From an optimization exercise on the open Yosys and OpenROAD flow, aimed at small area, a short achievable clock period and few clock cycles per item; shortcuts taken in it are not production practice. Where RTL was checked, it was by simulation tests only, not by an equivalence proof against the original. The series may have gaps, and a smaller design here may also do less where the tests do not look. The RTL of runs 1 to 3 and 13 was laid out without a check of its function.

Fig. 1: run 1, CTS result over the die
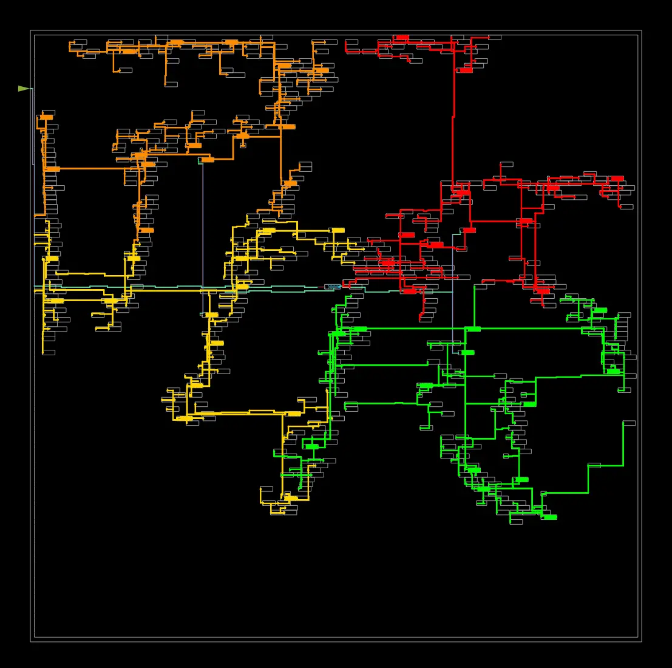
Fig. 2: run 1, port wiring
(1.5 px per um)
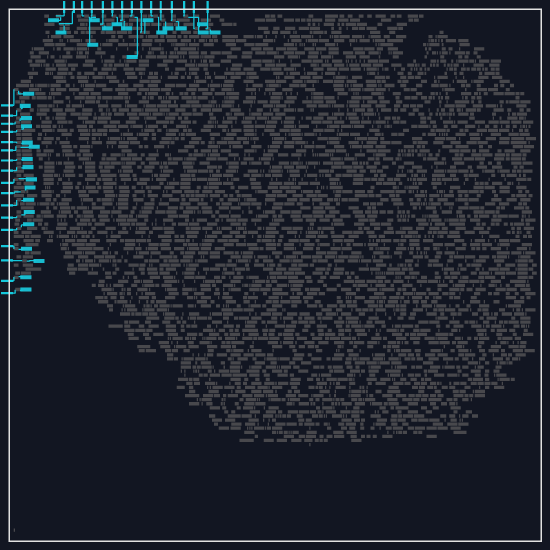
Fig. 3: run 1, metal 3
(1.5 px per um)
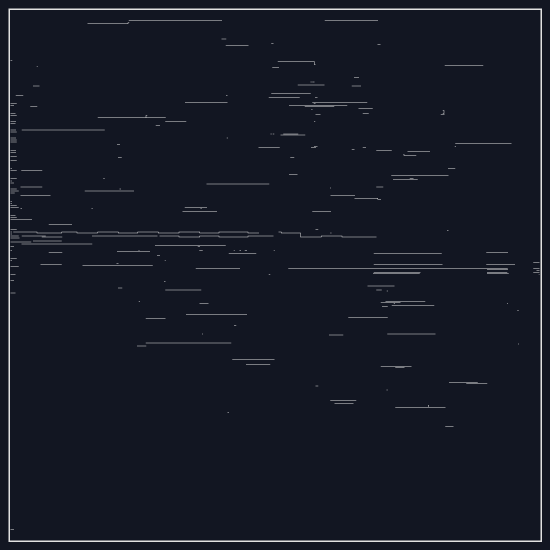
Fig. 4: run 1, placement density heat map
(1 px per um) The die is cut into 35 by 35 equal tiles; white is low, dark blue is high, 0 to 100% covered.
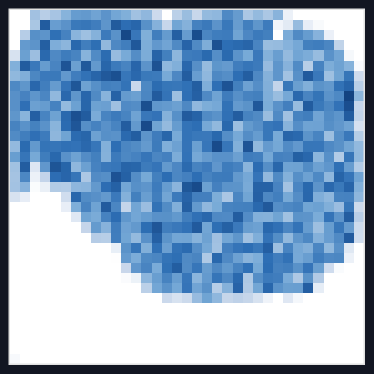
--- flow/design.v: outline only ---
// module arctan: 4768 lines
// module arctan_top: 29 lines
module arctan_top(
	input             clk,
	input             rst,
	input             in_valid,
	output            in_ready,
	input      [31:0] inx,
	input      [31:0] iny,
	output reg        out_valid,
	output reg [31:0] out
);
  // ...
==> flow/run.sh <==
#!/bin/bash
# synth_recipe.tcl (not shown) runs the flow's synth.tcl, then flattens the netlist and writes it again
# the make line also repeats each setting of config.mk as NAME=value (left out here)
make -C /OpenROAD-flow-scripts/flow DESIGN_CONFIG=/design/flow/config.mk WORK_HOME=/design/flow/orfs CLKGATE_MAP_FILE= SYNTH_SCRIPT=/design/flow/synth_recipe.tcl finish
==> flow/config.mk <==
export PLATFORM = sky130hd
export DESIGN_NAME = arctan_top
export DESIGN_NICKNAME = arctan_top
export VERILOG_FILES = /design/flow/design.v
export SDC_FILE = /design/flow/constraint.sdc
export NUM_CORES = 4
export LEC_CHECK = 0
export CAP_MARGIN = 20
export CORE_MARGIN = 2
export CORE_UTILIZATION = 40
export SLEW_MARGIN = 20
==> flow/constraint.sdc <==
create_clock -name core_clock -period 200.0 [get_ports {clk}]
set_input_delay 40.0000 -clock core_clock [delete_from_list [all_inputs] [get_ports {clk}]]
set_output_delay 40.0000 -clock core_clock [all_outputs]
set_load 0.01 [all_outputs]
==> flow_summary.json, run 1 <==
{
  "status": "complete, no violations",
  "synth_top_family_by_area": "adder cells",
  "drv_slew": 0,
  "whs_path_depth": 0,
  "syn_inst": 3972,
  "synth-seq-area-share": 0.203,
  "synth_edf_count": 0,
  "maxSlewHeadroom": 0.429,
  "grt_util_met2": 0.278,
  "most-common-layout-cells": "1,131 x fa_1, 959 x inv_1, 529 x xnor2_1, 495 x dfxtp_1, 389 x ha_1",
  "finClkSkew_ns": 0.0302,
  "n_antenna_cell": 0,
  "drc": 0,
  "nets": 5685,
  "slowest_stage": "clkdlybuf4s50_1",
  "grt.total_usage": 0.155,
  "vias_per_cell": 4.36,
  "crit_chain": "clkdlybuf4s50_1",
  "min_path_type": "reg -> reg",
  "reg2reg_slack_ns": 159.62,
  "clkLatencyLatePin_ns": 0.63,
  "dpl-instance-area_um2": 52000,
  "slowest_delay_ns": 0.54,
  "die_h_um": 354,
  "grt.met1_usage": 0.201,
  "clockBufferDepth": 3,
  "grt_pass1_vias": 29400,
  "synth_compound_area_frac": 0.0134,
  "critPathTopFamily": "buffers and inverters",
  "clock.fmax_mhz": 24.1,
  "final-hold-violation-count": 0,
  "setup_viol": 0,
  "path_class": "reg -> out",
  "synth_ff_type": "dfxtp_1",
  "cp.depth": 1,
  "antenna_found_initial": 14,
  "yosys_register_bits": 496,
  "tightestPinTransition_ns": 0.855,
  "crit_required_ns": 160.00,
  "firstDrtPassIters": 6,
  "synth_fa_ha_area_frac": 0.563,
  "worst_ep_arrival_time_ns": 1.48,
  "reg2regPathDepth": 114,
  "cts_tree": "built",
  "min_period_ns": 41.48,
  "post_cts_buffers": 0,
  "postCtsResizedCells": 0,
  "top_usage_layer": "met2",
  "crit_fanout": 1,
  "wl_per_cell_um": 15.8,
  "final_area_um2": 54100,
  "grt_first_pass_wirelength_mm": 154,
  "start_kind": "flip-flop",
  "gp_congestion": 0.888,
  "die_x_um": 354,
  "die_area_um2": 125000,
  "drtAntennaViolNets": 0,
  "final_common_cell": "fa_1",
  "period_share": 0.207,
  "syn_area_per_cell_um2": 12.3,
  "async_flop_share": 0,
  "overflow": 0,
  "tns_ns": 0,
  "synthesis.area_um2": 48900,
  "path_buf_inv": 1,
  "synthSimpleGateAreaFrac": 0.0165,
  "syn2layout_area_growth_pct": 10.7,
  "synthMuxAreaShare": 0.00136,
  "drt-initial-drc-count": 911,
  "synth_xor_area_frac": 0.124,
  "rsz0062_at_grt": "false",
  "ys_warn_count": 2,
  "clkTransAtPathRegs_ns": 0.07,
  "holdBufCountCts": 0,
  "yosysUniqueCellTypes": 66,
  "whs_ns": 0.321,
  "dp.final_hpwl_mm": 81.4,
  "grt_max_degree": 36,
  "maxCapViolations": 0,
  "floorplan.rows": 128,
  "cp-end-kind": "primary output",
  "drive_gt1_frac": 0.0405
}
About Fig. 1:
H-Tree Depth: 2
Num Clock Sinks: 496
num sequential: 496
CTS root buffer: clkbuf_16
total CTS buffers: 55

About Fig. 2:
legend:
  `inx`:
    colour: cyan
    direction: input
    edge: 17 left, 15 top
    end_cells: 32
    buffers: 32
    wire: 438 um
PortBufs: 99
IO Pins: 101

About Fig. 3:
longest straight run: 146 um
share of all routed wire: 2.9%
final wirelength: 91.1 mm
met3 global-route usage: 0.0172
vias after detailed routing: 25,100

About Fig. 4:
nearly empty tiles: 29%
fullest tile: 92%
tiles over 75% full: 11%
core area: 122,000 um^2
Starting Density: 0.402
utilization after layout: 0.445

==> run 1: routing by layer <==
metal  vias up  routed length (um)
li1      11800                   -
met1     12900               39700
met2       286               46900
met3       104                2660
met4         0                1810
met5         -                   0
==> run 1: Yosys cell counts, types with 3 or more instances <==
cell type / number / area share
nor2_1: 34 / 0.0026
o21a_1: 3 / 0.00046
buf_4: 4 / 0.00061
xnor2_1: 539 / 0.097
clkbuf_1: 31 / 0.0024
nor2b_1: 17 / 0.0022
nand2_1: 30 / 0.0023
xnor2_2: 7 / 0.0023
a211o_1: 4 / 0.00072
o21ai_0: 25 / 0.0026
mux2i_1: 3 / 0.00061
nor3_1: 14 / 0.0014
a311oi_1: 3 / 0.00054
fa_1: 1131 / 0.46
a31oi_1: 3 / 0.00038
nor4_1: 3 / 0.00038
and2_1: 4 / 0.00051
nand2b_1: 8 / 0.0010
o31ai_1: 5 / 0.00077
inv_1: 959 / 0.074
a21oi_1: 22 / 0.0023
dfxtp_1: 496 / 0.20
o211ai_1: 11 / 0.0017
and3_1: 4 / 0.00051
nand3_1: 14 / 0.0014
buf_1: 12 / 0.00092
a211oi_1: 4 / 0.00061
nand4_1: 4 / 0.00051
or3_1: 7 / 0.00090
ha_1: 389 / 0.10
buf_2: 11 / 0.0011
xor2_1: 125 / 0.022
==> run 1: through the flow <==
| step | cells | utilization | worst slack [ns] |
|---|---|---|---|
| finish | 5770 | 0.445 | 158.52 |
| global placement | 5665 | 0.428 | 159.18 |
| floorplan | 3974 | - | 159.67 |
| CTS | 5769 | 0.445 | 158.46 |
| detailed placement | 5665 | 0.428 | 159.17 |
| global route | 5770 | 0.445 | 157.73 |
==> run 1: final cells by class <==
cell class	count	area, um^2
Clock buffer	65	1460
Clock inverter	39	622
Fill cell	11200	67400
Inverter	960	3600
Multi-Input combinational cell	2458	35300
Sequential cell	496	9930
Tap cell	1625	2030
Timing Repair Buffer	127	1220
Fig. 5: run 1, placed cells, one colour a class
(1.5 px per um)
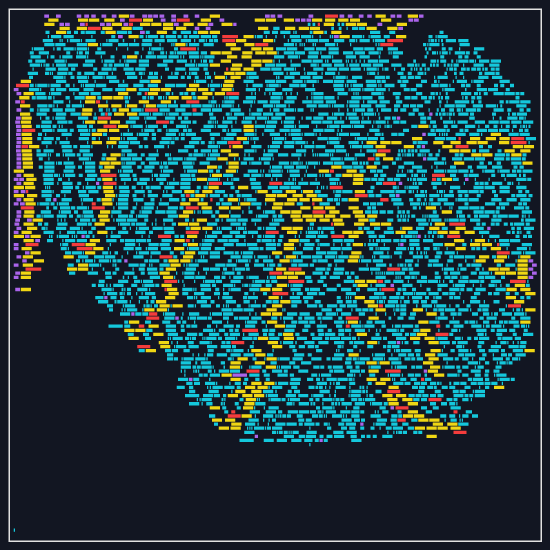

==> run 2: too many edits to list; what changed since run 1 <==
flow/design.v: 4797 -> 4873 lines; modules unchanged: 1
  arctan: edited, 4768 -> 4844 lines
Fig. 6: run 2, placed cells, one colour a class
(1.5 px per um)
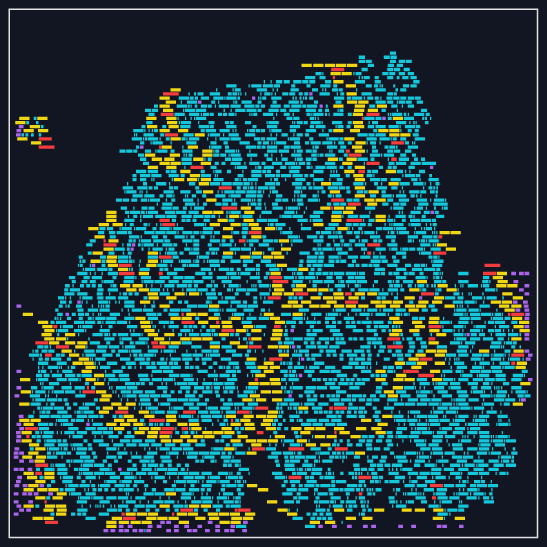
legend:
  other buffers and delay cells:
    colour: purple
    cells: 121
    share_of_their_area: 2.3%
  clock drivers and dummy loads:
    colour: red
    cells: 108
    share_of_their_area: 4.1%
  flops:
    colour: yellow
    cells: 495
    share_of_their_area: 19%
  all other logic:
    colour: cyan
    cells: 3,370
    share_of_their_area: 74%
core area: 120,000 um^2
sequential share of cell area: 0.186

Fig. 7: run 2, placement density heat map
(1 px per um) The die is cut into 35 by 35 equal tiles; white is low, dark blue is high, 0 to 100% covered.
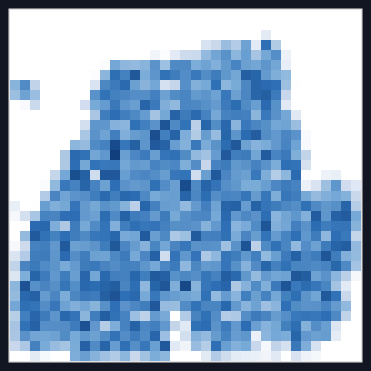
mean over tiles: 42%
emptiest ninth of the die: top left
nearly empty tiles: 27%
utilization after layout: 0.445
Starting Density: 0.403

Fig. 8: run 2, CTS result over the die
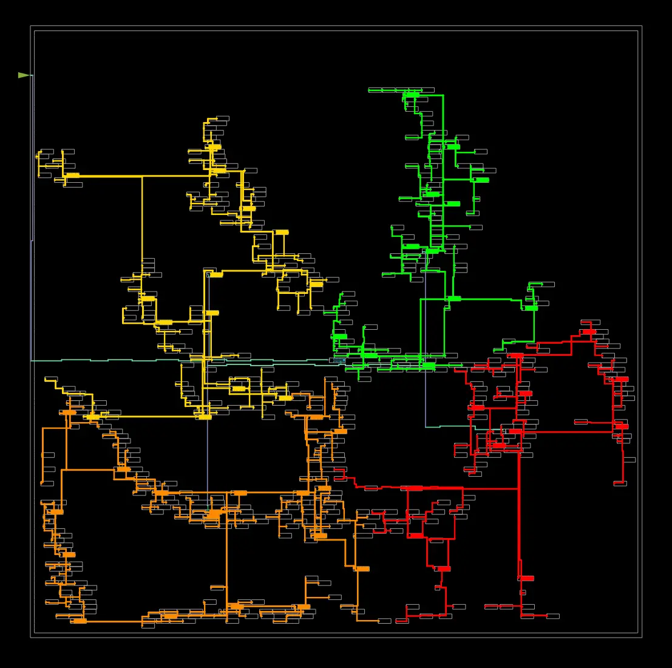
num sequential: 495
Num Clock Sinks: 495
total CTS buffers: 57

==> flow_summary.json, run 2 <==
{
  "status": "complete, no violations",
  "slowest_delay_ns": 0.46,
  "htree_levels": 2,
  "worst_ep_arrival_time_ns": 42.69,
  "io_buffer_count": 99,
  "cp-end-kind": "flip-flop",
  "nets": 5606,
  "clkLatencyLatePin_ns": 0.68,
  "syn_inst": 3925,
  "synth_top_area_cell": "fa_1",
  "start_kind": "flip-flop",
  "grt_pass1_vias": 29700,
  "ys_warn_count": 2,
  "floorplan.rows": 127,
  "min_path_type": "reg -> reg",
  "vias": 24800,
  "die_area_um2": 123000,
  "setup_viol": 0,
  "synth_edf_count": 0,
  "synthesis.area_um2": 48200,
  "dpl-instance-area_um2": 51100,
  "post_cts_buffers": 0,
  "n_antenna_cell": 0,
  "dp.final_hpwl_mm": 82.0,
  "firstDrtPassIters": 4,
  "grt.total_usage": 0.162,
  "syn2layout_area_growth_pct": 10.4,
  "syn_area_per_cell_um2": 12.3,
  "drc": 0,
  "reg2regPathDepth": 119,
  "cts.root.buffer_cell": "clkbuf_16",
  "postCtsResizedCells": 0,
  "crit_required_ns": 200.49,
  "finClkSkew_ns": 0.0471,
  "synthTopCellsByCount": "1,105 x fa_1, 987 x inv_1, 495 x dfxtp_1",
  "synth_ff_type": "dfxtp_1",
  "drv_slew": 0,
  "drt_wl_total_mm": 91.7,
  "path_class": "reg -> reg",
  "final_common_cell": "fa_1",
  "synth-seq-area-share": 0.206,
  "die_x_um": 351,
  "fillCellCount": 11100,
  "yosys_register_bits": 495,
  "maxCapViolations": 0,
  "tightestPinTransition_ns": 1.13,
  "vias_per_cell": 4.35,
  "grt_first_pass_wirelength_mm": 155,
  "async_flop_share": 0,
  "period_share": 0.211,
  "overflow": 0,
  "holdBufCountCts": 0,
  "most-common-layout-cells": "1,105 x fa_1, 987 x inv_1, 494 x dfxtp_1, 462 x xor2_1, 389 x ha_1",
  "crit_fanout": 16,
  "yosysUniqueCellTypes": 63,
  "grt_max_degree": 36,
  "wl_per_cell_um": 16.1,
  "cts_tree": "built",
  "tns_ns": 0,
  "die_h_um": 351,
  "multiInputGateArea_um2": 34300,
  "final-hold-violation-count": 0,
  "clockBufferDepth": 3,
  "yosysMostFrequentCell": "fa_1",
  "netlist.area_leader.share": 0.459,
  "antenna_found_initial": 3,
  "reg2reg_slack_ns": 157.80,
  "whs_path_depth": 0,
  "ios": 101,
  "maxSlewHeadroom": 0.240,
  "drtAntennaViolNets": 0,
  "final_area_um2": 53200,
  "drive_gt1_frac": 0.0393,
  "drt-initial-drc-count": 734,
  "slowest_stage": "fa_1",
  "seq_area_um2": 9910,
  "gp_congestion": 0.867,
  "synth_area_leaders": "fa_1 46%, dfxtp_1 21%, ha_1 10%, xor2_1 8.4%, inv_1 7.7%",
  "rsz0062_at_grt": "false",
  "min_period_ns": 42.20,
  "clock.fmax_mhz": 23.7
}
[run 2: per-stage QoR]
stage | hold WS, ns | setup slack [ns] | cells | utilization
after floorplan | 0.310 | 157.41 | 3927 | -
after global placement | 0.310 | 158.21 | 5598 | 0.427
after detailed placement | 0.312 | 157.35 | 5598 | 0.427
after CTS | 0.308 | 157.53 | 5706 | 0.445
after global routing | 0.314 | 155.63 | 5706 | 0.445
final | 0.319 | 157.80 | 5706 | 0.445
[run 2: per-layer routing]
metal | track usage | part of all wire
met5 | 0 | 0
met4 | 0.0367 | 0.020
met3 | 0.0195 | 0.029
met2 | 0.296 | 0.53
met1 | 0.204 | 0.43
[run 2: critical path, delay by kind of cell (launching register included)]
family        cells  cell delay (ns)
fa+ha+maj        91            37.55
flops             1             0.38
simple gates      8             1.09
xor+xnor          7             1.25
buf+inv          13             1.69
[run 2: cells by family (layout without fill, tap and decap cells)]
logic type | Yosys count | count (layout) | share of synthesized area
adder cells (fa/ha/maj) | 1494 | 1494 | 0.560
buffers and inverters | 1053 | 1220 | 0.0837
XOR/XNOR | 674 | 674 | 0.124
flip-flops | 495 | 495 | 0.206
AND/OR/NAND/NOR | 145 | 145 | 0.0158
AO/OA/AOI/OAI | 49 | 49 | 0.00779
multiplexers | 13 | 13 | 0.00278
other | 2 | 4 | 0.000156
[run 2: cell type report]
type,instances,area share
Inverter,991,0.0700
Timing Repair Buffer,121,0.0217
Sequential cell,495,0.186
Clock inverter,32,0.00938
Clock buffer,76,0.0300
Multi-Input combinational cell,2379,0.645
Tap cell,1612,0.0379
Fig. 9: run 2, metal 3
(1.5 px per um)
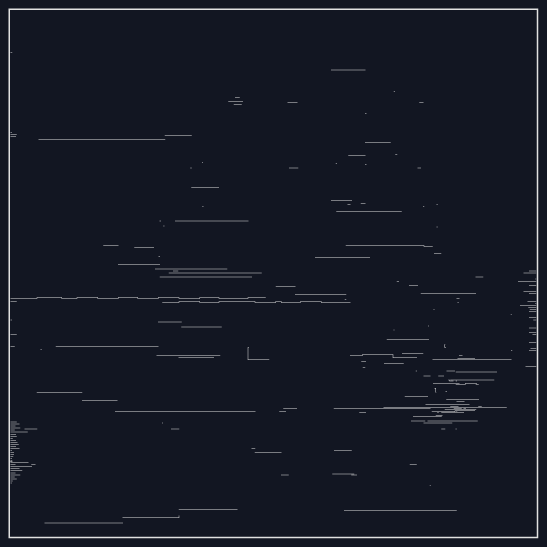

## Run 3: large edit since run 2, in outline
flow/design.v: 4873 -> 4881 lines; modules unchanged: 0
  arctan: edited, 4844 -> 4852 lines
  arctan_top: edited, 29 -> 29 lines
==> module arctan_top as of run 3 <==
module arctan_top(
	input             clk,
	input             rst,
	input             in_valid,
	output            in_ready,
	input      [31:0] inx,
	input      [31:0] iny,
	output reg        out_valid,
	output reg [31:0] out
);
reg [31:0] x_r, y_r;
reg [7:0] v_r;
wire [31:0] z;
arctan u_arctan(.clk(clk), .inx(x_r), .iny(y_r), .out(z));
assign in_ready = 1'b1;
always @(posedge clk) begin
	if (rst) begin
		v_r       <= 0;
		out_valid <= 1'b0;
	end
	else begin
		v_r       <= {v_r[6:0], in_valid};
		out_valid <= v_r[7];
	end
	x_r <= inx;
	y_r <= iny;
	out <= z;
end
endmodule
Fig. 10: run 3, metal 3
(1.5 px per um)
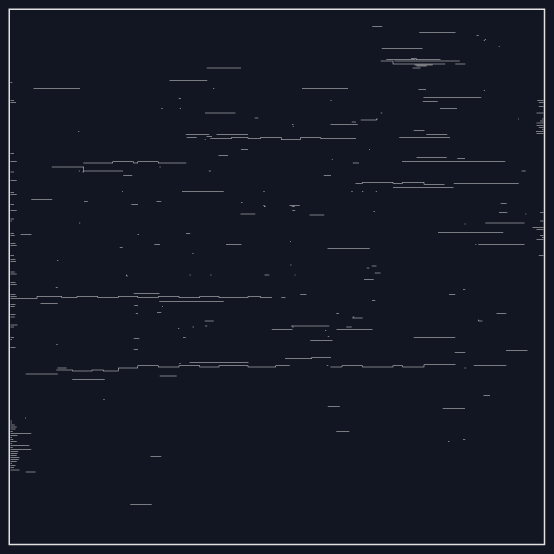
final wirelength: 90.6 mm
vias after detailed routing: 25,100

Fig. 11: run 3, port wiring
(1.5 px per um)
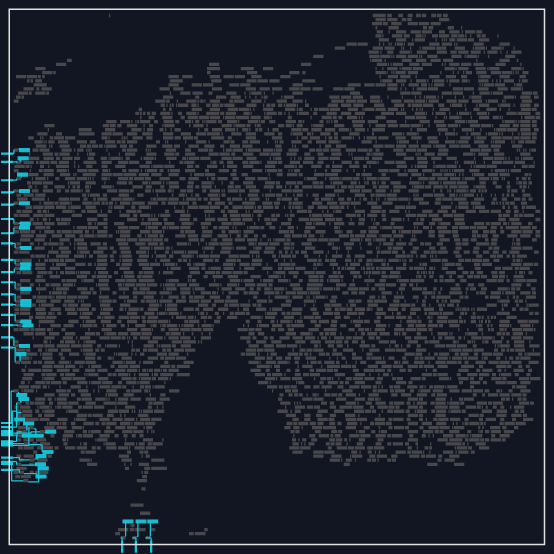
legend:
  `inx`:
    colour: cyan
    direction: input
    edge: 29 left, 3 bottom
    end_cells: 32
    buffers: 32
    wire: 447 um

==> flow_summary.json, run 3 <==
{
  "status": "complete, no violations",
  "setup_slack_ns": 158.05,
  "die_x_um": 356,
  "firstDrtPassIters": 4,
  "io_buffer_count": 99,
  "maxCapViolations": 0,
  "synth_ff_type": "dfxtp_1",
  "ys_warn_count": 2,
  "syn_inst": 4004,
  "gp_congestion": 0.866,
  "ios": 101,
  "die_area_um2": 127000,
  "synth_top_area_cell": "fa_1",
  "tightestPinTransition_ns": 1.08,
  "start_kind": "flip-flop",
  "whs_path_depth": 0,
  "period_share": 0.210,
  "worst_ep_arrival_time_ns": 42.47,
  "dp.final_hpwl_mm": 80.6,
  "drt-initial-drc-count": 717,
  "synth_area_leaders": "fa_1 45%, dfxtp_1 23%, ha_1 9.8%, inv_1 7.5%, xor2_1 7.1%",
  "floorplan.rows": 129,
  "final_area_um2": 54900,
  "slowest_stage": "fa_1",
  "grt.total_usage": 0.155,
  "vias_per_cell": 4.30,
  "syn2layout_area_growth_pct": 10.8,
  "yosysMostFrequentCell": "fa_1",
  "maxSlewHeadroom": 0.281,
  "clkLatencyLatePin_ns": 0.65,
  "crit_fanout": 33,
  "cp-end-kind": "flip-flop",
  "grt_max_degree": 36,
  "drc": 0,
  "grt_pass1_vias": 30100,
  "cts_tree": "built",
  "dpl-instance-area_um2": 52500,
  "rsz0062_at_grt": "false",
  "antenna_found_initial": 0,
  "clock_sinks": 562,
  "yosys_register_bits": 562,
  "clock.fmax_mhz": 23.8,
  "post_cts_buffers": 0,
  "drv_slew": 0,
  "synth_edf_count": 0,
  "slowest_delay_ns": 0.47,
  "pre_cts_slack_ns": 157.87,
  "setup_viol": 0,
  "synthesis.area_um2": 49500,
  "die_h_um": 356,
  "finClkSkew_ns": 0.0237,
  "drive_gt1_frac": 0.0418,
  "clkTransAtPathRegs_ns": 0.06,
  "path_class": "reg -> reg",
  "wl_per_cell_um": 15.5,
  "async_flop_share": 0,
  "syn_area_per_cell_um2": 12.4,
  "postCtsResizedCells": 0,
  "tns_ns": 0,
  "final-hold-violation-count": 0,
  "nets": 5696,
  "netlist.area_leader.share": 0.447,
  "crit_required_ns": 200.52,
  "reg2reg_slack_ns": 158.05,
  "reg2regPathDepth": 109,
  "most-common-layout-cells": "1,106 x fa_1, 993 x inv_1, 561 x dfxtp_1, 400 x xor2_1, 389 x ha_1",
  "grt_first_pass_wirelength_mm": 152,
  "holdBufCountCts": 0,
  "htree_levels": 3,
  "synth-seq-area-share": 0.227,
  "drtAntennaViolNets": 0,
  "min_period_ns": 41.95,
  "overflow": 0,
  "yosysUniqueCellTypes": 60
}
Fig. 12: run 3, placement density heat map
(1 px per um) The die is cut into 36 by 36 equal tiles; white is low, dark blue is high, 0 to 100% covered.
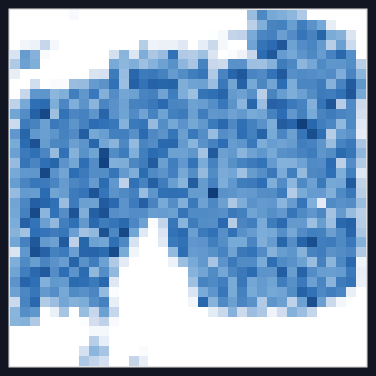
fullest tile: 96%
emptiest ninth of the die: bottom middle
tiles over 75% full: 8.7%
nearly empty tiles: 26%
densest ninth of the die: left middle
core area: 123,000 um^2
utilization after layout: 0.445
Starting Density: 0.402

-- run 3: final cells by class --
class                   count  area (um^2)  share of cell area
well taps                1637         2050              0.0373
repair buffers            120         1150              0.0209
clock buffers              94         2040              0.0371
diodes                      1         2.50           0.0000456
clock inverters            30          370             0.00675
flip-flops and latches    562        11300               0.205
inverters                 995         3730              0.0680
multi-input cells        2386        34300               0.625
-- run 3: worst max-delay path, delay by kind of cell (launching register included) --
family	cells	cell delay, ns
flops	1	0.33
buf+inv	7	1.04
simple gates	3	0.55
fa+ha+maj	96	39.40
xor+xnor	3	0.45
-- run 3: kinds of logic after synthesis --
kind of cell,synth area share
other cells,0.000152
fa+ha+maj,0.545
compound gates,0.00725
mux,0.00237
flops,0.227
simple gates,0.0177
xor+xnor,0.118
buf+inv,0.0818
-- run 3: stage by stage --
stage	hold slack, ns	std cells
6_report	0.325	5825
5_1_grt	0.329	5824
4_1_cts	0.315	5824
3_5_place_dp	0.312	5700
3_3_place_gp	0.310	5700
2_1_floorplan	0.310	4006
-- run 3: metal layers --
| layer | vias up | track usage | routed length [um] |
|---|---|---|---|
| met5 | - | 0 | 0 |
| met4 | 0 | 0.0658 | 4090 |
| met3 | 152 | 0.0235 | 2480 |
| li1 | 11800 | - | - |
| met2 | 306 | 0.299 | 50400 |
| met1 | 12700 | 0.164 | 33600 |
Fig. 13: run 3, CTS result over the die
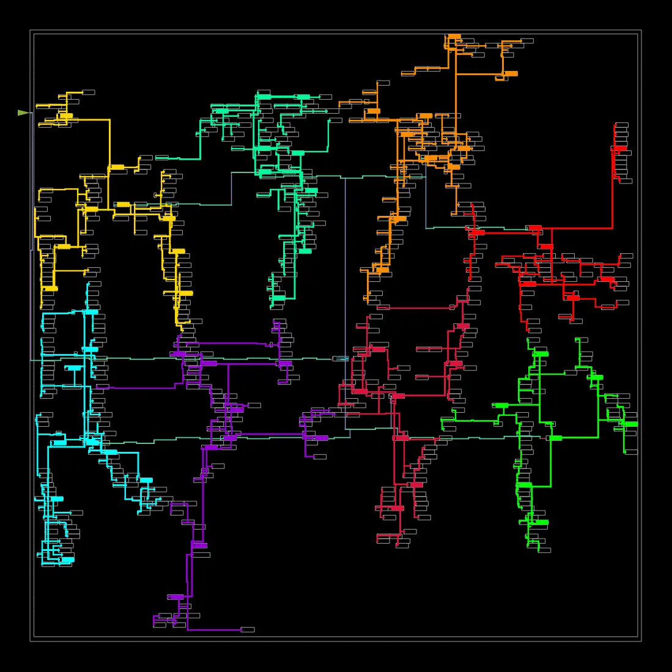

## Run 4: large edit since run 3, in outline
flow/design.v: 4881 -> 3284 lines; modules unchanged: 0
  arctan: edited, 4852 -> 3247 lines
  arctan_fa: new, 4 lines
  arctan_ha: new, 4 lines
  arctan_top: edited, 29 -> 29 lines
==> module arctan_top as of run 4 <==
module arctan_top(
	input             clk,
	input             rst,
	input             in_valid,
	output            in_ready,
	input      [31:0] inx,
	input      [31:0] iny,
	output reg        out_valid,
	output reg [31:0] out
);
reg [31:0] x_r, y_r;
reg [6:0] v_r;
wire [31:0] z;
arctan u_arctan(.clk(clk), .inx(x_r), .iny(y_r), .out(z));
assign in_ready = 1'b1;
always @(posedge clk) begin
	if (rst) begin
		v_r       <= 0;
		out_valid <= 1'b0;
	end
	else begin
		v_r       <= {v_r[5:0], in_valid};
		out_valid <= v_r[6];
	end
	x_r <= inx;
	y_r <= iny;
	out <= z;
end
endmodule
==> module arctan_ha as of run 4 <==
module arctan_ha(input a, input b, output s, output co);
assign s  = a ^ b;
assign co = a & b;
endmodule
==> module arctan_fa as of run 4 <==
module arctan_fa(input a, input b, input c, output s, output co);
assign s  = a ^ b ^ c;
assign co = (a & b) | (c & (a ^ b));
endmodule
--- a/flow/config.mk
+++ b/flow/config.mk
@@ -9,3 +9,6 @@
 export CORE_MARGIN = 2
 export CORE_UTILIZATION = 40
+export CTS_BUF_LIST = sky130_fd_sc_hd__clkbuf_4
 export SLEW_MARGIN = 20
+export SYNTH_HIERARCHICAL = 1
+export SYNTH_MINIMUM_KEEP_SIZE = 0
Fig. 14: run 4, CTS result over the die
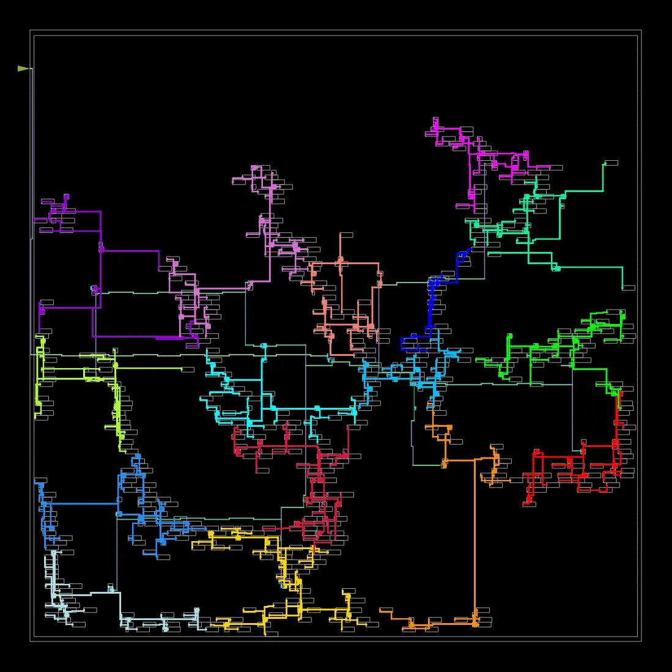
total CTS buffers: 134
CTS root buffer: clkbuf_4

Fig. 15: run 4, placed cells, one colour a class
(1.5 px per um)
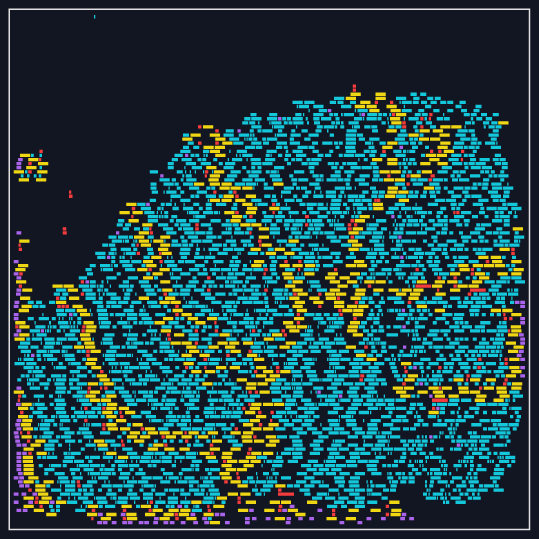
legend:
  all other logic:
    colour: cyan
    cells: 2,845
    share_of_their_area: 74%
  other buffers and delay cells:
    colour: purple
    cells: 127
    share_of_their_area: 2.4%
  flops:
    colour: yellow
    cells: 496
    share_of_their_area: 20%
  clock drivers and dummy loads:
    colour: red
    cells: 229
    share_of_their_area: 3.4%
fin area: 51,300 um^2
core area: 116,000 um^2
Core Rows: 125

Fig. 16: run 4, metal 3
(1.5 px per um)
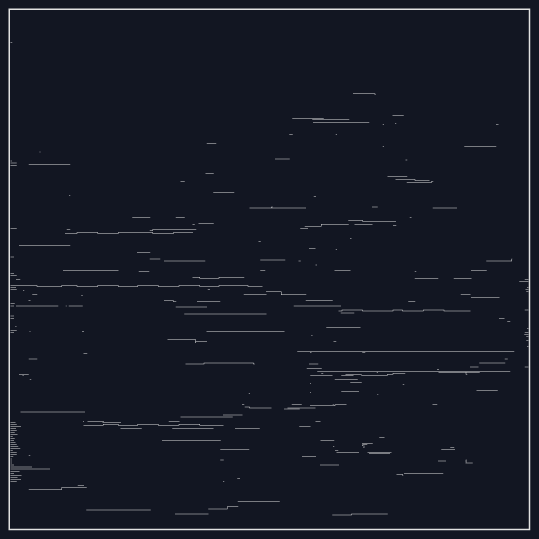
longest straight run: 144 um
nets with wire on the layer: 131
share of all routed wire: 3.4%
main direction: horizontal
final wirelength: 86.7 mm
vias after detailed routing: 23,600
met3 global-route usage: 0.0278

==> flow_summary.json, run 4 <==
{
  "drtAntennaViolNets": 0,
  "htree_levels": 4,
  "cp.depth": 1,
  "min_period_ns": 41.92,
  "slowest_delay_ns": 0.53,
  "vias_per_cell": 4.51,
  "setup_viol": 0,
  "pre_cts_slack_ns": 158.06,
  "nets": 5183,
  "grt.total_usage": 0.158,
  "cts_tree": "built",
  "wl_per_cell_um": 16.6,
  "start_util": 0.403,
  "status": "complete, no violations",
  "min_path_type": "reg -> reg",
  "holdBufCountCts": 0,
  "grt_pass1_vias": 28600,
  "clock_sinks": 496,
  "rsz0062_at_grt": "false",
  "synth_ff_type": "dfxtp_1",
  "clockBufferDepth": 3,
  "reg2reg_slack_ns": 158.22,
  "ys_warn_count": 8,
  "synth_top_area_cell": "fa_1",
  "gp_congestion": 0.845,
  "whs_path_depth": 0,
  "tns_ns": 0,
  "yosysMostFrequentCell": "fa_1",
  "antenna_found_initial": 4,
  "io_buffer_count": 99,
  "final_common_cell": "fa_1",
  "maxSlewHeadroom": 0.340,
  "drv_slew": 0,
  "period_share": 0.210,
  "syn2layout_area_growth_pct": 9.79,
  "grt_first_pass_wirelength_mm": 149,
  "syn_inst": 3414,
  "slowest_stage": "clkdlybuf4s50_1",
  "drt-initial-drc-count": 636,
  "drive_gt1_frac": 0.0730,
  "yosysUniqueCellTypes": 63,
  "postCtsResizedCells": 0,
  "critPathTopFamily": "buffers and inverters",
  "ios": 101,
  "clkTransAtPathRegs_ns": 0.06,
  "synth-seq-area-share": 0.212,
  "start_kind": "flip-flop",
  "syn_area_per_cell_um2": 13.7,
  "die_x_um": 346,
  "clkLatencyLatePin_ns": 1.07,
  "firstDrtPassIters": 4,
  "dp.final_hpwl_mm": 76.9,
  "tightestPinTransition_ns": 0.979,
  "most-common-layout-cells": "1,132 x fa_1, 495 x dfxtp_1, 397 x xnor2_1, 391 x inv_1, 380 x ha_1",
  "drc": 0,
  "yosys_register_bits": 496,
  "final_util": 0.442,
  "post_cts_buffers": 0,
  "reg2regPathDepth": 109,
  "worst_ep_arrival_time_ns": 1.92,
  "crit_required_ns": 160.00,
  "path_class": "reg -> out",
  "final-hold-violation-count": 0,
  "overflow": 0,
  "synthesis.area_um2": 46700,
  "path_buf_inv": 1,
  "die_area_um2": 120000,
  "async_flop_share": 0,
  "synth_area_leaders": "fa_1 48%, dfxtp_1 21%, ha_1 10%, xnor2_1 7.8%, xor2_1 4.6%",
  "die_h_um": 346,
  "grt_max_degree": 36,
  "clock.fmax_mhz": 23.9,
  "crit_fanout": 1,
  "crit_chain": "clkdlybuf4s50_1",
  "cp-end-kind": "primary output",
  "maxCapViolations": 0,
  "finClkSkew_ns": 0.0788,
  "synthTopCellsByCount": "1,132 x fa_1, 496 x dfxtp_1, 415 x xnor2_1",
  "synth_edf_count": 0,
  "setup_slack_ns": 158.08,
  "netlist.area_leader.share": 0.485
}
Testbench counts for the RTL of run 4, summed over its fixed seeds: cycles 3,264, items 3,200.
run 4: cell types whose count changed after synthesis, moves of 9 or more:
| cell | before | now |
|---|---|---|
| fa_1 | 1106 | 1132 |
| dfxtp_1 | 562 | 496 |
| buf_2 | 23 | 2 |
| xor2_1 | 400 | 247 |
| buf_4 | 7 | 35 |
| o21ai_0 | 12 | 23 |
| xnor2_1 | 261 | 415 |
| a21oi_1 | 9 | 25 |
| a21o_1 | 1 | 10 |
| and3_1 | 3 | 12 |
| clkbuf_1 | 20 | 41 |
| ha_1 | 389 | 380 |
| nor2b_1 | 25 | 11 |
| inv_1 | 993 | 391 |
run 4: cell families (layout without fill, tap and decap cells):
| group | count (synthesis) | in the layout | synth area share |
|---|---|---|---|
| compound gates | 87 | 87 | 0.0122 |
| xor+xnor | 671 | 671 | 0.128 |
| fa+ha+maj | 1512 | 1512 | 0.587 |
| buf+inv | 482 | 747 | 0.0417 |
| flops | 496 | 496 | 0.212 |
| mux | 2 | 2 | 0.000428 |
| other cells | 3 | 36 | 0.000241 |
| simple gates | 161 | 161 | 0.0184 |
run 4: final cells by class:
class | instances | area, um^2
inverter | 391 | 1470
multi-input combinational | 2454 | 35100
antenna | 15 | 37.5
timing repair buffer | 127 | 1200
sequential | 496 | 9930
clock buffer | 177 | 1330
clock inverter | 52 | 367
tap | 1524 | 1910
fill | 10800 | 64700
run 4: metal layers:
metal | share of wire | vias up | track usage
met4 | 0.021 | 2 | 0.0478
li1 | - | 10900 | -
met1 | 0.43 | 12300 | 0.200
met2 | 0.52 | 328 | 0.277
met3 | 0.034 | 126 | 0.0278
met5 | 0.00015 | - | 0
run 4: metrics by stage:
stage               instance area (um^2)  std cells  hold slack, ns
floorplan                          46800       3432           0.310
global route                       51300       5233           0.297
detailed placement                 49600       4992           0.312
finish                             51300       5236           0.299
CTS                                51300       5221           0.290
global placement                   49600       4992           0.310
Fig. 17: run 4, placement density heat map
(1 px per um) The die is cut into 35 by 35 equal tiles; white is low, dark blue is high, 0 to 100% covered.
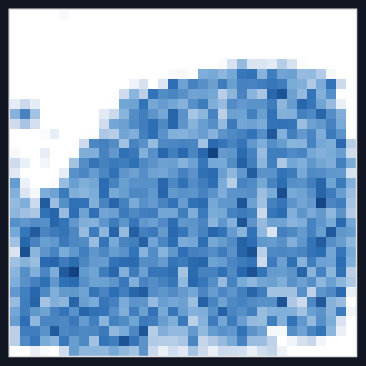

## Run 5: large edit since run 4, in outline
flow/design.v: 3284 -> 3245 lines; modules unchanged: 3
  arctan: edited, 3247 -> 3208 lines
--- a/flow/config.mk
+++ b/flow/config.mk
@@ -9,5 +9,5 @@
 export CORE_MARGIN = 2
 export CORE_UTILIZATION = 40
-export CTS_BUF_LIST = sky130_fd_sc_hd__clkbuf_4
+export CTS_BUF_LIST = sky130_fd_sc_hd__clkbuf_8
 export SLEW_MARGIN = 20
 export SYNTH_HIERARCHICAL = 1
Fig. 18: run 5, placement density heat map
(1 px per um) The die is cut into 34 by 34 equal tiles; white is low, dark blue is high, 0 to 100% covered.
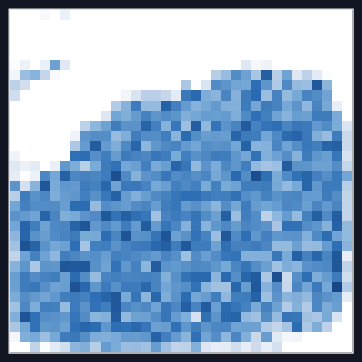
fullest tile: 91%
mean over tiles: 42%
nearly empty tiles: 27%
tiles over 75% full: 8.6%
emptiest ninth of the die: top left
core area: 114,000 um^2
utilization after layout: 0.445
Starting Density: 0.402

Fig. 19: run 5, port wiring
(1.5 px per um)
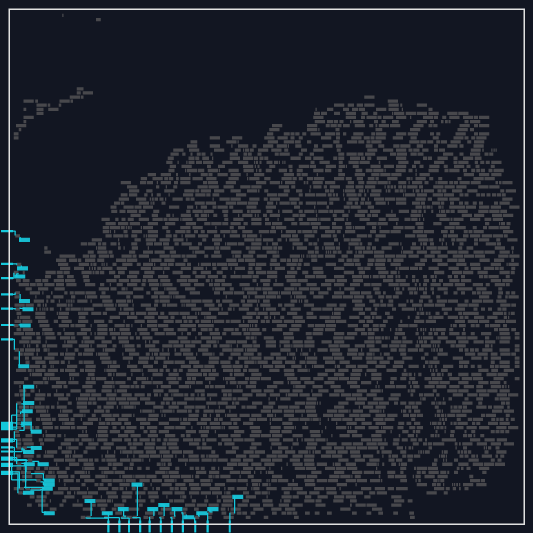
legend:
  `inx`:
    colour: cyan
    direction: input
    edge: 21 left, 11 bottom
    end_cells: 32
    buffers: 32
    wire: 577 um

==> flow_summary.json, run 5 <==
{
  "post_cts_buffers": 0,
  "synth_top_area_cell": "fa_1",
  "drtAntennaViolNets": 0,
  "clockBufferDepth": 3,
  "netlist.area_leader.share": 0.495,
  "synthTopCellsByCount": "1,132 x fa_1, 500 x dfxtp_1, 416 x xnor2_1",
  "dpl-instance-area_um2": 48600,
  "crit_fanout": 1,
  "whs_path_depth": 0,
  "finClkSkew_ns": 0.0437,
  "async_flop_share": 0,
  "cts_buffers": 90,
  "setup_viol": 0,
  "floorplan.rows": 124,
  "yosys_register_bits": 500,
  "final-hold-violation-count": 0,
  "critPathTopFamily": "buffers and inverters",
  "clock.fmax_mhz": 24.0,
  "yosysUniqueCellTypes": 58,
  "gp_congestion": 0.850,
  "most-common-layout-cells": "1,132 x fa_1, 499 x dfxtp_1, 412 x inv_1, 396 x xnor2_1, 283 x ha_1",
  "crit_required_ns": 160.00,
  "wl_per_cell_um": 17.1,
  "synth_ff_type": "dfxtp_1",
  "yosysMostFrequentCell": "fa_1",
  "die_area_um2": 117000,
  "clkLatencyLatePin_ns": 0.73,
  "tns_ns": 0,
  "final_area_um2": 50600,
  "rsz0062_at_grt": "false",
  "ys_warn_count": 8,
  "drt-initial-drc-count": 803,
  "synthesis.area_um2": 45800,
  "maxSlewHeadroom": 0.324,
  "grt.total_usage": 0.160,
  "grt_pass1_vias": 27700,
  "io_buffer_count": 99,
  "crit_chain": "clkdlybuf4s50_1",
  "cts.root.buffer_cell": "clkbuf_8",
  "min_path_type": "reg -> reg",
  "drv_slew": 0,
  "worst_ep_arrival_time_ns": 1.59,
  "slowest_stage": "clkdlybuf4s50_1",
  "die_x_um": 342,
  "clkTransAtPathRegs_ns": 0.06,
  "reg2reg_slack_ns": 158.52,
  "cp-end-kind": "primary output",
  "final_common_cell": "fa_1",
  "path_class": "reg -> out",
  "reg2regPathDepth": 108,
  "die_h_um": 342,
  "status": "complete, no violations",
  "drive_gt1_frac": 0.0570,
  "grt_first_pass_wirelength_mm": 146,
  "holdBufCountCts": 0,
  "maxCapViolations": 0,
  "period_share": 0.208,
  "nets": 4991,
  "cp.depth": 1,
  "tightestPinTransition_ns": 1.00,
  "htree_levels": 3,
  "overflow": 0,
  "syn_area_per_cell_um2": 13.6,
  "syn2layout_area_growth_pct": 10.6,
  "cts_tree": "built",
  "path_buf_inv": 1,
  "clock_sinks": 500,
  "vias_per_cell": 4.49,
  "placed_cells_incl_taps": 4929,
  "start_kind": "flip-flop",
  "min_period_ns": 41.59,
  "layout.cells.non_filler": 5093,
  "antenna_found_initial": 4,
  "synth-seq-area-share": 0.219,
  "firstDrtPassIters": 5,
  "dp.final_hpwl_mm": 76.5,
  "ios": 101,
  "syn_inst": 3367,
  "synth_edf_count": 0,
  "synth_area_leaders": "fa_1 50%, dfxtp_1 22%, xnor2_1 8.0%, ha_1 7.7%, xor2_1 4.6%",
  "postCtsResizedCells": 0,
  "grt_max_degree": 36,
  "drc": 0,
  "slowest_delay_ns": 0.54
}
Testbench counts for the RTL of run 5, summed over its fixed seeds: cycles 3,264, items 3,200.
Fig. 20: run 5, metal 3
(1.5 px per um)
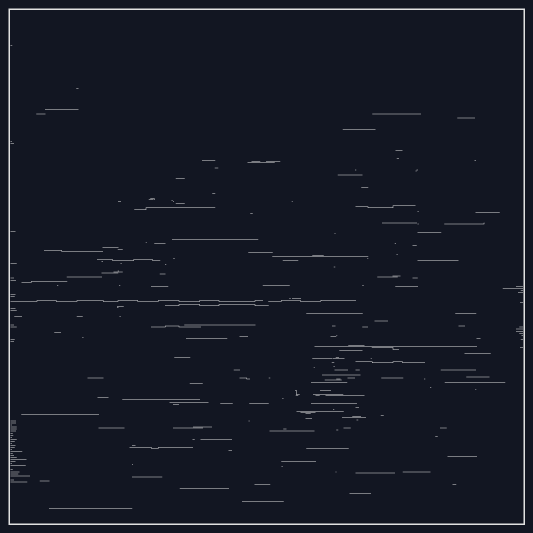
share of all routed wire: 3.2%
longest straight run: 108 um
met3 global-route usage: 0.0243
final wirelength: 86.9 mm
vias after detailed routing: 22,900

==> run 5: cell type report <==
cell class,instances,area [um^2]
clock inverters,56,556
well taps,1512,1890
diodes,3,7.51
flip-flops and latches,500,10000
multi-input cells,2396,34000
repair buffers,129,1220
inverters,392,1470
clock buffers,105,1450
fillers,10500,63300
==> run 5: stage by stage <==
stage	setup WS [ns]	hold WS, ns	utilization
after global routing	156.67	0.326	0.444
final	158.41	0.320	0.445
after floorplan	157.01	0.310	-
after detailed placement	158.30	0.312	0.427
after CTS	158.27	0.323	0.444
after global placement	158.69	0.310	0.427
==> run 5: per-layer routing <==
layer / vias up / track usage / share of wire
met4: 2 / 0.0498 / 0.027
met1: 11900 / 0.199 / 0.42
met3: 137 / 0.0243 / 0.032
met2: 327 / 0.287 / 0.52
li1: 10500 / - / -
met5: - / 0 / 0.00015
==> run 5: cell families (layout without fill, tap and decap cells) <==
logic type	count (synthesis)	after routing	share of synthesized area
adder cells (fa/ha/maj)	1415	1415	0.572
XOR/XNOR	667	667	0.130
flip-flops	500	500	0.219
buffers and inverters	485	682	0.0426
AND/OR/NAND/NOR	193	193	0.0212
AO/OA/AOI/OAI	100	100	0.0143
multiplexers	4	4	0.000929
other	3	20	0.000246
Fig. 21: run 5, CTS result over the die
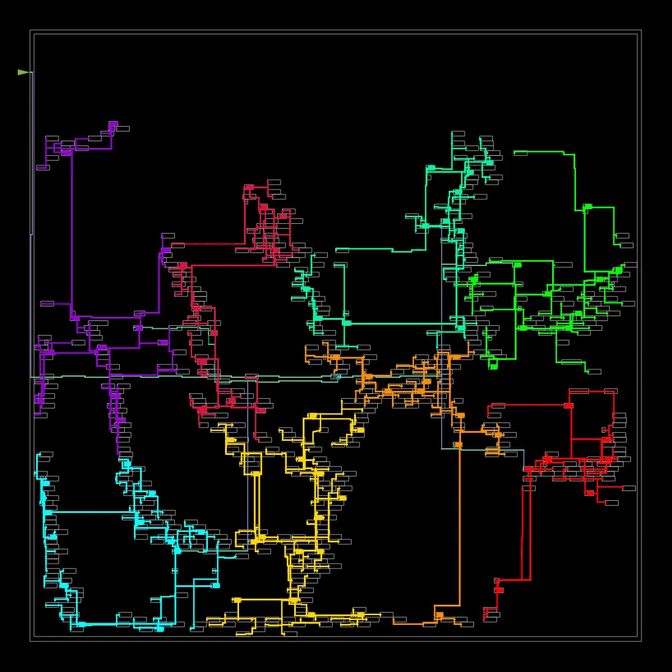

==> run 6, diff against run 5 <==
--- a/flow/config.mk
+++ b/flow/config.mk
@@ -8,7 +8,7 @@
 export CAP_MARGIN = 20
 export CORE_MARGIN = 2
 export CORE_UTILIZATION = 40
-export CTS_BUF_LIST = sky130_fd_sc_hd__clkbuf_8
+export CTS_BUF_LIST = sky130_fd_sc_hd__clkbuf_2
 export SLEW_MARGIN = 20
 export SYNTH_HIERARCHICAL = 1
 export SYNTH_MINIMUM_KEEP_SIZE = 0
Fig. 22: run 6, CTS result over the die
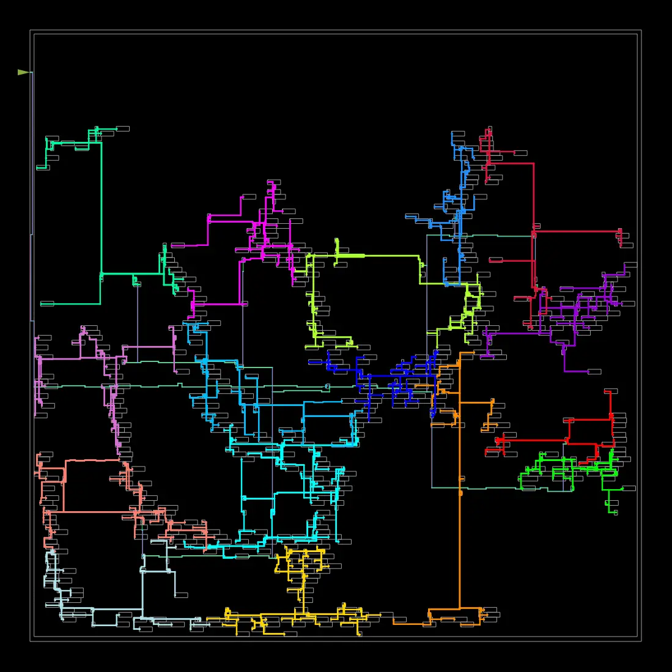
num sequential: 500
CTS root buffer: clkbuf_2
Num Clock Sinks: 500
H-Tree Depth: 4
total CTS buffers: 135

Fig. 23: run 6, placed cells, one colour a class
(1.5 px per um)
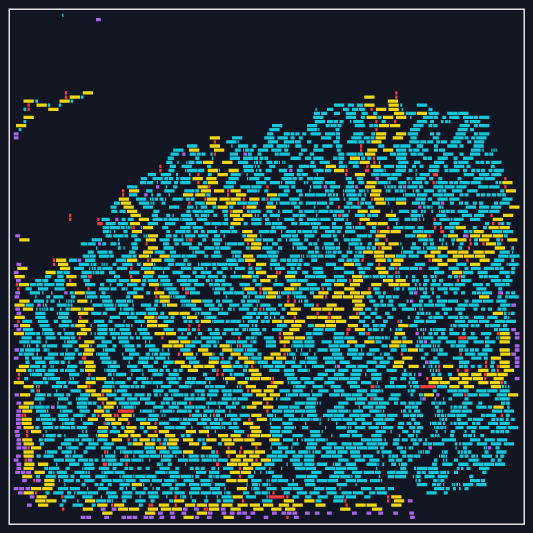
legend:
  clock drivers and dummy loads:
    colour: red
    cells: 229
    share_of_their_area: 2.6%
  all other logic:
    colour: cyan
    cells: 2,788
    share_of_their_area: 74%
  other buffers and delay cells:
    colour: purple
    cells: 129
    share_of_their_area: 2.5%
  flops:
    colour: yellow
    cells: 500
    share_of_their_area: 21%
utilization after layout: 0.438
sequential share of cell area: 0.201
Core Rows: 124
fin area: 49,900 um^2

==> flow_summary.json, run 6 <==
{
  "drt_wl_total_mm": 87.0,
  "synth_top_area_cell": "fa_1",
  "clkLatencyLatePin_ns": 1.40,
  "clockBufferDepth": 3,
  "slowest_stage": "clkdlybuf4s50_1",
  "finClkSkew_ns": 0.142,
  "core_um2": 114000,
  "period_share": 0.211,
  "clock.fmax_mhz": 23.7,
  "path_buf_inv": 1,
  "vias_per_cell": 4.48,
  "gp_congestion": 0.850,
  "status": "complete, no violations",
  "die_x_um": 342,
  "min_period_ns": 42.20,
  "maxSlewHeadroom": 0.311,
  "clkTransAtPathRegs_ns": 0.09,
  "synth_ff_type": "dfxtp_1",
  "setup_viol": 0,
  "wl_per_cell_um": 16.8,
  "syn2layout_area_growth_pct": 8.97,
  "whs_path_depth": 0,
  "grt_max_degree": 36,
  "drtAntennaViolNets": 0,
  "nets": 5036,
  "start_util": 0.402,
  "slowest_delay_ns": 0.54,
  "path_class": "reg -> out",
  "die_area_um2": 117000,
  "yosys_register_bits": 500,
  "synth_area_leaders": "fa_1 50%, dfxtp_1 22%, xnor2_1 8.0%, ha_1 7.7%, xor2_1 4.6%",
  "cp.depth": 1,
  "cts_tree": "built",
  "grt.total_usage": 0.161,
  "yosysMostFrequentCell": "fa_1",
  "final-hold-violation-count": 0,
  "cp-end-kind": "primary output",
  "worst_ep_arrival_time_ns": 2.20,
  "final_common_cell": "fa_1",
  "netlist.area_leader.share": 0.495,
  "drc": 0,
  "synthesis.area_um2": 45800,
  "critPathTopFamily": "buffers and inverters",
  "most-common-layout-cells": "1,132 x fa_1, 499 x dfxtp_1, 396 x xnor2_1, 391 x inv_1, 283 x ha_1",
  "io_buffer_count": 99,
  "grt_pass1_vias": 28000,
  "tightestPinTransition_ns": 1.03,
  "die_h_um": 342,
  "min_path_type": "reg -> reg",
  "synth-seq-area-share": 0.219,
  "ios": 101,
  "reg2reg_slack_ns": 158.53,
  "start_kind": "flip-flop",
  "postCtsResizedCells": 0,
  "syn_area_per_cell_um2": 13.6,
  "crit_chain": "clkdlybuf4s50_1",
  "synthTopCellsByCount": "1,132 x fa_1, 500 x dfxtp_1, 416 x xnor2_1",
  "ys_warn_count": 8,
  "synth_edf_count": 0,
  "maxCapViolations": 0,
  "drv_slew": 0,
  "dpl-instance-area_um2": 48600,
  "syn_inst": 3367,
  "rsz0062_at_grt": "false",
  "holdBufCountCts": 0,
  "dp.final_hpwl_mm": 76.5,
  "crit_required_ns": 160.00,
  "vias": 23100,
  "overflow": 0,
  "firstDrtPassIters": 5,
  "tns_ns": 0,
  "crit_fanout": 1,
  "whs_ns": 0.273,
  "yosysUniqueCellTypes": 58,
  "antenna_found_initial": 6,
  "post_cts_buffers": 0,
  "async_flop_share": 0,
  "grt_first_pass_wirelength_mm": 146,
  "drive_gt1_frac": 0.0743,
  "drt-initial-drc-count": 762,
  "reg2regPathDepth": 108
}
Fig. 24: run 6, placement density heat map
(1 px per um) The die is cut into 34 by 34 equal tiles; white is low, dark blue is high, 0 to 100% covered.
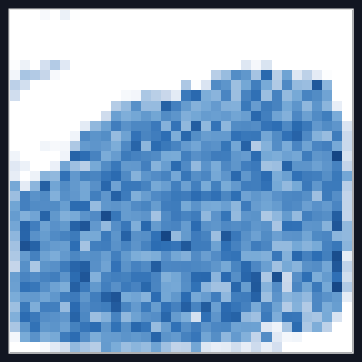
nearly empty tiles: 27%
mean over tiles: 41%
tiles over 75% full: 7.6%

## run 6: cell counts after synthesis
Identical to the previous run, type by type.
## run 6: stage by stage
stage / setup WS (ns) / cells
after floorplan: 157.01 / 3381
after global placement: 158.69 / 4928
after CTS: 157.49 / 5158
final: 157.80 / 5161
after detailed placement: 158.30 / 4929
after global routing: 156.65 / 5160
## run 6: cells by family (layout without fill, tap and decap cells)
family	count (synthesis)	count (layout)	share of synthesized area
AND/OR/NAND/NOR	193	193	0.0212
flip-flops	500	500	0.219
adder cells (fa/ha/maj)	1415	1415	0.572
other	3	20	0.000246
buffers and inverters	485	750	0.0426
AO/OA/AOI/OAI	100	100	0.0143
multiplexers	4	4	0.000929
XOR/XNOR	667	667	0.130
## run 6: layout make-up
class,instances,area (um^2)
tap,1512,1890
clock inverter,50,360
sequential,500,10000
timing repair buffer,129,1220
antenna,3,7.51
clock buffer,179,896
multi-input combinational,2396,34000
fill,10700,64000
inverter,392,1470
## run 6: metal layers
| metal | share of wire | track usage |
|---|---|---|
| met5 | 0.00031 | 0 |
| met3 | 0.036 | 0.0296 |
| met2 | 0.52 | 0.287 |
| met1 | 0.41 | 0.196 |
| met4 | 0.027 | 0.0564 |
Fig. 25: run 6, port wiring
(1.5 px per um)
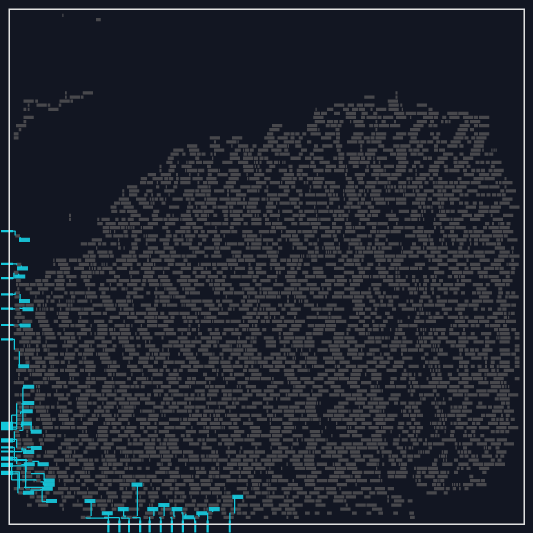

==> run 7, diff against run 6 <==
--- a/flow/config.mk
+++ b/flow/config.mk
@@ -7,8 +7,8 @@
 export LEC_CHECK = 0
 export CAP_MARGIN = 20
 export CORE_MARGIN = 2
-export CORE_UTILIZATION = 40
-export CTS_BUF_LIST = sky130_fd_sc_hd__clkbuf_2
+export CORE_UTILIZATION = 65
+export CTS_BUF_LIST = sky130_fd_sc_hd__clkbuf_4
 export SLEW_MARGIN = 20
 export SYNTH_HIERARCHICAL = 1
 export SYNTH_MINIMUM_KEEP_SIZE = 0
Fig. 26: run 7, port wiring
(2 px per um)
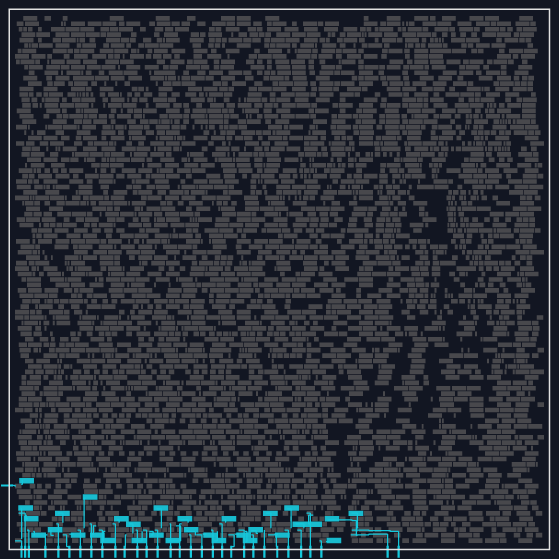
legend:
  `inx`:
    colour: cyan
    direction: input
    edge: 31 bottom, 1 left
    end_cells: 32
    buffers: 32
    wire: 595 um

Fig. 27: run 7, CTS result over the die
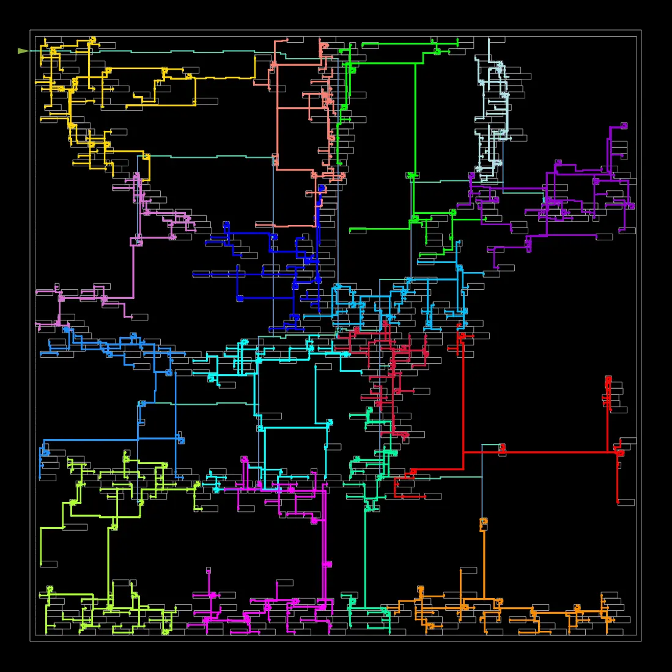
total CTS buffers: 134
CTS root buffer: clkbuf_4

==> flow_summary.json, run 7 <==
{
  "min_period_ns": 41.81,
  "ios": 101,
  "finClkSkew_ns": 0.0857,
  "final_area_um2": 49700,
  "maxSlewHeadroom": 0.333,
  "clock.fmax_mhz": 23.9,
  "path_buf_inv": 1,
  "grt_max_degree": 36,
  "grt_pass1_vias": 28700,
  "holdBufCountCts": 0,
  "drtAntennaViolNets": 0,
  "postCtsResizedCells": 0,
  "floorplan.rows": 97,
  "reg2regPathDepth": 112,
  "cp.depth": 1,
  "vias_per_cell": 5.16,
  "min_path_type": "reg -> reg",
  "antenna_found_initial": 2,
  "core_um2": 69900,
  "nets": 5034,
  "path_class": "reg -> out",
  "maxCapViolations": 0,
  "start_util": 0.655,
  "yosysMostFrequentCell": "fa_1",
  "crit_required_ns": 160.00,
  "dp.final_hpwl_mm": 76.7,
  "cts_tree": "built",
  "fillCellCount": 4955,
  "drv_slew": 0,
  "multiInputGateArea_um2": 34000,
  "period_share": 0.209,
  "final_common_cell": "fa_1",
  "synth_edf_count": 0,
  "slowest_delay_ns": 0.53,
  "reg2reg_slack_ns": 158.24,
  "crit_fanout": 1,
  "synthTopCellsByCount": "1,132 x fa_1, 500 x dfxtp_1, 416 x xnor2_1",
  "clock_sinks": 500,
  "whs_path_depth": 0,
  "start_kind": "flip-flop",
  "gp_congestion": 0.927,
  "firstDrtPassIters": 4,
  "dpl-instance-area_um2": 47900,
  "post_cts_buffers": 0,
  "syn_area_per_cell_um2": 13.6,
  "synth_ff_type": "dfxtp_1",
  "synth-seq-area-share": 0.219,
  "tightestPinTransition_ns": 0.997,
  "synthesis.area_um2": 45800,
  "die_area_um2": 72600,
  "clockBufferDepth": 3,
  "io_buffer_count": 99,
  "grt_first_pass_wirelength_mm": 150,
  "wl_per_cell_um": 19.1,
  "seq_area_um2": 10000,
  "critPathTopFamily": "buffers and inverters",
  "worst_ep_arrival_time_ns": 1.81,
  "syn2layout_area_growth_pct": 8.53,
  "die_h_um": 269,
  "slowest_stage": "clkdlybuf4s50_1",
  "drive_gt1_frac": 0.0735,
  "rsz0062_at_grt": "false",
  "yosysUniqueCellTypes": 58,
  "overflow": 0,
  "most-common-layout-cells": "1,132 x fa_1, 499 x dfxtp_1, 397 x xnor2_1, 391 x inv_1, 283 x ha_1",
  "async_flop_share": 0,
  "htree_levels": 4,
  "ys_warn_count": 8,
  "syn_inst": 3367,
  "die_x_um": 269,
  "cp-end-kind": "primary output",
  "clkTransAtPathRegs_ns": 0.06,
  "crit_chain": "clkdlybuf4s50_1",
  "status": "complete, no violations",
  "clkLatencyLatePin_ns": 0.98,
  "setup_viol": 0,
  "yosys_register_bits": 500,
  "synth_top_area_cell": "fa_1",
  "drt-initial-drc-count": 903,
  "tns_ns": 0,
  "drc": 0,
  "grt.total_usage": 0.267,
  "netlist.area_leader.share": 0.495,
  "final-hold-violation-count": 0,
  "synth_area_leaders": "fa_1 50%, dfxtp_1 22%, xnor2_1 8.0%, ha_1 7.7%, xor2_1 4.6%"
}
Fig. 28: run 7, metal 3
(2 px per um)
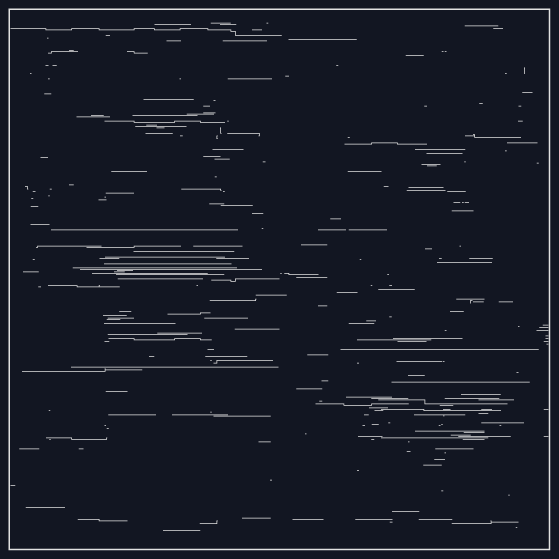
wire length on this layer: 3,730 um
main direction: horizontal
vias after detailed routing: 23,700
final wirelength: 87.8 mm
met3 global-route usage: 0.0524

## run 7: worst register-to-register path, delay by kind of cell (launching register included)
family | cells | cell delay [ns]
fa+ha+maj | 95 | 37.80
compound gates | 1 | 0.11
xor+xnor | 10 | 2.01
flops | 1 | 0.33
buf+inv | 4 | 1.24
simple gates | 2 | 0.18
## run 7: area by class of cell
type                    instances  area share
repair buffers                128      0.0243
clock inverters                49     0.00849
flip-flops and latches        500       0.202
clock buffers                 181      0.0274
well taps                     940      0.0237
multi-input cells            2396       0.685
diodes                          3    0.000151
inverters                     392      0.0296
## run 7: metal layers
metal	share of wire	up-vias	track usage
met4	0.028	0	0.0940
met5	0	-	0
met2	0.53	412	0.464
li1	-	10600	-
met3	0.042	145	0.0524
met1	0.40	12500	0.337
## run 7: kinds of logic after synthesis
| family | after synthesis | share of synthesized area |
|---|---|---|
| buffers and inverters | 485 | 0.0426 |
| AOI/OAI and AO/OA | 100 | 0.0143 |
| DFF | 500 | 0.219 |
| adders and majority gates | 1415 | 0.572 |
| xor gates and xnor gates | 667 | 0.130 |
| other | 3 | 0.000246 |
| and+or+nand+nor | 193 | 0.0212 |
| muxes | 4 | 0.000929 |
## run 7: metrics by stage
step                       util  instances  hold WS, ns  worst slack [ns]
final                     0.711       4589        0.278            158.19
after global placement    0.685       4356        0.310            158.47
after floorplan               -       3381        0.310            157.01
after CTS                 0.710       4586        0.270            157.96
after detailed placement  0.685       4356        0.312            157.98
after global routing      0.711       4589        0.304            156.59
Fig. 29: run 7, placement density heat map
(1.5 px per um) The die is cut into 27 by 27 equal tiles; white is low, dark blue is high, 0 to 100% covered.
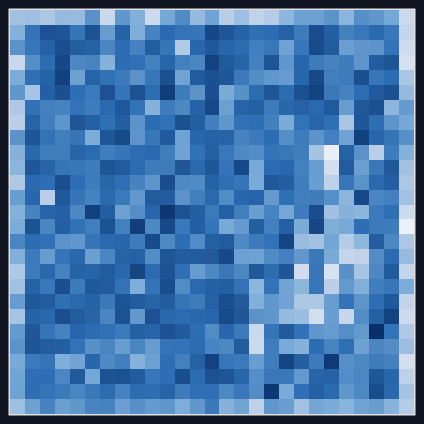

==> run 8, diff against run 7 <==
--- a/flow/config.mk
+++ b/flow/config.mk
@@ -7,7 +7,7 @@
 export LEC_CHECK = 0
 export CAP_MARGIN = 20
 export CORE_MARGIN = 2
-export CORE_UTILIZATION = 65
+export CORE_UTILIZATION = 40
 export CTS_BUF_LIST = sky130_fd_sc_hd__clkbuf_4
 export SLEW_MARGIN = 20
 export SYNTH_HIERARCHICAL = 1
Fig. 30: run 8, placement density heat map
(1 px per um) The die is cut into 34 by 34 equal tiles; white is low, dark blue is high, 0 to 100% covered.
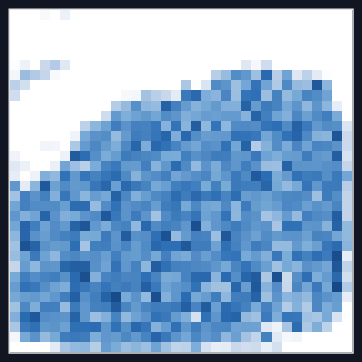
emptiest ninth of the die: top left
tiles over 75% full: 8.0%
fullest tile: 91%
nearly empty tiles: 27%
mean over tiles: 41%
utilization after layout: 0.442

Fig. 31: run 8, metal 3
(1.5 px per um)
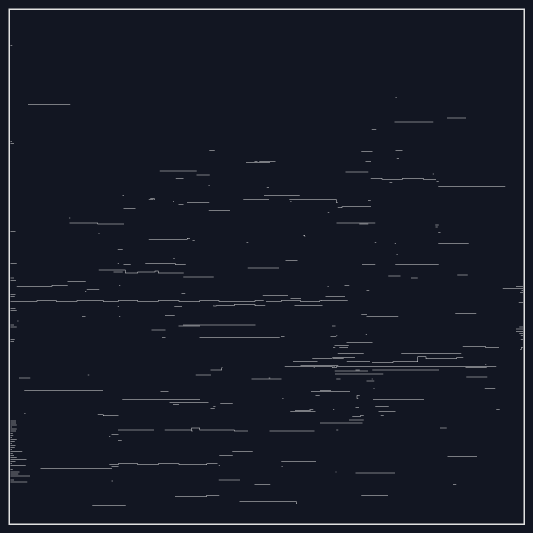
met3 global-route usage: 0.0274
final wirelength: 86.8 mm
vias after detailed routing: 23,200

==> flow_summary.json, run 8 <==
{
  "status": "complete, no violations",
  "synthesis.area_um2": 45800,
  "setup_viol": 0,
  "netlist.area_leader.share": 0.495,
  "crit_chain": "clkdlybuf4s50_1",
  "slowest_stage": "clkdlybuf4s50_1",
  "syn_inst": 3367,
  "die_area_um2": 117000,
  "wl_met2_mm": 45.5,
  "fillCellCount": 10600,
  "seq_area_um2": 10000,
  "synthTopCellsByCount": "1,132 x fa_1, 500 x dfxtp_1, 416 x xnor2_1",
  "met3_length_mm": 2.92,
  "synth_area_leaders": "fa_1 50%, dfxtp_1 22%, xnor2_1 8.0%, ha_1 7.7%, xor2_1 4.6%",
  "period_share": 0.209,
  "synth_edf_count": 0,
  "final-hold-violation-count": 0,
  "postCtsResizedCells": 0,
  "drv_slew": 0,
  "path_buf_inv": 1,
  "clock.fmax_mhz": 23.9,
  "dp.final_hpwl_mm": 76.5,
  "ys_warn_count": 8,
  "dpl-instance-area_um2": 48600,
  "syn2layout_area_growth_pct": 10.1,
  "yosysMostFrequentCell": "fa_1",
  "die_x_um": 342,
  "yosys_register_bits": 500,
  "top_layer": "met5",
  "crit_fanout": 1,
  "min_period_ns": 41.84,
  "drtAntennaViolNets": 0,
  "critPathTopFamily": "buffers and inverters",
  "min_path_type": "reg -> reg",
  "drc": 0,
  "cts_tree": "built",
  "syn_area_per_cell_um2": 13.6,
  "floorplan.rows": 124,
  "overflow": 0,
  "rsz0062_at_grt": "false",
  "synth_ff_type": "dfxtp_1",
  "maxCapViolations": 0,
  "drive_gt1_frac": 0.0758,
  "grt.total_usage": 0.161,
  "holdBufCountCts": 0,
  "cts.root.buffer_cell": "clkbuf_4",
  "start_util": 0.402,
  "worst_ep_arrival_time_ns": 1.84,
  "synth_top_area_cell": "fa_1",
  "final_area_um2": 50400,
  "multiInputGateArea_um2": 34000,
  "post_cts_buffers": 0,
  "maxSlewHeadroom": 0.283,
  "yosysUniqueCellTypes": 58,
  "clockBufferDepth": 3,
  "htree_levels": 4,
  "grt_pass1_vias": 28000,
  "clock_sinks": 500,
  "final_common_cell": "fa_1",
  "ios": 101,
  "grt_first_pass_wirelength_mm": 146,
  "async_flop_share": 0,
  "crit_required_ns": 160.00,
  "tns_ns": 0,
  "tightestPinTransition_ns": 1.06,
  "firstDrtPassIters": 5,
  "core_um2": 114000,
  "clkLatencyLatePin_ns": 1.01,
  "clkTransAtPathRegs_ns": 0.06,
  "cp-end-kind": "primary output",
  "reg2reg_slack_ns": 158.49,
  "synth-seq-area-share": 0.219,
  "whs_path_depth": 0,
  "path_class": "reg -> out",
  "start_kind": "flip-flop",
  "reg2regPathDepth": 108,
  "most-common-layout-cells": "1,132 x fa_1, 499 x dfxtp_1, 396 x xnor2_1, 391 x inv_1, 283 x ha_1",
  "finClkSkew_ns": 0.0877,
  "nets": 5038,
  "grt_max_degree": 36,
  "wl_per_cell_um": 16.8,
  "die_h_um": 342,
  "antenna_found_initial": 6,
  "wl_met1_mm": 36.0,
  "io_buffer_count": 99,
  "vias_per_cell": 4.48,
  "drt-initial-drc-count": 773,
  "cp.depth": 1,
  "slowest_delay_ns": 0.54,
  "gp_congestion": 0.850
}
Fig. 32: run 8, CTS result over the die
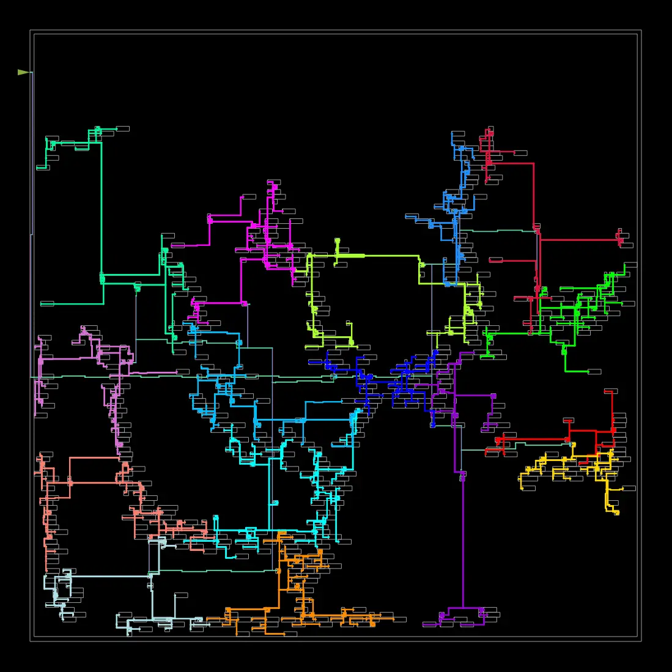
total CTS buffers: 137

run 8: cell counts after synthesis:
No cell type changed its count.
run 8: metal layers:
layer | track usage | vias up
met5 | 0 | -
met3 | 0.0274 | 157
li1 | - | 10600
met1 | 0.198 | 12000
met4 | 0.0548 | 4
met2 | 0.287 | 333
run 8: kinds of logic (layout without fill, tap and decap cells):
group | Yosys count | after routing | synth area share
xor+xnor | 667 | 667 | 0.130
buf+inv | 485 | 759 | 0.0426
flops | 500 | 500 | 0.219
other cells | 3 | 21 | 0.000246
simple gates | 193 | 193 | 0.0212
compound gates | 100 | 100 | 0.0143
fa+ha+maj | 1415 | 1415 | 0.572
mux | 4 | 4 | 0.000929
run 8: area by class of cell:
class | count | area share
multi-input combinational | 2396 | 0.675
sequential | 500 | 0.199
tap | 1512 | 0.0376
inverter | 392 | 0.0292
clock buffer | 184 | 0.0274
timing repair buffer | 129 | 0.0242
clock inverter | 54 | 0.00738
antenna | 4 | 0.000199
run 8: metrics by stage:
step / setup slack, ns / utilization / hold WS [ns] / cells
after floorplan: 157.01 / - / 0.310 / 3381
after global placement: 158.69 / 0.427 / 0.310 / 4928
after detailed placement: 158.30 / 0.427 / 0.312 / 4929
after CTS: 157.92 / 0.442 / 0.286 / 5167
after global routing: 156.63 / 0.442 / 0.294 / 5170
final: 158.16 / 0.442 / 0.303 / 5171
==> run 9, diff against run 8 <==
--- a/flow/config.mk
+++ b/flow/config.mk
@@ -8,7 +8,7 @@
 export CAP_MARGIN = 20
 export CORE_MARGIN = 2
 export CORE_UTILIZATION = 40
-export CTS_BUF_LIST = sky130_fd_sc_hd__clkbuf_4
+export CTS_BUF_LIST = sky130_fd_sc_hd__clkbuf_2 sky130_fd_sc_hd__clkbuf_4
 export SLEW_MARGIN = 20
 export SYNTH_HIERARCHICAL = 1
 export SYNTH_MINIMUM_KEEP_SIZE = 0
Fig. 33: run 9, placed cells, one colour a class
(1.5 px per um)
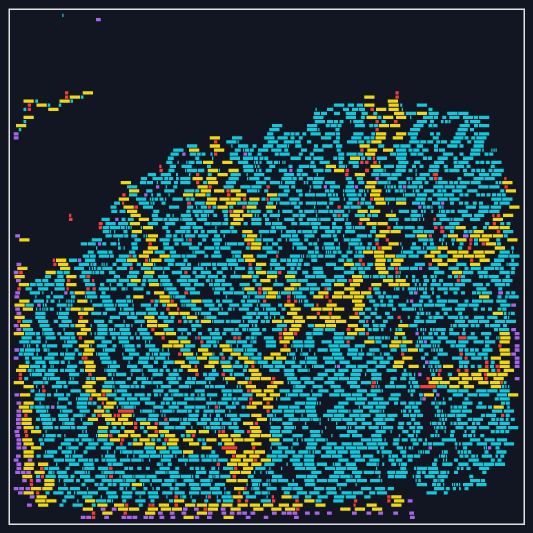
fin area: 50,400 um^2
sequential share of cell area: 0.199

==> flow_summary.json, run 9 <==
{
  "final-hold-violation-count": 0,
  "synthesis.area_um2": 45800,
  "netlist.area_leader.share": 0.495,
  "async_flop_share": 0,
  "grt_max_degree": 36,
  "htree_levels": 4,
  "slowest_delay_ns": 0.54,
  "gp_congestion": 0.850,
  "most-common-layout-cells": "1,132 x fa_1, 499 x dfxtp_1, 396 x xnor2_1, 391 x inv_1, 283 x ha_1",
  "drt-initial-drc-count": 773,
  "clock_sinks": 500,
  "floorplan.rows": 124,
  "drtAntennaViolNets": 0,
  "reg2reg_slack_ns": 158.49,
  "overflow": 0,
  "pre_cts_slack_ns": 158.30,
  "cp.depth": 1,
  "wl_per_cell_um": 16.8,
  "dp.final_hpwl_mm": 76.5,
  "post_cts_buffers": 0,
  "cts.root.buffer_cell": "clkbuf_4",
  "drv_slew": 0,
  "maxCapViolations": 0,
  "vias": 23200,
  "yosys_register_bits": 500,
  "min_path_type": "reg -> reg",
  "reg2regPathDepth": 108,
  "drive_gt1_frac": 0.0758,
  "postCtsResizedCells": 0,
  "ios": 101,
  "crit_chain": "clkdlybuf4s50_1",
  "path_class": "reg -> out",
  "synth_top_area_cell": "fa_1",
  "syn_inst": 3367,
  "cts_tree": "built",
  "grt.total_usage": 0.161,
  "antenna_found_initial": 6,
  "start_util": 0.402,
  "firstDrtPassIters": 5,
  "cts_buffers": 137,
  "core_um2": 114000,
  "start_kind": "flip-flop",
  "syn2layout_area_growth_pct": 10.1,
  "holdBufCountCts": 0,
  "vias_per_cell": 4.48,
  "min_period_ns": 41.84,
  "clockBufferDepth": 3,
  "cp-end-kind": "primary output",
  "placed_cells_incl_taps": 4929,
  "tightestPinTransition_ns": 1.06,
  "setup_viol": 0,
  "synthTopCellsByCount": "1,132 x fa_1, 500 x dfxtp_1, 416 x xnor2_1",
  "rsz0062_at_grt": "false",
  "synth-seq-area-share": 0.219,
  "io_buffer_count": 99,
  "synth_edf_count": 0,
  "final_common_cell": "fa_1",
  "drc": 0,
  "status": "complete, no violations",
  "whs_ns": 0.303,
  "clkLatencyLatePin_ns": 1.01,
  "yosysUniqueCellTypes": 58,
  "whs_path_depth": 0,
  "path_buf_inv": 1,
  "grt_pass1_vias": 28000,
  "die_x_um": 342,
  "slowest_stage": "clkdlybuf4s50_1",
  "grt_first_pass_wirelength_mm": 146,
  "crit_fanout": 1,
  "synth_ff_type": "dfxtp_1",
  "layout.cells.non_filler": 5171,
  "setup_slack_ns": 158.16,
  "synth_area_leaders": "fa_1 50%, dfxtp_1 22%, xnor2_1 8.0%, ha_1 7.7%, xor2_1 4.6%",
  "maxSlewHeadroom": 0.283,
  "crit_required_ns": 160.00,
  "clkTransAtPathRegs_ns": 0.06,
  "drt_wl_total_mm": 86.8,
  "finClkSkew_ns": 0.0877,
  "critPathTopFamily": "buffers and inverters",
  "syn_area_per_cell_um2": 13.6,
  "worst_ep_arrival_time_ns": 1.84,
  "die_h_um": 342,
  "clock.fmax_mhz": 23.9,
  "yosysMostFrequentCell": "fa_1",
  "period_share": 0.209,
  "tns_ns": 0,
  "die_area_um2": 117000,
  "ys_warn_count": 8,
  "nets": 5038
}
Fig. 34: run 9, port wiring
(1.5 px per um)
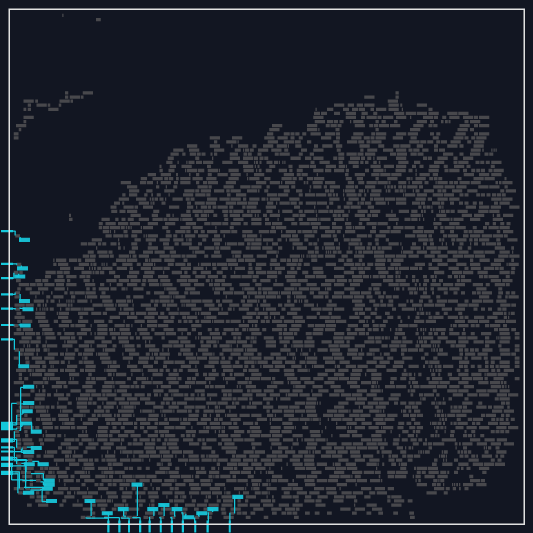
legend:
  `inx`:
    colour: cyan
    direction: input
    edge: 21 left, 11 bottom
    end_cells: 32
    buffers: 32
    wire: 573 um

-- run 9: cell counts after synthesis --
No cell type changed its count.
-- run 9: worst reg2reg max path: cells and delay by family (launching register included) --
family | cells | cell delay [ns]
adders and majority gates | 96 | 37.81
buffers and inverters | 3 | 0.99
DFF | 1 | 0.97
xor gates and xnor gates | 5 | 0.97
and+or+nand+nor | 3 | 0.45
AOI/OAI and AO/OA | 1 | 0.18
-- run 9: stage by stage --
step	instance area, um^2	utilization
5_1_grt	50400	0.442
3_5_place_dp	48600	0.427
2_1_floorplan	45800	-
6_report	50400	0.442
4_1_cts	50400	0.442
3_3_place_gp	48600	0.427
-- run 9: routing by layer --
| metal | GRT usage | wire length (um) | vias up | part of all wire |
|---|---|---|---|---|
| met1 | 0.198 | 36000 | 12000 | 0.42 |
| met4 | 0.0548 | 2370 | 4 | 0.027 |
| met2 | 0.287 | 45500 | 333 | 0.52 |
| li1 | - | - | 10600 | - |
| met5 | 0 | 27 | - | 0.00031 |
| met3 | 0.0274 | 2920 | 157 | 0.034 |
-- run 9: area by class of cell --
type	count	area, um^2
Timing Repair Buffer	129	1220
Antenna cell	4	10.0
Clock inverter	54	372
Fill cell	10600	63500
Clock buffer	184	1380
Sequential cell	500	10000
Tap cell	1512	1890
Inverter	392	1470
Multi-Input combinational cell	2396	34000
-- run 9: kinds of logic (layout without fill, tap and decap cells) --
kind of cell               Yosys count  in the layout  synth area share
muxes                                4              4          0.000929
buffers and inverters              485            759            0.0426
and+or+nand+nor                    193            193            0.0212
xor gates and xnor gates           667            667             0.130
adders and majority gates         1415           1415             0.572
other                                3             21          0.000246
DFF                                500            500             0.219
AOI/OAI and AO/OA                  100            100            0.0143
==> run 10, diff against run 9 <==
--- a/flow/config.mk
+++ b/flow/config.mk
@@ -8,7 +8,9 @@
 export CAP_MARGIN = 20
 export CORE_MARGIN = 2
 export CORE_UTILIZATION = 40
-export CTS_BUF_LIST = sky130_fd_sc_hd__clkbuf_2 sky130_fd_sc_hd__clkbuf_4
+export CTS_BUF_LIST = sky130_fd_sc_hd__clkbuf_8
+export CTS_CLUSTER_DIAMETER = 84
+export CTS_CLUSTER_SIZE = 14
 export SLEW_MARGIN = 20
 export SYNTH_HIERARCHICAL = 1
 export SYNTH_MINIMUM_KEEP_SIZE = 0
Fig. 35: run 10, metal 3
(1.5 px per um)
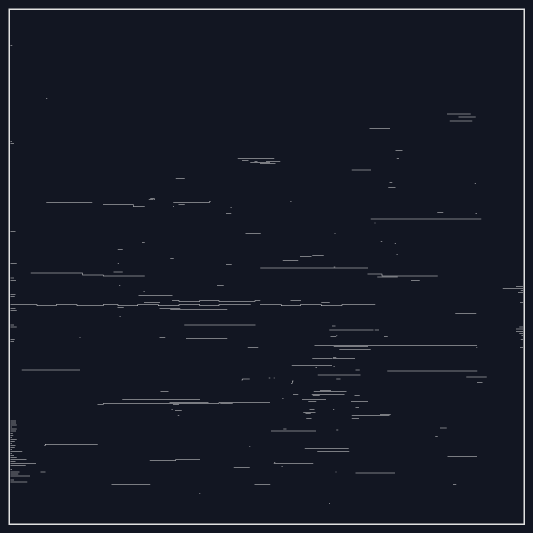
main direction: horizontal
wire length on this layer: 2,360 um
final wirelength: 85.8 mm
met3 global-route usage: 0.0180
vias after detailed routing: 22,500

Fig. 36: run 10, placement density heat map
(1 px per um) The die is cut into 34 by 34 equal tiles; white is low, dark blue is high, 0 to 100% covered.
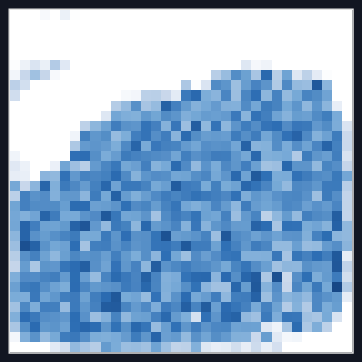
nearly empty tiles: 27%
mean over tiles: 41%
fullest tile: 91%
utilization after layout: 0.434

Fig. 37: run 10, placed cells, one colour a class
(1.5 px per um)
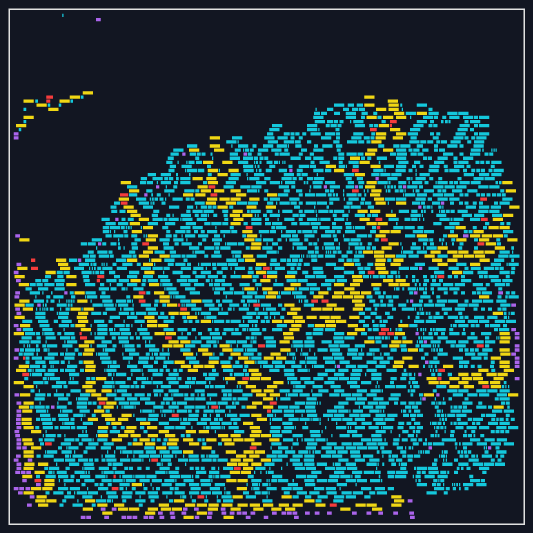
fin area: 49,400 um^2
sequential share of cell area: 0.203

==> flow_summary.json, run 10 <==
{
  "tns_ns": 0,
  "clock.fmax_mhz": 24.1,
  "drv_slew": 0,
  "maxSlewHeadroom": 0.323,
  "tightestPinTransition_ns": 1.00,
  "drive_gt1_frac": 0.0354,
  "status": "complete, no violations",
  "finClkSkew_ns": 0.0514,
  "die_h_um": 342,
  "drt-initial-drc-count": 785,
  "crit_chain": "clkdlybuf4s50_1",
  "postCtsResizedCells": 0,
  "netlist.area_leader.share": 0.495,
  "ios": 101,
  "final-hold-violation-count": 0,
  "rsz0062_at_grt": "false",
  "clkTransAtPathRegs_ns": 0.10,
  "period_share": 0.208,
  "cp.depth": 1,
  "setup_viol": 0,
  "slowest_stage": "clkdlybuf4s50_1",
  "gp_congestion": 0.850,
  "ys_warn_count": 8,
  "floorplan.rows": 124,
  "die_area_um2": 117000,
  "worst_ep_arrival_time_ns": 1.54,
  "synth_ff_type": "dfxtp_1",
  "seq_area_um2": 10000,
  "antenna_found_initial": 5,
  "most-common-layout-cells": "1,132 x fa_1, 499 x dfxtp_1, 396 x xnor2_1, 394 x inv_1, 283 x ha_1",
  "syn_inst": 3367,
  "cts.root.buffer_cell": "clkbuf_8",
  "maxCapViolations": 0,
  "htree_levels": 2,
  "grt_first_pass_wirelength_mm": 144,
  "cp-end-kind": "primary output",
  "async_flop_share": 0,
  "synth_edf_count": 0,
  "grt.total_usage": 0.158,
  "path_buf_inv": 1,
  "crit_required_ns": 160.00,
  "synthesis.area_um2": 45800,
  "start_kind": "flip-flop",
  "wl_per_cell_um": 17.2,
  "cts_tree": "built",
  "synth_area_leaders": "fa_1 50%, dfxtp_1 22%, xnor2_1 8.0%, ha_1 7.7%, xor2_1 4.6%",
  "drtAntennaViolNets": 0,
  "nets": 4946,
  "cts_buffers": 45,
  "io_buffer_count": 99,
  "whs_ns": 0.321,
  "reg2reg_slack_ns": 158.49,
  "whs_path_depth": 0,
  "holdBufCountCts": 0,
  "post_cts_buffers": 0,
  "core_um2": 114000,
  "clkLatencyLatePin_ns": 0.68,
  "drc": 0,
  "synth-seq-area-share": 0.219,
  "reg2regPathDepth": 108,
  "overflow": 0,
  "dp.final_hpwl_mm": 76.5,
  "vias_per_cell": 4.51,
  "start_util": 0.402,
  "min_path_type": "reg -> reg",
  "firstDrtPassIters": 5,
  "clock_sinks": 500,
  "crit_fanout": 1
}
## run 10: cell types whose count changed in the layout (fill, tap and decap cells not counted), sizes merged
cell | previous run | this run
clkinvlp | 1 | 3
clkinv | 43 | 8
diode | 4 | 6
bufinv | 3 | 0
inv | 399 | 395
clkbuf | 184 | 48
## run 10: through the flow
step / area (um^2) / setup WS [ns] / utilization
final: 49400 / 158.46 / 0.434
after global routing: 49400 / 156.66 / 0.434
after floorplan: 45800 / 157.01 / -
after CTS: 49400 / 158.28 / 0.434
after global placement: 48600 / 158.69 / 0.427
after detailed placement: 48600 / 158.30 / 0.427
## run 10: cell type report
type	count	share of cell area
diodes	6	0.000304
clock buffers	48	0.0134
clock inverters	14	0.00225
inverters	392	0.0298
multi-input cells	2396	0.689
flip-flops and latches	500	0.203
well taps	1512	0.0383
repair buffers	129	0.0247
## run 10: per-layer routing
layer | routed length [um] | vias to the layer above | GRT usage
met4 | 2070 | 6 | 0.0389
met5 | 40 | - | 0
met1 | 36300 | 11800 | 0.200
li1 | - | 10300 | -
met2 | 45100 | 270 | 0.286
met3 | 2360 | 107 | 0.0180
## run 10: cells by family (layout without fill, tap and decap cells)
logic type                 Yosys count  in the layout  share of synthesized area
muxes                                4              4                   0.000929
and+or+nand+nor                    193            193                     0.0212
adders and majority gates         1415           1415                      0.572
xor gates and xnor gates           667            667                      0.130
other                                3             23                   0.000246
buffers and inverters              485            583                     0.0426
DFF                                500            500                      0.219
AOI/OAI and AO/OA                  100            100                     0.0143
Fig. 38: run 10, port wiring
(1.5 px per um)
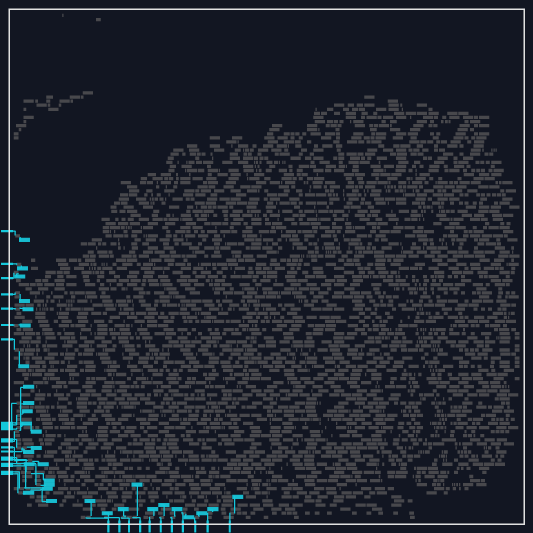

==> run 11, diff against run 10 <==
--- a/flow/config.mk
+++ b/flow/config.mk
@@ -10,7 +10,7 @@
 export CORE_UTILIZATION = 40
 export CTS_BUF_LIST = sky130_fd_sc_hd__clkbuf_8
 export CTS_CLUSTER_DIAMETER = 84
-export CTS_CLUSTER_SIZE = 14
+export CTS_CLUSTER_SIZE = 16
 export SLEW_MARGIN = 20
 export SYNTH_HIERARCHICAL = 1
 export SYNTH_MINIMUM_KEEP_SIZE = 0
Fig. 39: run 11, port wiring
(1.5 px per um)
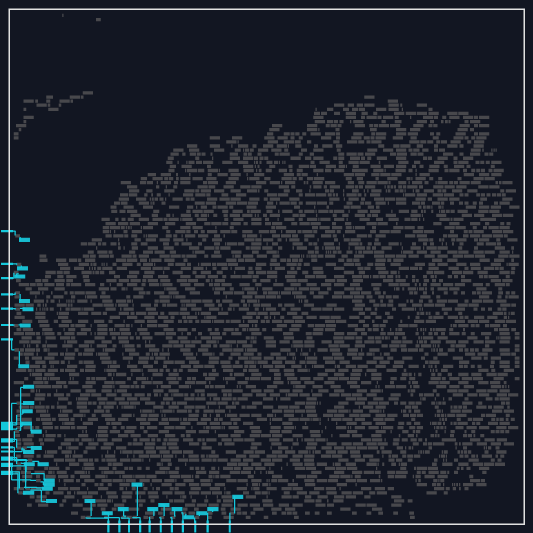
legend:
  `inx`:
    colour: cyan
    direction: input
    edge: 21 left, 11 bottom
    end_cells: 32
    buffers: 32
    wire: 570 um

Fig. 40: run 11, placed cells, one colour a class
(1.5 px per um)
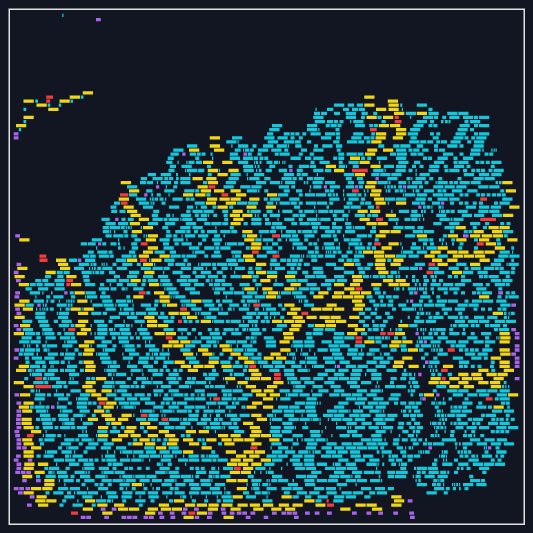
legend:
  all other logic:
    colour: cyan
    cells: 2,788
    share_of_their_area: 75%
  other buffers and delay cells:
    colour: purple
    cells: 129
    share_of_their_area: 2.6%
  clock drivers and dummy loads:
    colour: red
    cells: 60
    share_of_their_area: 1.8%
  flops:
    colour: yellow
    cells: 500
    share_of_their_area: 21%
utilization after layout: 0.434
fin area: 49,500 um^2

Fig. 41: run 11, CTS result over the die
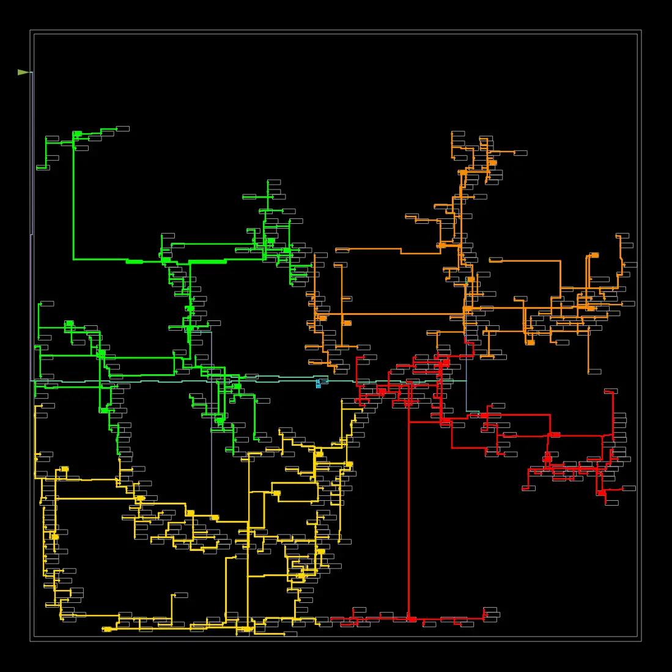
CTS root buffer: clkbuf_8
H-Tree Depth: 2
total CTS buffers: 42

==> flow_summary.json, run 11 <==
{
  "ios": 101,
  "io_buffer_count": 99,
  "slowest_stage": "clkdlybuf4s50_1",
  "crit_fanout": 1,
  "drtAntennaViolNets": 0,
  "drt_wl_total_mm": 85.6,
  "grt_pass1_vias": 27100,
  "syn2layout_area_growth_pct": 8.07,
  "slowest_delay_ns": 0.55,
  "tns_ns": 0,
  "holdBufCountCts": 0,
  "crit_required_ns": 160.00,
  "yosysMostFrequentCell": "fa_1",
  "synth_ff_type": "dfxtp_1",
  "tightestPinTransition_ns": 1.02,
  "die_h_um": 342,
  "ys_warn_count": 8,
  "clkTransAtPathRegs_ns": 0.11,
  "cp-end-kind": "primary output",
  "clock_sinks": 500,
  "synth_top_area_cell": "fa_1",
  "die_area_um2": 117000,
  "rsz0062_at_grt": "false",
  "maxSlewHeadroom": 0.311,
  "whs_path_depth": 0,
  "layout.cells.non_filler": 4995,
  "drc": 0,
  "final_common_cell": "fa_1",
  "most-common-layout-cells": "1,132 x fa_1, 499 x dfxtp_1, 396 x xnor2_1, 392 x inv_1, 283 x ha_1",
  "core_um2": 114000,
  "reg2reg_slack_ns": 158.51,
  "overflow": 0,
  "synthesis.area_um2": 45800,
  "final-hold-violation-count": 0,
  "start_kind": "flip-flop",
  "vias": 22500,
  "path_class": "reg -> out",
  "die_x_um": 342,
  "reg2regPathDepth": 108,
  "critPathTopFamily": "buffers and inverters",
  "synth-seq-area-share": 0.219,
  "yosys_register_bits": 500,
  "synthTopCellsByCount": "1,132 x fa_1, 500 x dfxtp_1, 416 x xnor2_1",
  "min_path_type": "reg -> reg",
  "netlist.area_leader.share": 0.495,
  "min_period_ns": 41.54,
  "synth_area_leaders": "fa_1 50%, dfxtp_1 22%, xnor2_1 8.0%, ha_1 7.7%, xor2_1 4.6%",
  "grt.total_usage": 0.157,
  "period_share": 0.208,
  "clockBufferDepth": 3,
  "path_buf_inv": 1,
  "dp.final_hpwl_mm": 76.5,
  "drt-initial-drc-count": 749,
  "postCtsResizedCells": 0,
  "gp_congestion": 0.850,
  "synth_edf_count": 0,
  "maxCapViolations": 0,
  "pre_cts_slack_ns": 158.30,
  "syn_area_per_cell_um2": 13.6,
  "drive_gt1_frac": 0.0354,
  "grt_max_degree": 36,
  "post_cts_buffers": 0,
  "firstDrtPassIters": 5,
  "yosysUniqueCellTypes": 58,
  "grt_first_pass_wirelength_mm": 144,
  "dpl-instance-area_um2": 48600,
  "floorplan.rows": 124,
  "status": "complete, no violations",
  "nets": 4943,
  "cts_tree": "built",
  "antenna_found_initial": 5,
  "crit_chain": "clkdlybuf4s50_1",
  "clock.fmax_mhz": 24.1,
  "wl_per_cell_um": 17.1,
  "finClkSkew_ns": 0.0495,
  "setup_slack_ns": 158.46,
  "clkLatencyLatePin_ns": 0.68,
  "worst_ep_arrival_time_ns": 1.54,
  "drv_slew": 0,
  "vias_per_cell": 4.50,
  "cp.depth": 1,
  "start_util": 0.402,
  "async_flop_share": 0,
  "setup_viol": 0,
  "placed_cells_incl_taps": 4929,
  "syn_inst": 3367
}
## run 11: cell counts after synthesis
No cell type changed its count.
## run 11: layout make-up
type                    instances  area [um^2]
diodes                          6         15.0
clock buffers                  46          633
clock inverters                14          205
fillers                     10600        64400
inverters                     392         1470
multi-input cells            2396        34000
flip-flops and latches        500        10000
well taps                    1512         1890
repair buffers                129         1220
## run 11: cell families after synthesis
group,after synthesis,synth area share
fa+ha+maj,1415,0.572
xor+xnor,667,0.130
flops,500,0.219
buf+inv,485,0.0426
simple gates,193,0.0212
compound gates,100,0.0143
mux,4,0.000929
other cells,3,0.000246
## run 11: stage by stage
stage	hold slack, ns
after global routing	0.341
after detailed placement	0.312
final	0.324
after CTS	0.329
after global placement	0.310
after floorplan	0.310
## run 11: routing by layer
| layer | vias up | global-route usage | part of all wire |
|---|---|---|---|
| met5 | - | 0 | 0.00047 |
| met4 | 6 | 0.0375 | 0.022 |
| met3 | 98 | 0.0180 | 0.026 |
| met2 | 250 | 0.286 | 0.53 |
| met1 | 11800 | 0.199 | 0.42 |
| li1 | 10300 | - | - |
Fig. 42: run 11, metal 3
(1.5 px per um)
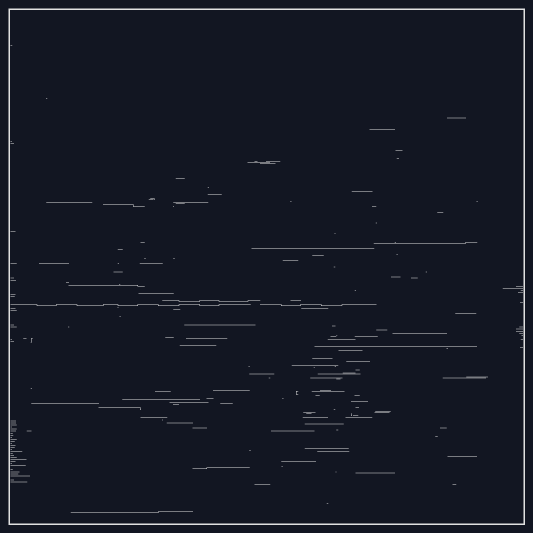

==> run 12, diff against run 11 <==
==> flow/flow/run.sh (new file) <==
#!/bin/bash
# The standard layout (standard.sh), with plain buf_2 cells as the port
# buffers instead of the delay buffer the resizer picks by default.
# make's full output goes to flow_make.log; ORFS keeps each step's log under orfs/logs/.
set -euo pipefail
BUFFER_PORTS_ARGS="-buffer_cell sky130_fd_sc_hd__buf_2" bash standard.sh finish > flow_make.log 2>&1
==> flow/standard.sh (new file) <==
#!/bin/bash
# synth_recipe.tcl (not shown) runs the flow's synth.tcl, then flattens the netlist and writes it again
# the make line also repeats each setting of config.mk as NAME=value (left out here)
make -C /OpenROAD-flow-scripts/flow DESIGN_CONFIG=/design/flow/config.mk WORK_HOME=/design/flow/orfs CLKGATE_MAP_FILE= SYNTH_SCRIPT=/design/flow/synth_recipe.tcl "${@:-finish}"
--- a/flow/config.mk
+++ b/flow/config.mk
@@ -8,9 +8,7 @@
 export CAP_MARGIN = 20
 export CORE_MARGIN = 2
 export CORE_UTILIZATION = 40
-export CTS_BUF_LIST = sky130_fd_sc_hd__clkbuf_8
-export CTS_CLUSTER_DIAMETER = 84
-export CTS_CLUSTER_SIZE = 16
+export CTS_BUF_LIST = sky130_fd_sc_hd__clkbuf_4
 export SLEW_MARGIN = 20
 export SYNTH_HIERARCHICAL = 1
 export SYNTH_MINIMUM_KEEP_SIZE = 0
removed: flow/run.sh
Fig. 43: run 12, metal 3
(1.5 px per um)
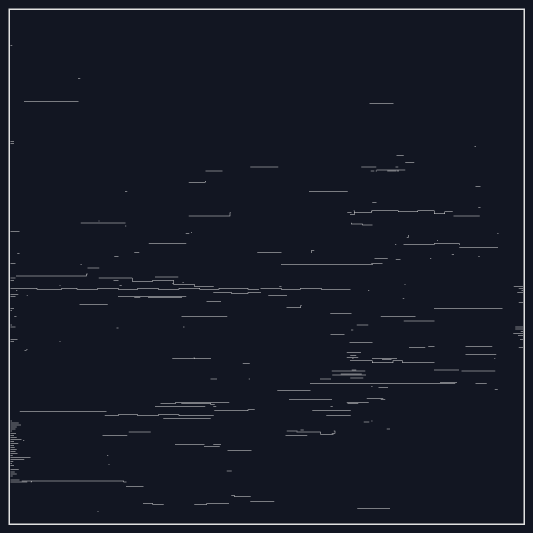
share of all routed wire: 3.1%
wire length on this layer: 2,630 um
nets with wire on the layer: 123
final wirelength: 86.3 mm
vias after detailed routing: 23,100
met3 global-route usage: 0.0275

Fig. 44: run 12, CTS result over the die
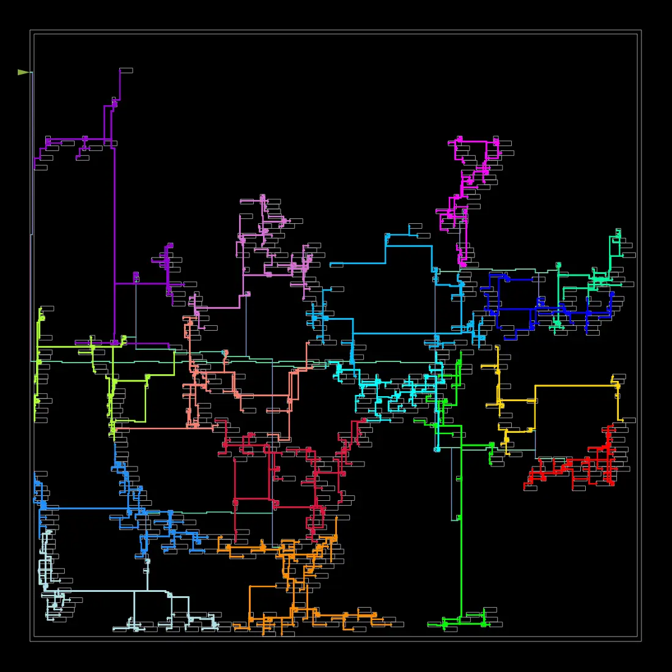
total CTS buffers: 141
CTS root buffer: clkbuf_4
H-Tree Depth: 4

Fig. 45: run 12, port wiring
(1.5 px per um)
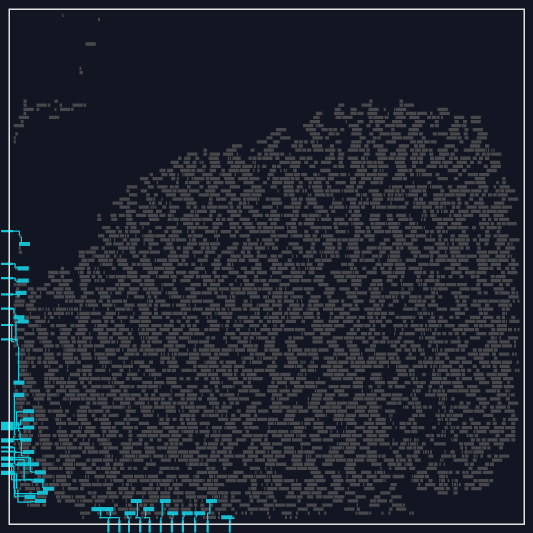
legend:
  `inx`:
    colour: cyan
    direction: input
    edge: 21 left, 11 bottom
    end_cells: 32
    buffers: 32
    wire: 584 um

==> flow_summary.json, run 12 <==
{
  "reg2regPathDepth": 108,
  "fillCellCount": 10700,
  "cp.depth": 108,
  "start_kind": "flip-flop",
  "drc": 0,
  "nets": 5042,
  "syn2layout_area_growth_pct": 8.95,
  "path_buf_inv": 3,
  "synth_area_leaders": "fa_1 50%, dfxtp_1 22%, xnor2_1 8.0%, ha_1 7.7%, xor2_1 4.6%",
  "yosys_register_bits": 500,
  "overflow": 0,
  "floorplan.rows": 124,
  "path_class": "reg -> reg",
  "clock.fmax_mhz": 24.1,
  "vias_per_cell": 4.47,
  "clockBufferDepth": 3,
  "synth_edf_count": 0,
  "final_area_um2": 49900,
  "tightestPinTransition_ns": 1.03,
  "die_area_um2": 117000,
  "crit_fanout": 35,
  "grt.total_usage": 0.160,
  "setup_viol": 0,
  "grt_pass1_vias": 27700,
  "post_cts_buffers": 0,
  "reg2reg_slack_ns": 158.56,
  "final_util": 0.438,
  "cts_tree": "built",
  "ios": 101,
  "synthTopCellsByCount": "1,132 x fa_1, 500 x dfxtp_1, 416 x xnor2_1",
  "cp-end-kind": "flip-flop",
  "critPathTopFamily": "adder cells",
  "final-hold-violation-count": 0,
  "netlist.area_leader.share": 0.495,
  "firstDrtPassIters": 4,
  "status": "complete, no violations",
  "min_period_ns": 41.44,
  "grt_first_pass_wirelength_mm": 145,
  "postCtsResizedCells": 0,
  "clkLatencyLatePin_ns": 1.03,
  "most-common-layout-cells": "1,132 x fa_1, 499 x dfxtp_1, 396 x xnor2_1, 391 x inv_1, 283 x ha_1",
  "worst_ep_arrival_time_ns": 42.26,
  "whs_ns": 0.306,
  "slowest_stage": "dfxtp_2",
  "synth_top_area_cell": "fa_1",
  "drtAntennaViolNets": 0,
  "synth_ff_type": "dfxtp_1",
  "dp.final_hpwl_mm": 76.5,
  "holdBufCountCts": 0,
  "die_h_um": 342,
  "synth-seq-area-share": 0.219,
  "whs_path_depth": 0,
  "final_common_cell": "fa_1",
  "grt_max_degree": 36,
  "maxCapViolations": 0,
  "core_um2": 114000,
  "clock_sinks": 500,
  "die_x_um": 342,
  "yosysMostFrequentCell": "fa_1",
  "synthesis.area_um2": 45800,
  "syn_area_per_cell_um2": 13.6,
  "async_flop_share": 0,
  "crit_required_ns": 200.82,
  "slowest_delay_ns": 0.97,
  "clkTransAtPathRegs_ns": 0.06,
  "drive_gt1_frac": 0.103,
  "finClkSkew_ns": 0.0808,
  "ys_warn_count": 8,
  "period_share": 0.207,
  "gp_congestion": 0.855,
  "drv_slew": 0,
  "rsz0062_at_grt": "false",
  "dpl-instance-area_um2": 48100,
  "syn_inst": 3367,
  "io_buffer_count": 99
}
## run 12: cell counts after synthesis
No cell type changed its count.
## run 12: final cells by class
type / instances / area, um^2 / area share
antenna: 4 / 10.0 / 0.000201
clock buffer: 189 / 1420 / 0.0285
timing repair buffer: 129 / 724 / 0.0145
inverter: 392 / 1470 / 0.0295
multi-input combinational: 2396 / 34000 / 0.682
clock inverter: 55 / 324 / 0.00650
tap: 1512 / 1890 / 0.0379
sequential: 500 / 10000 / 0.201
## run 12: metal layers
layer,wire length [um],track usage,vias to the layer above
li1,-,-,10600
met1,36200,0.197,12000
met2,45600,0.284,300
met3,2630,0.0275,129
met4,1850,0.0497,4
met5,27,0,-
## run 12: through the flow
stage               setup WS (ns)  cells
floorplan                  157.01   3381
global placement           158.72   4928
detailed placement         158.37   4929
CTS                        158.31   5173
global route               156.99   5177
finish                     158.56   5177
## run 12: cell families (layout without fill, tap and decap cells)
kind of cell               Yosys count  in the layout  share of synthesized area
adders and majority gates         1415           1415                      0.572
xor gates and xnor gates           667            667                      0.130
DFF                                500            500                      0.219
buffers and inverters              485            765                     0.0426
and+or+nand+nor                    193            193                     0.0212
AOI/OAI and AO/OA                  100            100                     0.0143
muxes                                4              4                   0.000929
other                                3             21                   0.000246
Fig. 46: run 12, placed cells, one colour a class
(1.5 px per um)
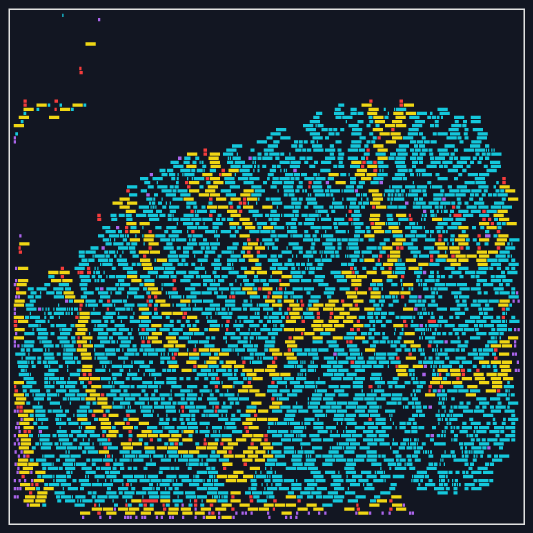

==> run 13: too many edits to list; what changed since run 12 <==
flow/design.v: 3245 -> 3244 lines; modules unchanged: 3
  arctan: edited, 3208 -> 3204 lines
  arctan_sgn: new, 3 lines
==> module arctan_sgn as of run 13 <==
module arctan_sgn(input a, input b, output y);
assign y = ~(a ^ b);
endmodule
==> flow/run.sh (new file) <==
#!/bin/bash
# synth_recipe.tcl (not shown) runs the flow's synth.tcl, then flattens the netlist and writes it again
# the make line also repeats each setting of config.mk as NAME=value (left out here)
make -C /OpenROAD-flow-scripts/flow DESIGN_CONFIG=/design/flow/config.mk WORK_HOME=/design/flow/orfs CLKGATE_MAP_FILE= SYNTH_SCRIPT=/design/flow/synth_recipe.tcl finish
--- a/flow/config.mk
+++ b/flow/config.mk
@@ -9,6 +9,3 @@
 export CORE_MARGIN = 2
 export CORE_UTILIZATION = 40
-export CTS_BUF_LIST = sky130_fd_sc_hd__clkbuf_4
 export SLEW_MARGIN = 20
-export SYNTH_HIERARCHICAL = 1
-export SYNTH_MINIMUM_KEEP_SIZE = 0
removed: flow/flow/run.sh
removed: flow/standard.sh
Fig. 47: run 13, placed cells, one colour a class
(1.5 px per um)
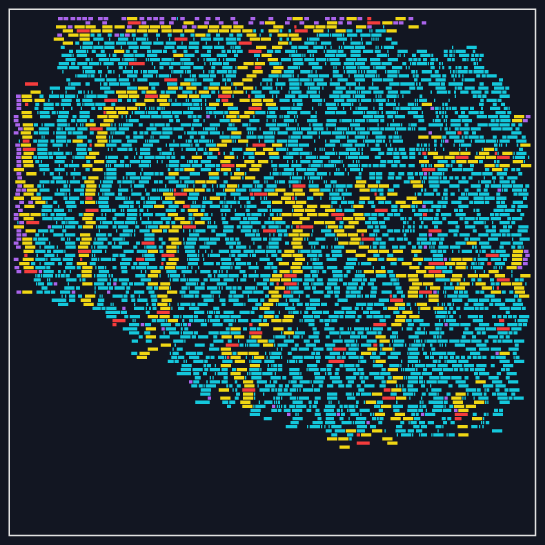
legend:
  flops:
    colour: yellow
    cells: 500
    share_of_their_area: 20%
  other buffers and delay cells:
    colour: purple
    cells: 131
    share_of_their_area: 2.4%
  clock drivers and dummy loads:
    colour: red
    cells: 97
    share_of_their_area: 3.5%
  all other logic:
    colour: cyan
    cells: 3,273
    share_of_their_area: 74%
Core Rows: 126
utilization after layout: 0.445
sequential share of cell area: 0.190
core area: 118,000 um^2
fin area: 52,700 um^2

Fig. 48: run 13, metal 3
(1.5 px per um)
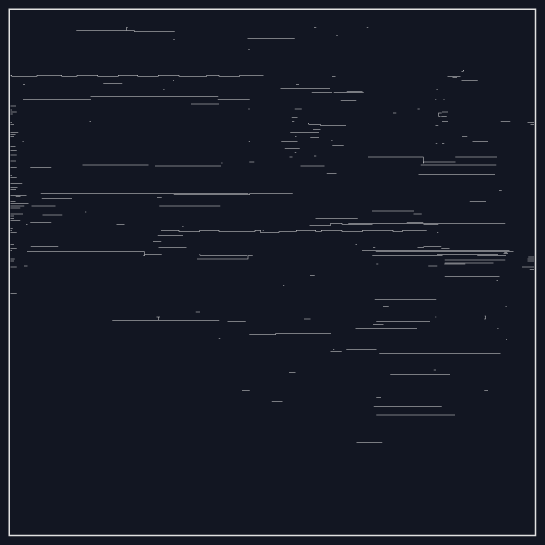
wire length on this layer: 3,210 um
nets with wire on the layer: 125
vias after detailed routing: 24,300
final wirelength: 90.1 mm
met3 global-route usage: 0.0201

Fig. 49: run 13, CTS result over the die
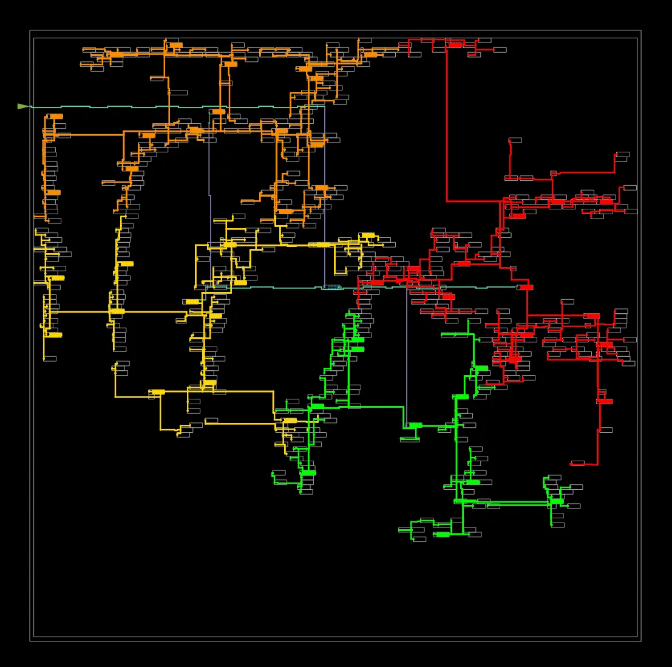
H-Tree Depth: 2
total CTS buffers: 54
CTS root buffer: clkbuf_16

==> flow_summary.json, run 13 <==
{
  "status": "complete, no violations",
  "dp.final_hpwl_mm": 79.7,
  "synth_xor_area_frac": 0.128,
  "holdBufCountCts": 0,
  "yosysUniqueCellTypes": 67,
  "synth_edf_count": 0,
  "antenna_found_initial": 11,
  "synthSimpleGateAreaFrac": 0.0172,
  "crit_required_ns": 200.53,
  "reg2regPathDepth": 119,
  "clock_sinks": 500,
  "drive_gt1_frac": 0.0440,
  "seq_area_um2": 10000,
  "synthesis.area_um2": 47900,
  "slowest_delay_ns": 0.56,
  "crit_fanout": 20,
  "maxSlewHeadroom": 0.385,
  "multiInputGateArea_um2": 34300,
  "clkLatencyLatePin_ns": 0.65,
  "drc": 0,
  "slowest_stage": "xor2_4",
  "die_h_um": 350,
  "nets": 5450,
  "path_class": "reg -> reg",
  "syn2layout_area_growth_pct": 10.2,
  "ys_warn_count": 2,
  "synth-seq-area-share": 0.209,
  "yosysMostFrequentCell": "fa_1",
  "die_area_um2": 122000,
  "syn_inst": 3838,
  "clock.fmax_mhz": 23.5,
  "start_util": 0.404,
  "async_flop_share": 0,
  "final-hold-violation-count": 0,
  "setup_viol": 0,
  "whs_ns": 0.302,
  "grt.total_usage": 0.157,
  "whs_path_depth": 0,
  "tns_ns": 0,
  "yosys_register_bits": 500,
  "gp_congestion": 0.877,
  "top_layer": "met5",
  "drtAntennaViolNets": 0,
  "synth_area_leaders": "fa_1 47%, dfxtp_1 21%, xnor2_1 9.5%, ha_1 7.6%, inv_1 7.0%",
  "finClkSkew_ns": 0.0405,
  "ios": 101,
  "synthMuxAreaShare": 0.00107,
  "overflow": 0,
  "final_common_cell": "fa_1",
  "synth_fa_ha_area_frac": 0.550,
  "min_period_ns": 42.62,
  "synth_ff_type": "dfxtp_1",
  "vias_per_cell": 4.34,
  "netlist.area_leader.share": 0.474,
  "synth_top_family_by_area": "adder cells",
  "synthTopCellsByCount": "1,132 x fa_1, 892 x inv_1, 517 x xnor2_1",
  "min_path_type": "reg -> reg",
  "reg2reg_slack_ns": 157.38,
  "wl_met1_mm": 38.0,
  "postCtsResizedCells": 0,
  "cp-end-kind": "flip-flop",
  "drt-initial-drc-count": 887,
  "start_kind": "flip-flop",
  "most-common-layout-cells": "1,132 x fa_1, 892 x inv_1, 513 x xnor2_1, 499 x dfxtp_1, 291 x ha_1",
  "synth_top_area_cell": "fa_1",
  "grt_max_degree": 34,
  "met3_length_mm": 3.21,
  "cts_tree": "built",
  "synth_compound_area_frac": 0.0181,
  "post_cts_buffers": 0,
  "worst_ep_arrival_time_ns": 43.15,
  "period_share": 0.213,
  "tightestPinTransition_ns": 0.916,
  "grt_pass1_vias": 28400,
  "fillCellCount": 10900,
  "clockBufferDepth": 3,
  "grt_first_pass_wirelength_mm": 150,
  "drv_slew": 0,
  "wl_per_cell_um": 16.1
}
[run 13: cells by family (layout without fill, tap and decap cells)]
| kind of cell | Yosys count | after routing |
|---|---|---|
| DFF | 500 | 500 |
| and+or+nand+nor | 157 | 157 |
| AOI/OAI and AO/OA | 117 | 117 |
| xor gates and xnor gates | 676 | 676 |
| muxes | 5 | 5 |
| buffers and inverters | 959 | 1122 |
| other | 1 | 5 |
| adders and majority gates | 1423 | 1423 |
[run 13: worst max-delay path: cells and delay by family (launching register included)]
kind,cells,cell delay [ns]
buffers and inverters,12,1.36
AND/OR/NAND/NOR,1,0.30
adder cells (fa/ha/maj),95,38.17
XOR/XNOR,10,2.16
flip-flops,1,0.34
AO/OA/AOI/OAI,1,0.09
[run 13: layout make-up]
cell class,count,area share
Inverter,894,0.0636
Tap cell,1600,0.0380
Timing Repair Buffer,131,0.0233
Clock buffer,66,0.0282
Antenna cell,4,0.000190
Clock inverter,31,0.00548
Multi-Input combinational cell,2379,0.651
Sequential cell,500,0.190
[run 13: per-stage QoR]
| stage | area [um^2] | std cells | setup WS [ns] |
|---|---|---|---|
| finish | 52700 | 5605 | 157.38 |
| global route | 52700 | 5601 | 155.47 |
| global placement | 50900 | 5504 | 157.46 |
| CTS | 52700 | 5601 | 156.87 |
| detailed placement | 50900 | 5504 | 156.88 |
| floorplan | 47900 | 3838 | 156.89 |
[run 13: layer usage]
layer,track usage,vias up
met3,0.0201,102
li1,-,11400
met4,0.0338,2
met1,0.202,12600
met5,0,-
met2,0.282,289

==> screenshots <==
Placed cells, one colour a class.
(a)
(1.5 px per um)
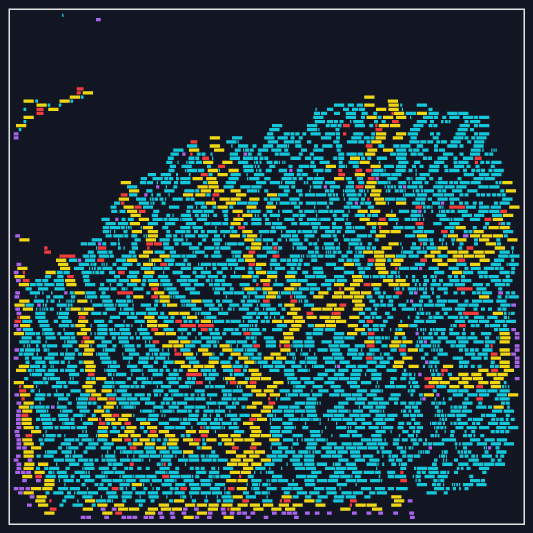
(b)
(1.5 px per um)
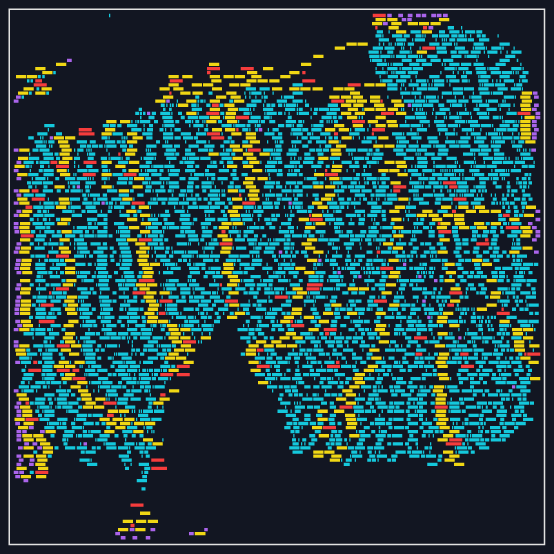
(c)
(2 px per um)
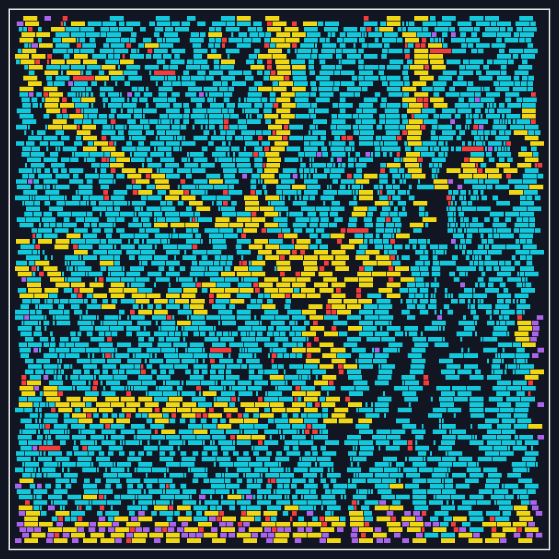
run 7: (c)
run 3: (b)
run 5: (a)
Of these, smallest die: (c)

Key to (c):
legend:
  clock drivers and dummy loads:
    colour: red
    cells: 230
    share_of_their_area: 3.7%
  other buffers and delay cells:
    colour: purple
    cells: 128
    share_of_their_area: 2.5%
  flops:
    colour: yellow
    cells: 500
    share_of_their_area: 21%
  all other logic:
    colour: cyan
    cells: 2,788
    share_of_their_area: 73%


==> layout pictures side by side <==
Port wiring.
(1.5 px per um)
shot_01.png
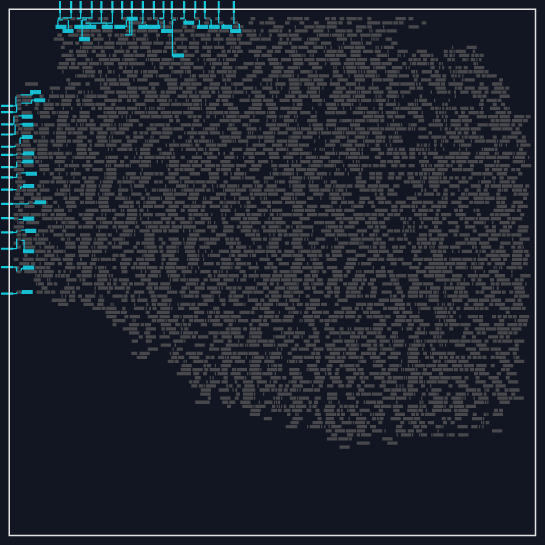
shot_02.png
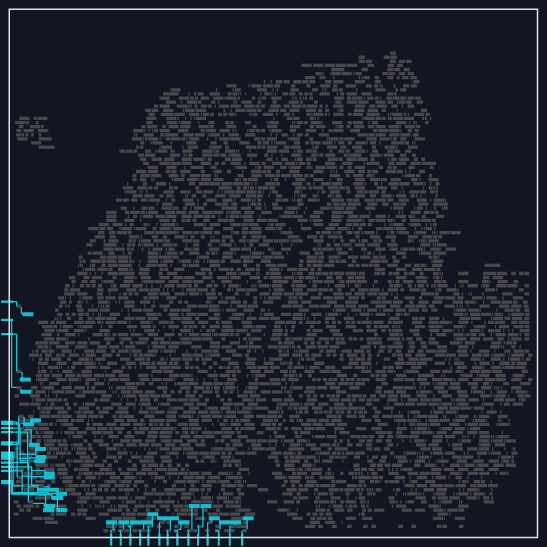
run 2 -> shot_02.png
run 13 -> shot_01.png

Key to shot_01.png:
legend:
  `inx`:
    colour: cyan
    direction: input
    edge: 17 top, 15 left
    end_cells: 32
    buffers: 32
    wire: 489 um

[port drivers added, routing unchanged]
The results above use ideal ports. As a check the final layouts listed here were re-extracted and re-timed, cells and wires unchanged. Step 1 (the two cells are an assumption about what drives the block):
set clk [get_ports {clk}]
set_driving_cell -lib_cell sky130_fd_sc_hd__clkbuf_16 $clk
set_driving_cell -lib_cell sky130_fd_sc_hd__buf_2 [delete_from_list [all_inputs] $clk]
Step 2, shift: input delay + t, output delay - t, t = (earliest + latest rising clock arrival at the registers) / 2. This alone moves slack from input paths to output paths. Slacks: no drivers / after step 1 / after step 2; pairs: no drivers / after step 1.
| run | t (ns) | slack for setup (ns) | clock arrival spread, ns | worst register clock-pin slew, ns | pins driven straight from the clock port |
|---|---|---|---|---|---|
| run 1 | 0.681 | 158.521 / 158.454 / 159.136 | 0.033 / 0.033 | 0.07 / 0.07 | 1 |
| run 2 | 0.716 | 157.800 / 157.800 / 157.800 | 0.056 / 0.056 | 0.07 / 0.07 | 1 |
| run 3 | 0.710 | 158.052 / 158.052 / 158.052 | 0.026 / 0.026 | 0.06 / 0.06 | 1 |
| run 4 | 1.099 | 158.080 / 158.016 / 158.219 | 0.085 / 0.085 | 0.09 / 0.09 | 1 |
| run 5 | 0.780 | 158.408 / 158.343 / 158.524 | 0.049 / 0.050 | 0.08 / 0.08 | 1 |
| run 6 | 1.395 | 157.803 / 157.740 / 158.531 | 0.169 / 0.168 | 0.12 / 0.12 | 1 |
| run 7 | 1.007 | 158.191 / 158.126 / 158.235 | 0.090 / 0.090 | 0.09 / 0.09 | 1 |
| run 8 | 1.035 | 158.160 / 158.096 / 158.485 | 0.096 / 0.096 | 0.08 / 0.08 | 1 |
| run 9 | 1.035 | 158.160 / 158.096 / 158.485 | 0.096 / 0.096 | 0.08 / 0.08 | 1 |
| run 10 | 0.716 | 158.462 / 158.394 / 158.492 | 0.062 / 0.062 | 0.11 / 0.11 | 1 |
| run 11 | 0.723 | 158.458 / 158.390 / 158.506 | 0.051 / 0.050 | 0.11 / 0.11 | 1 |
| run 12 | 1.053 | 158.559 / 158.508 / 158.559 | 0.088 / 0.088 | 0.08 / 0.08 | 1 |
| run 13 | 0.695 | 157.380 / 157.380 / 157.380 | 0.043 / 0.044 | 0.07 / 0.07 | 1 |
After both steps setup and hold are still met in every run listed.
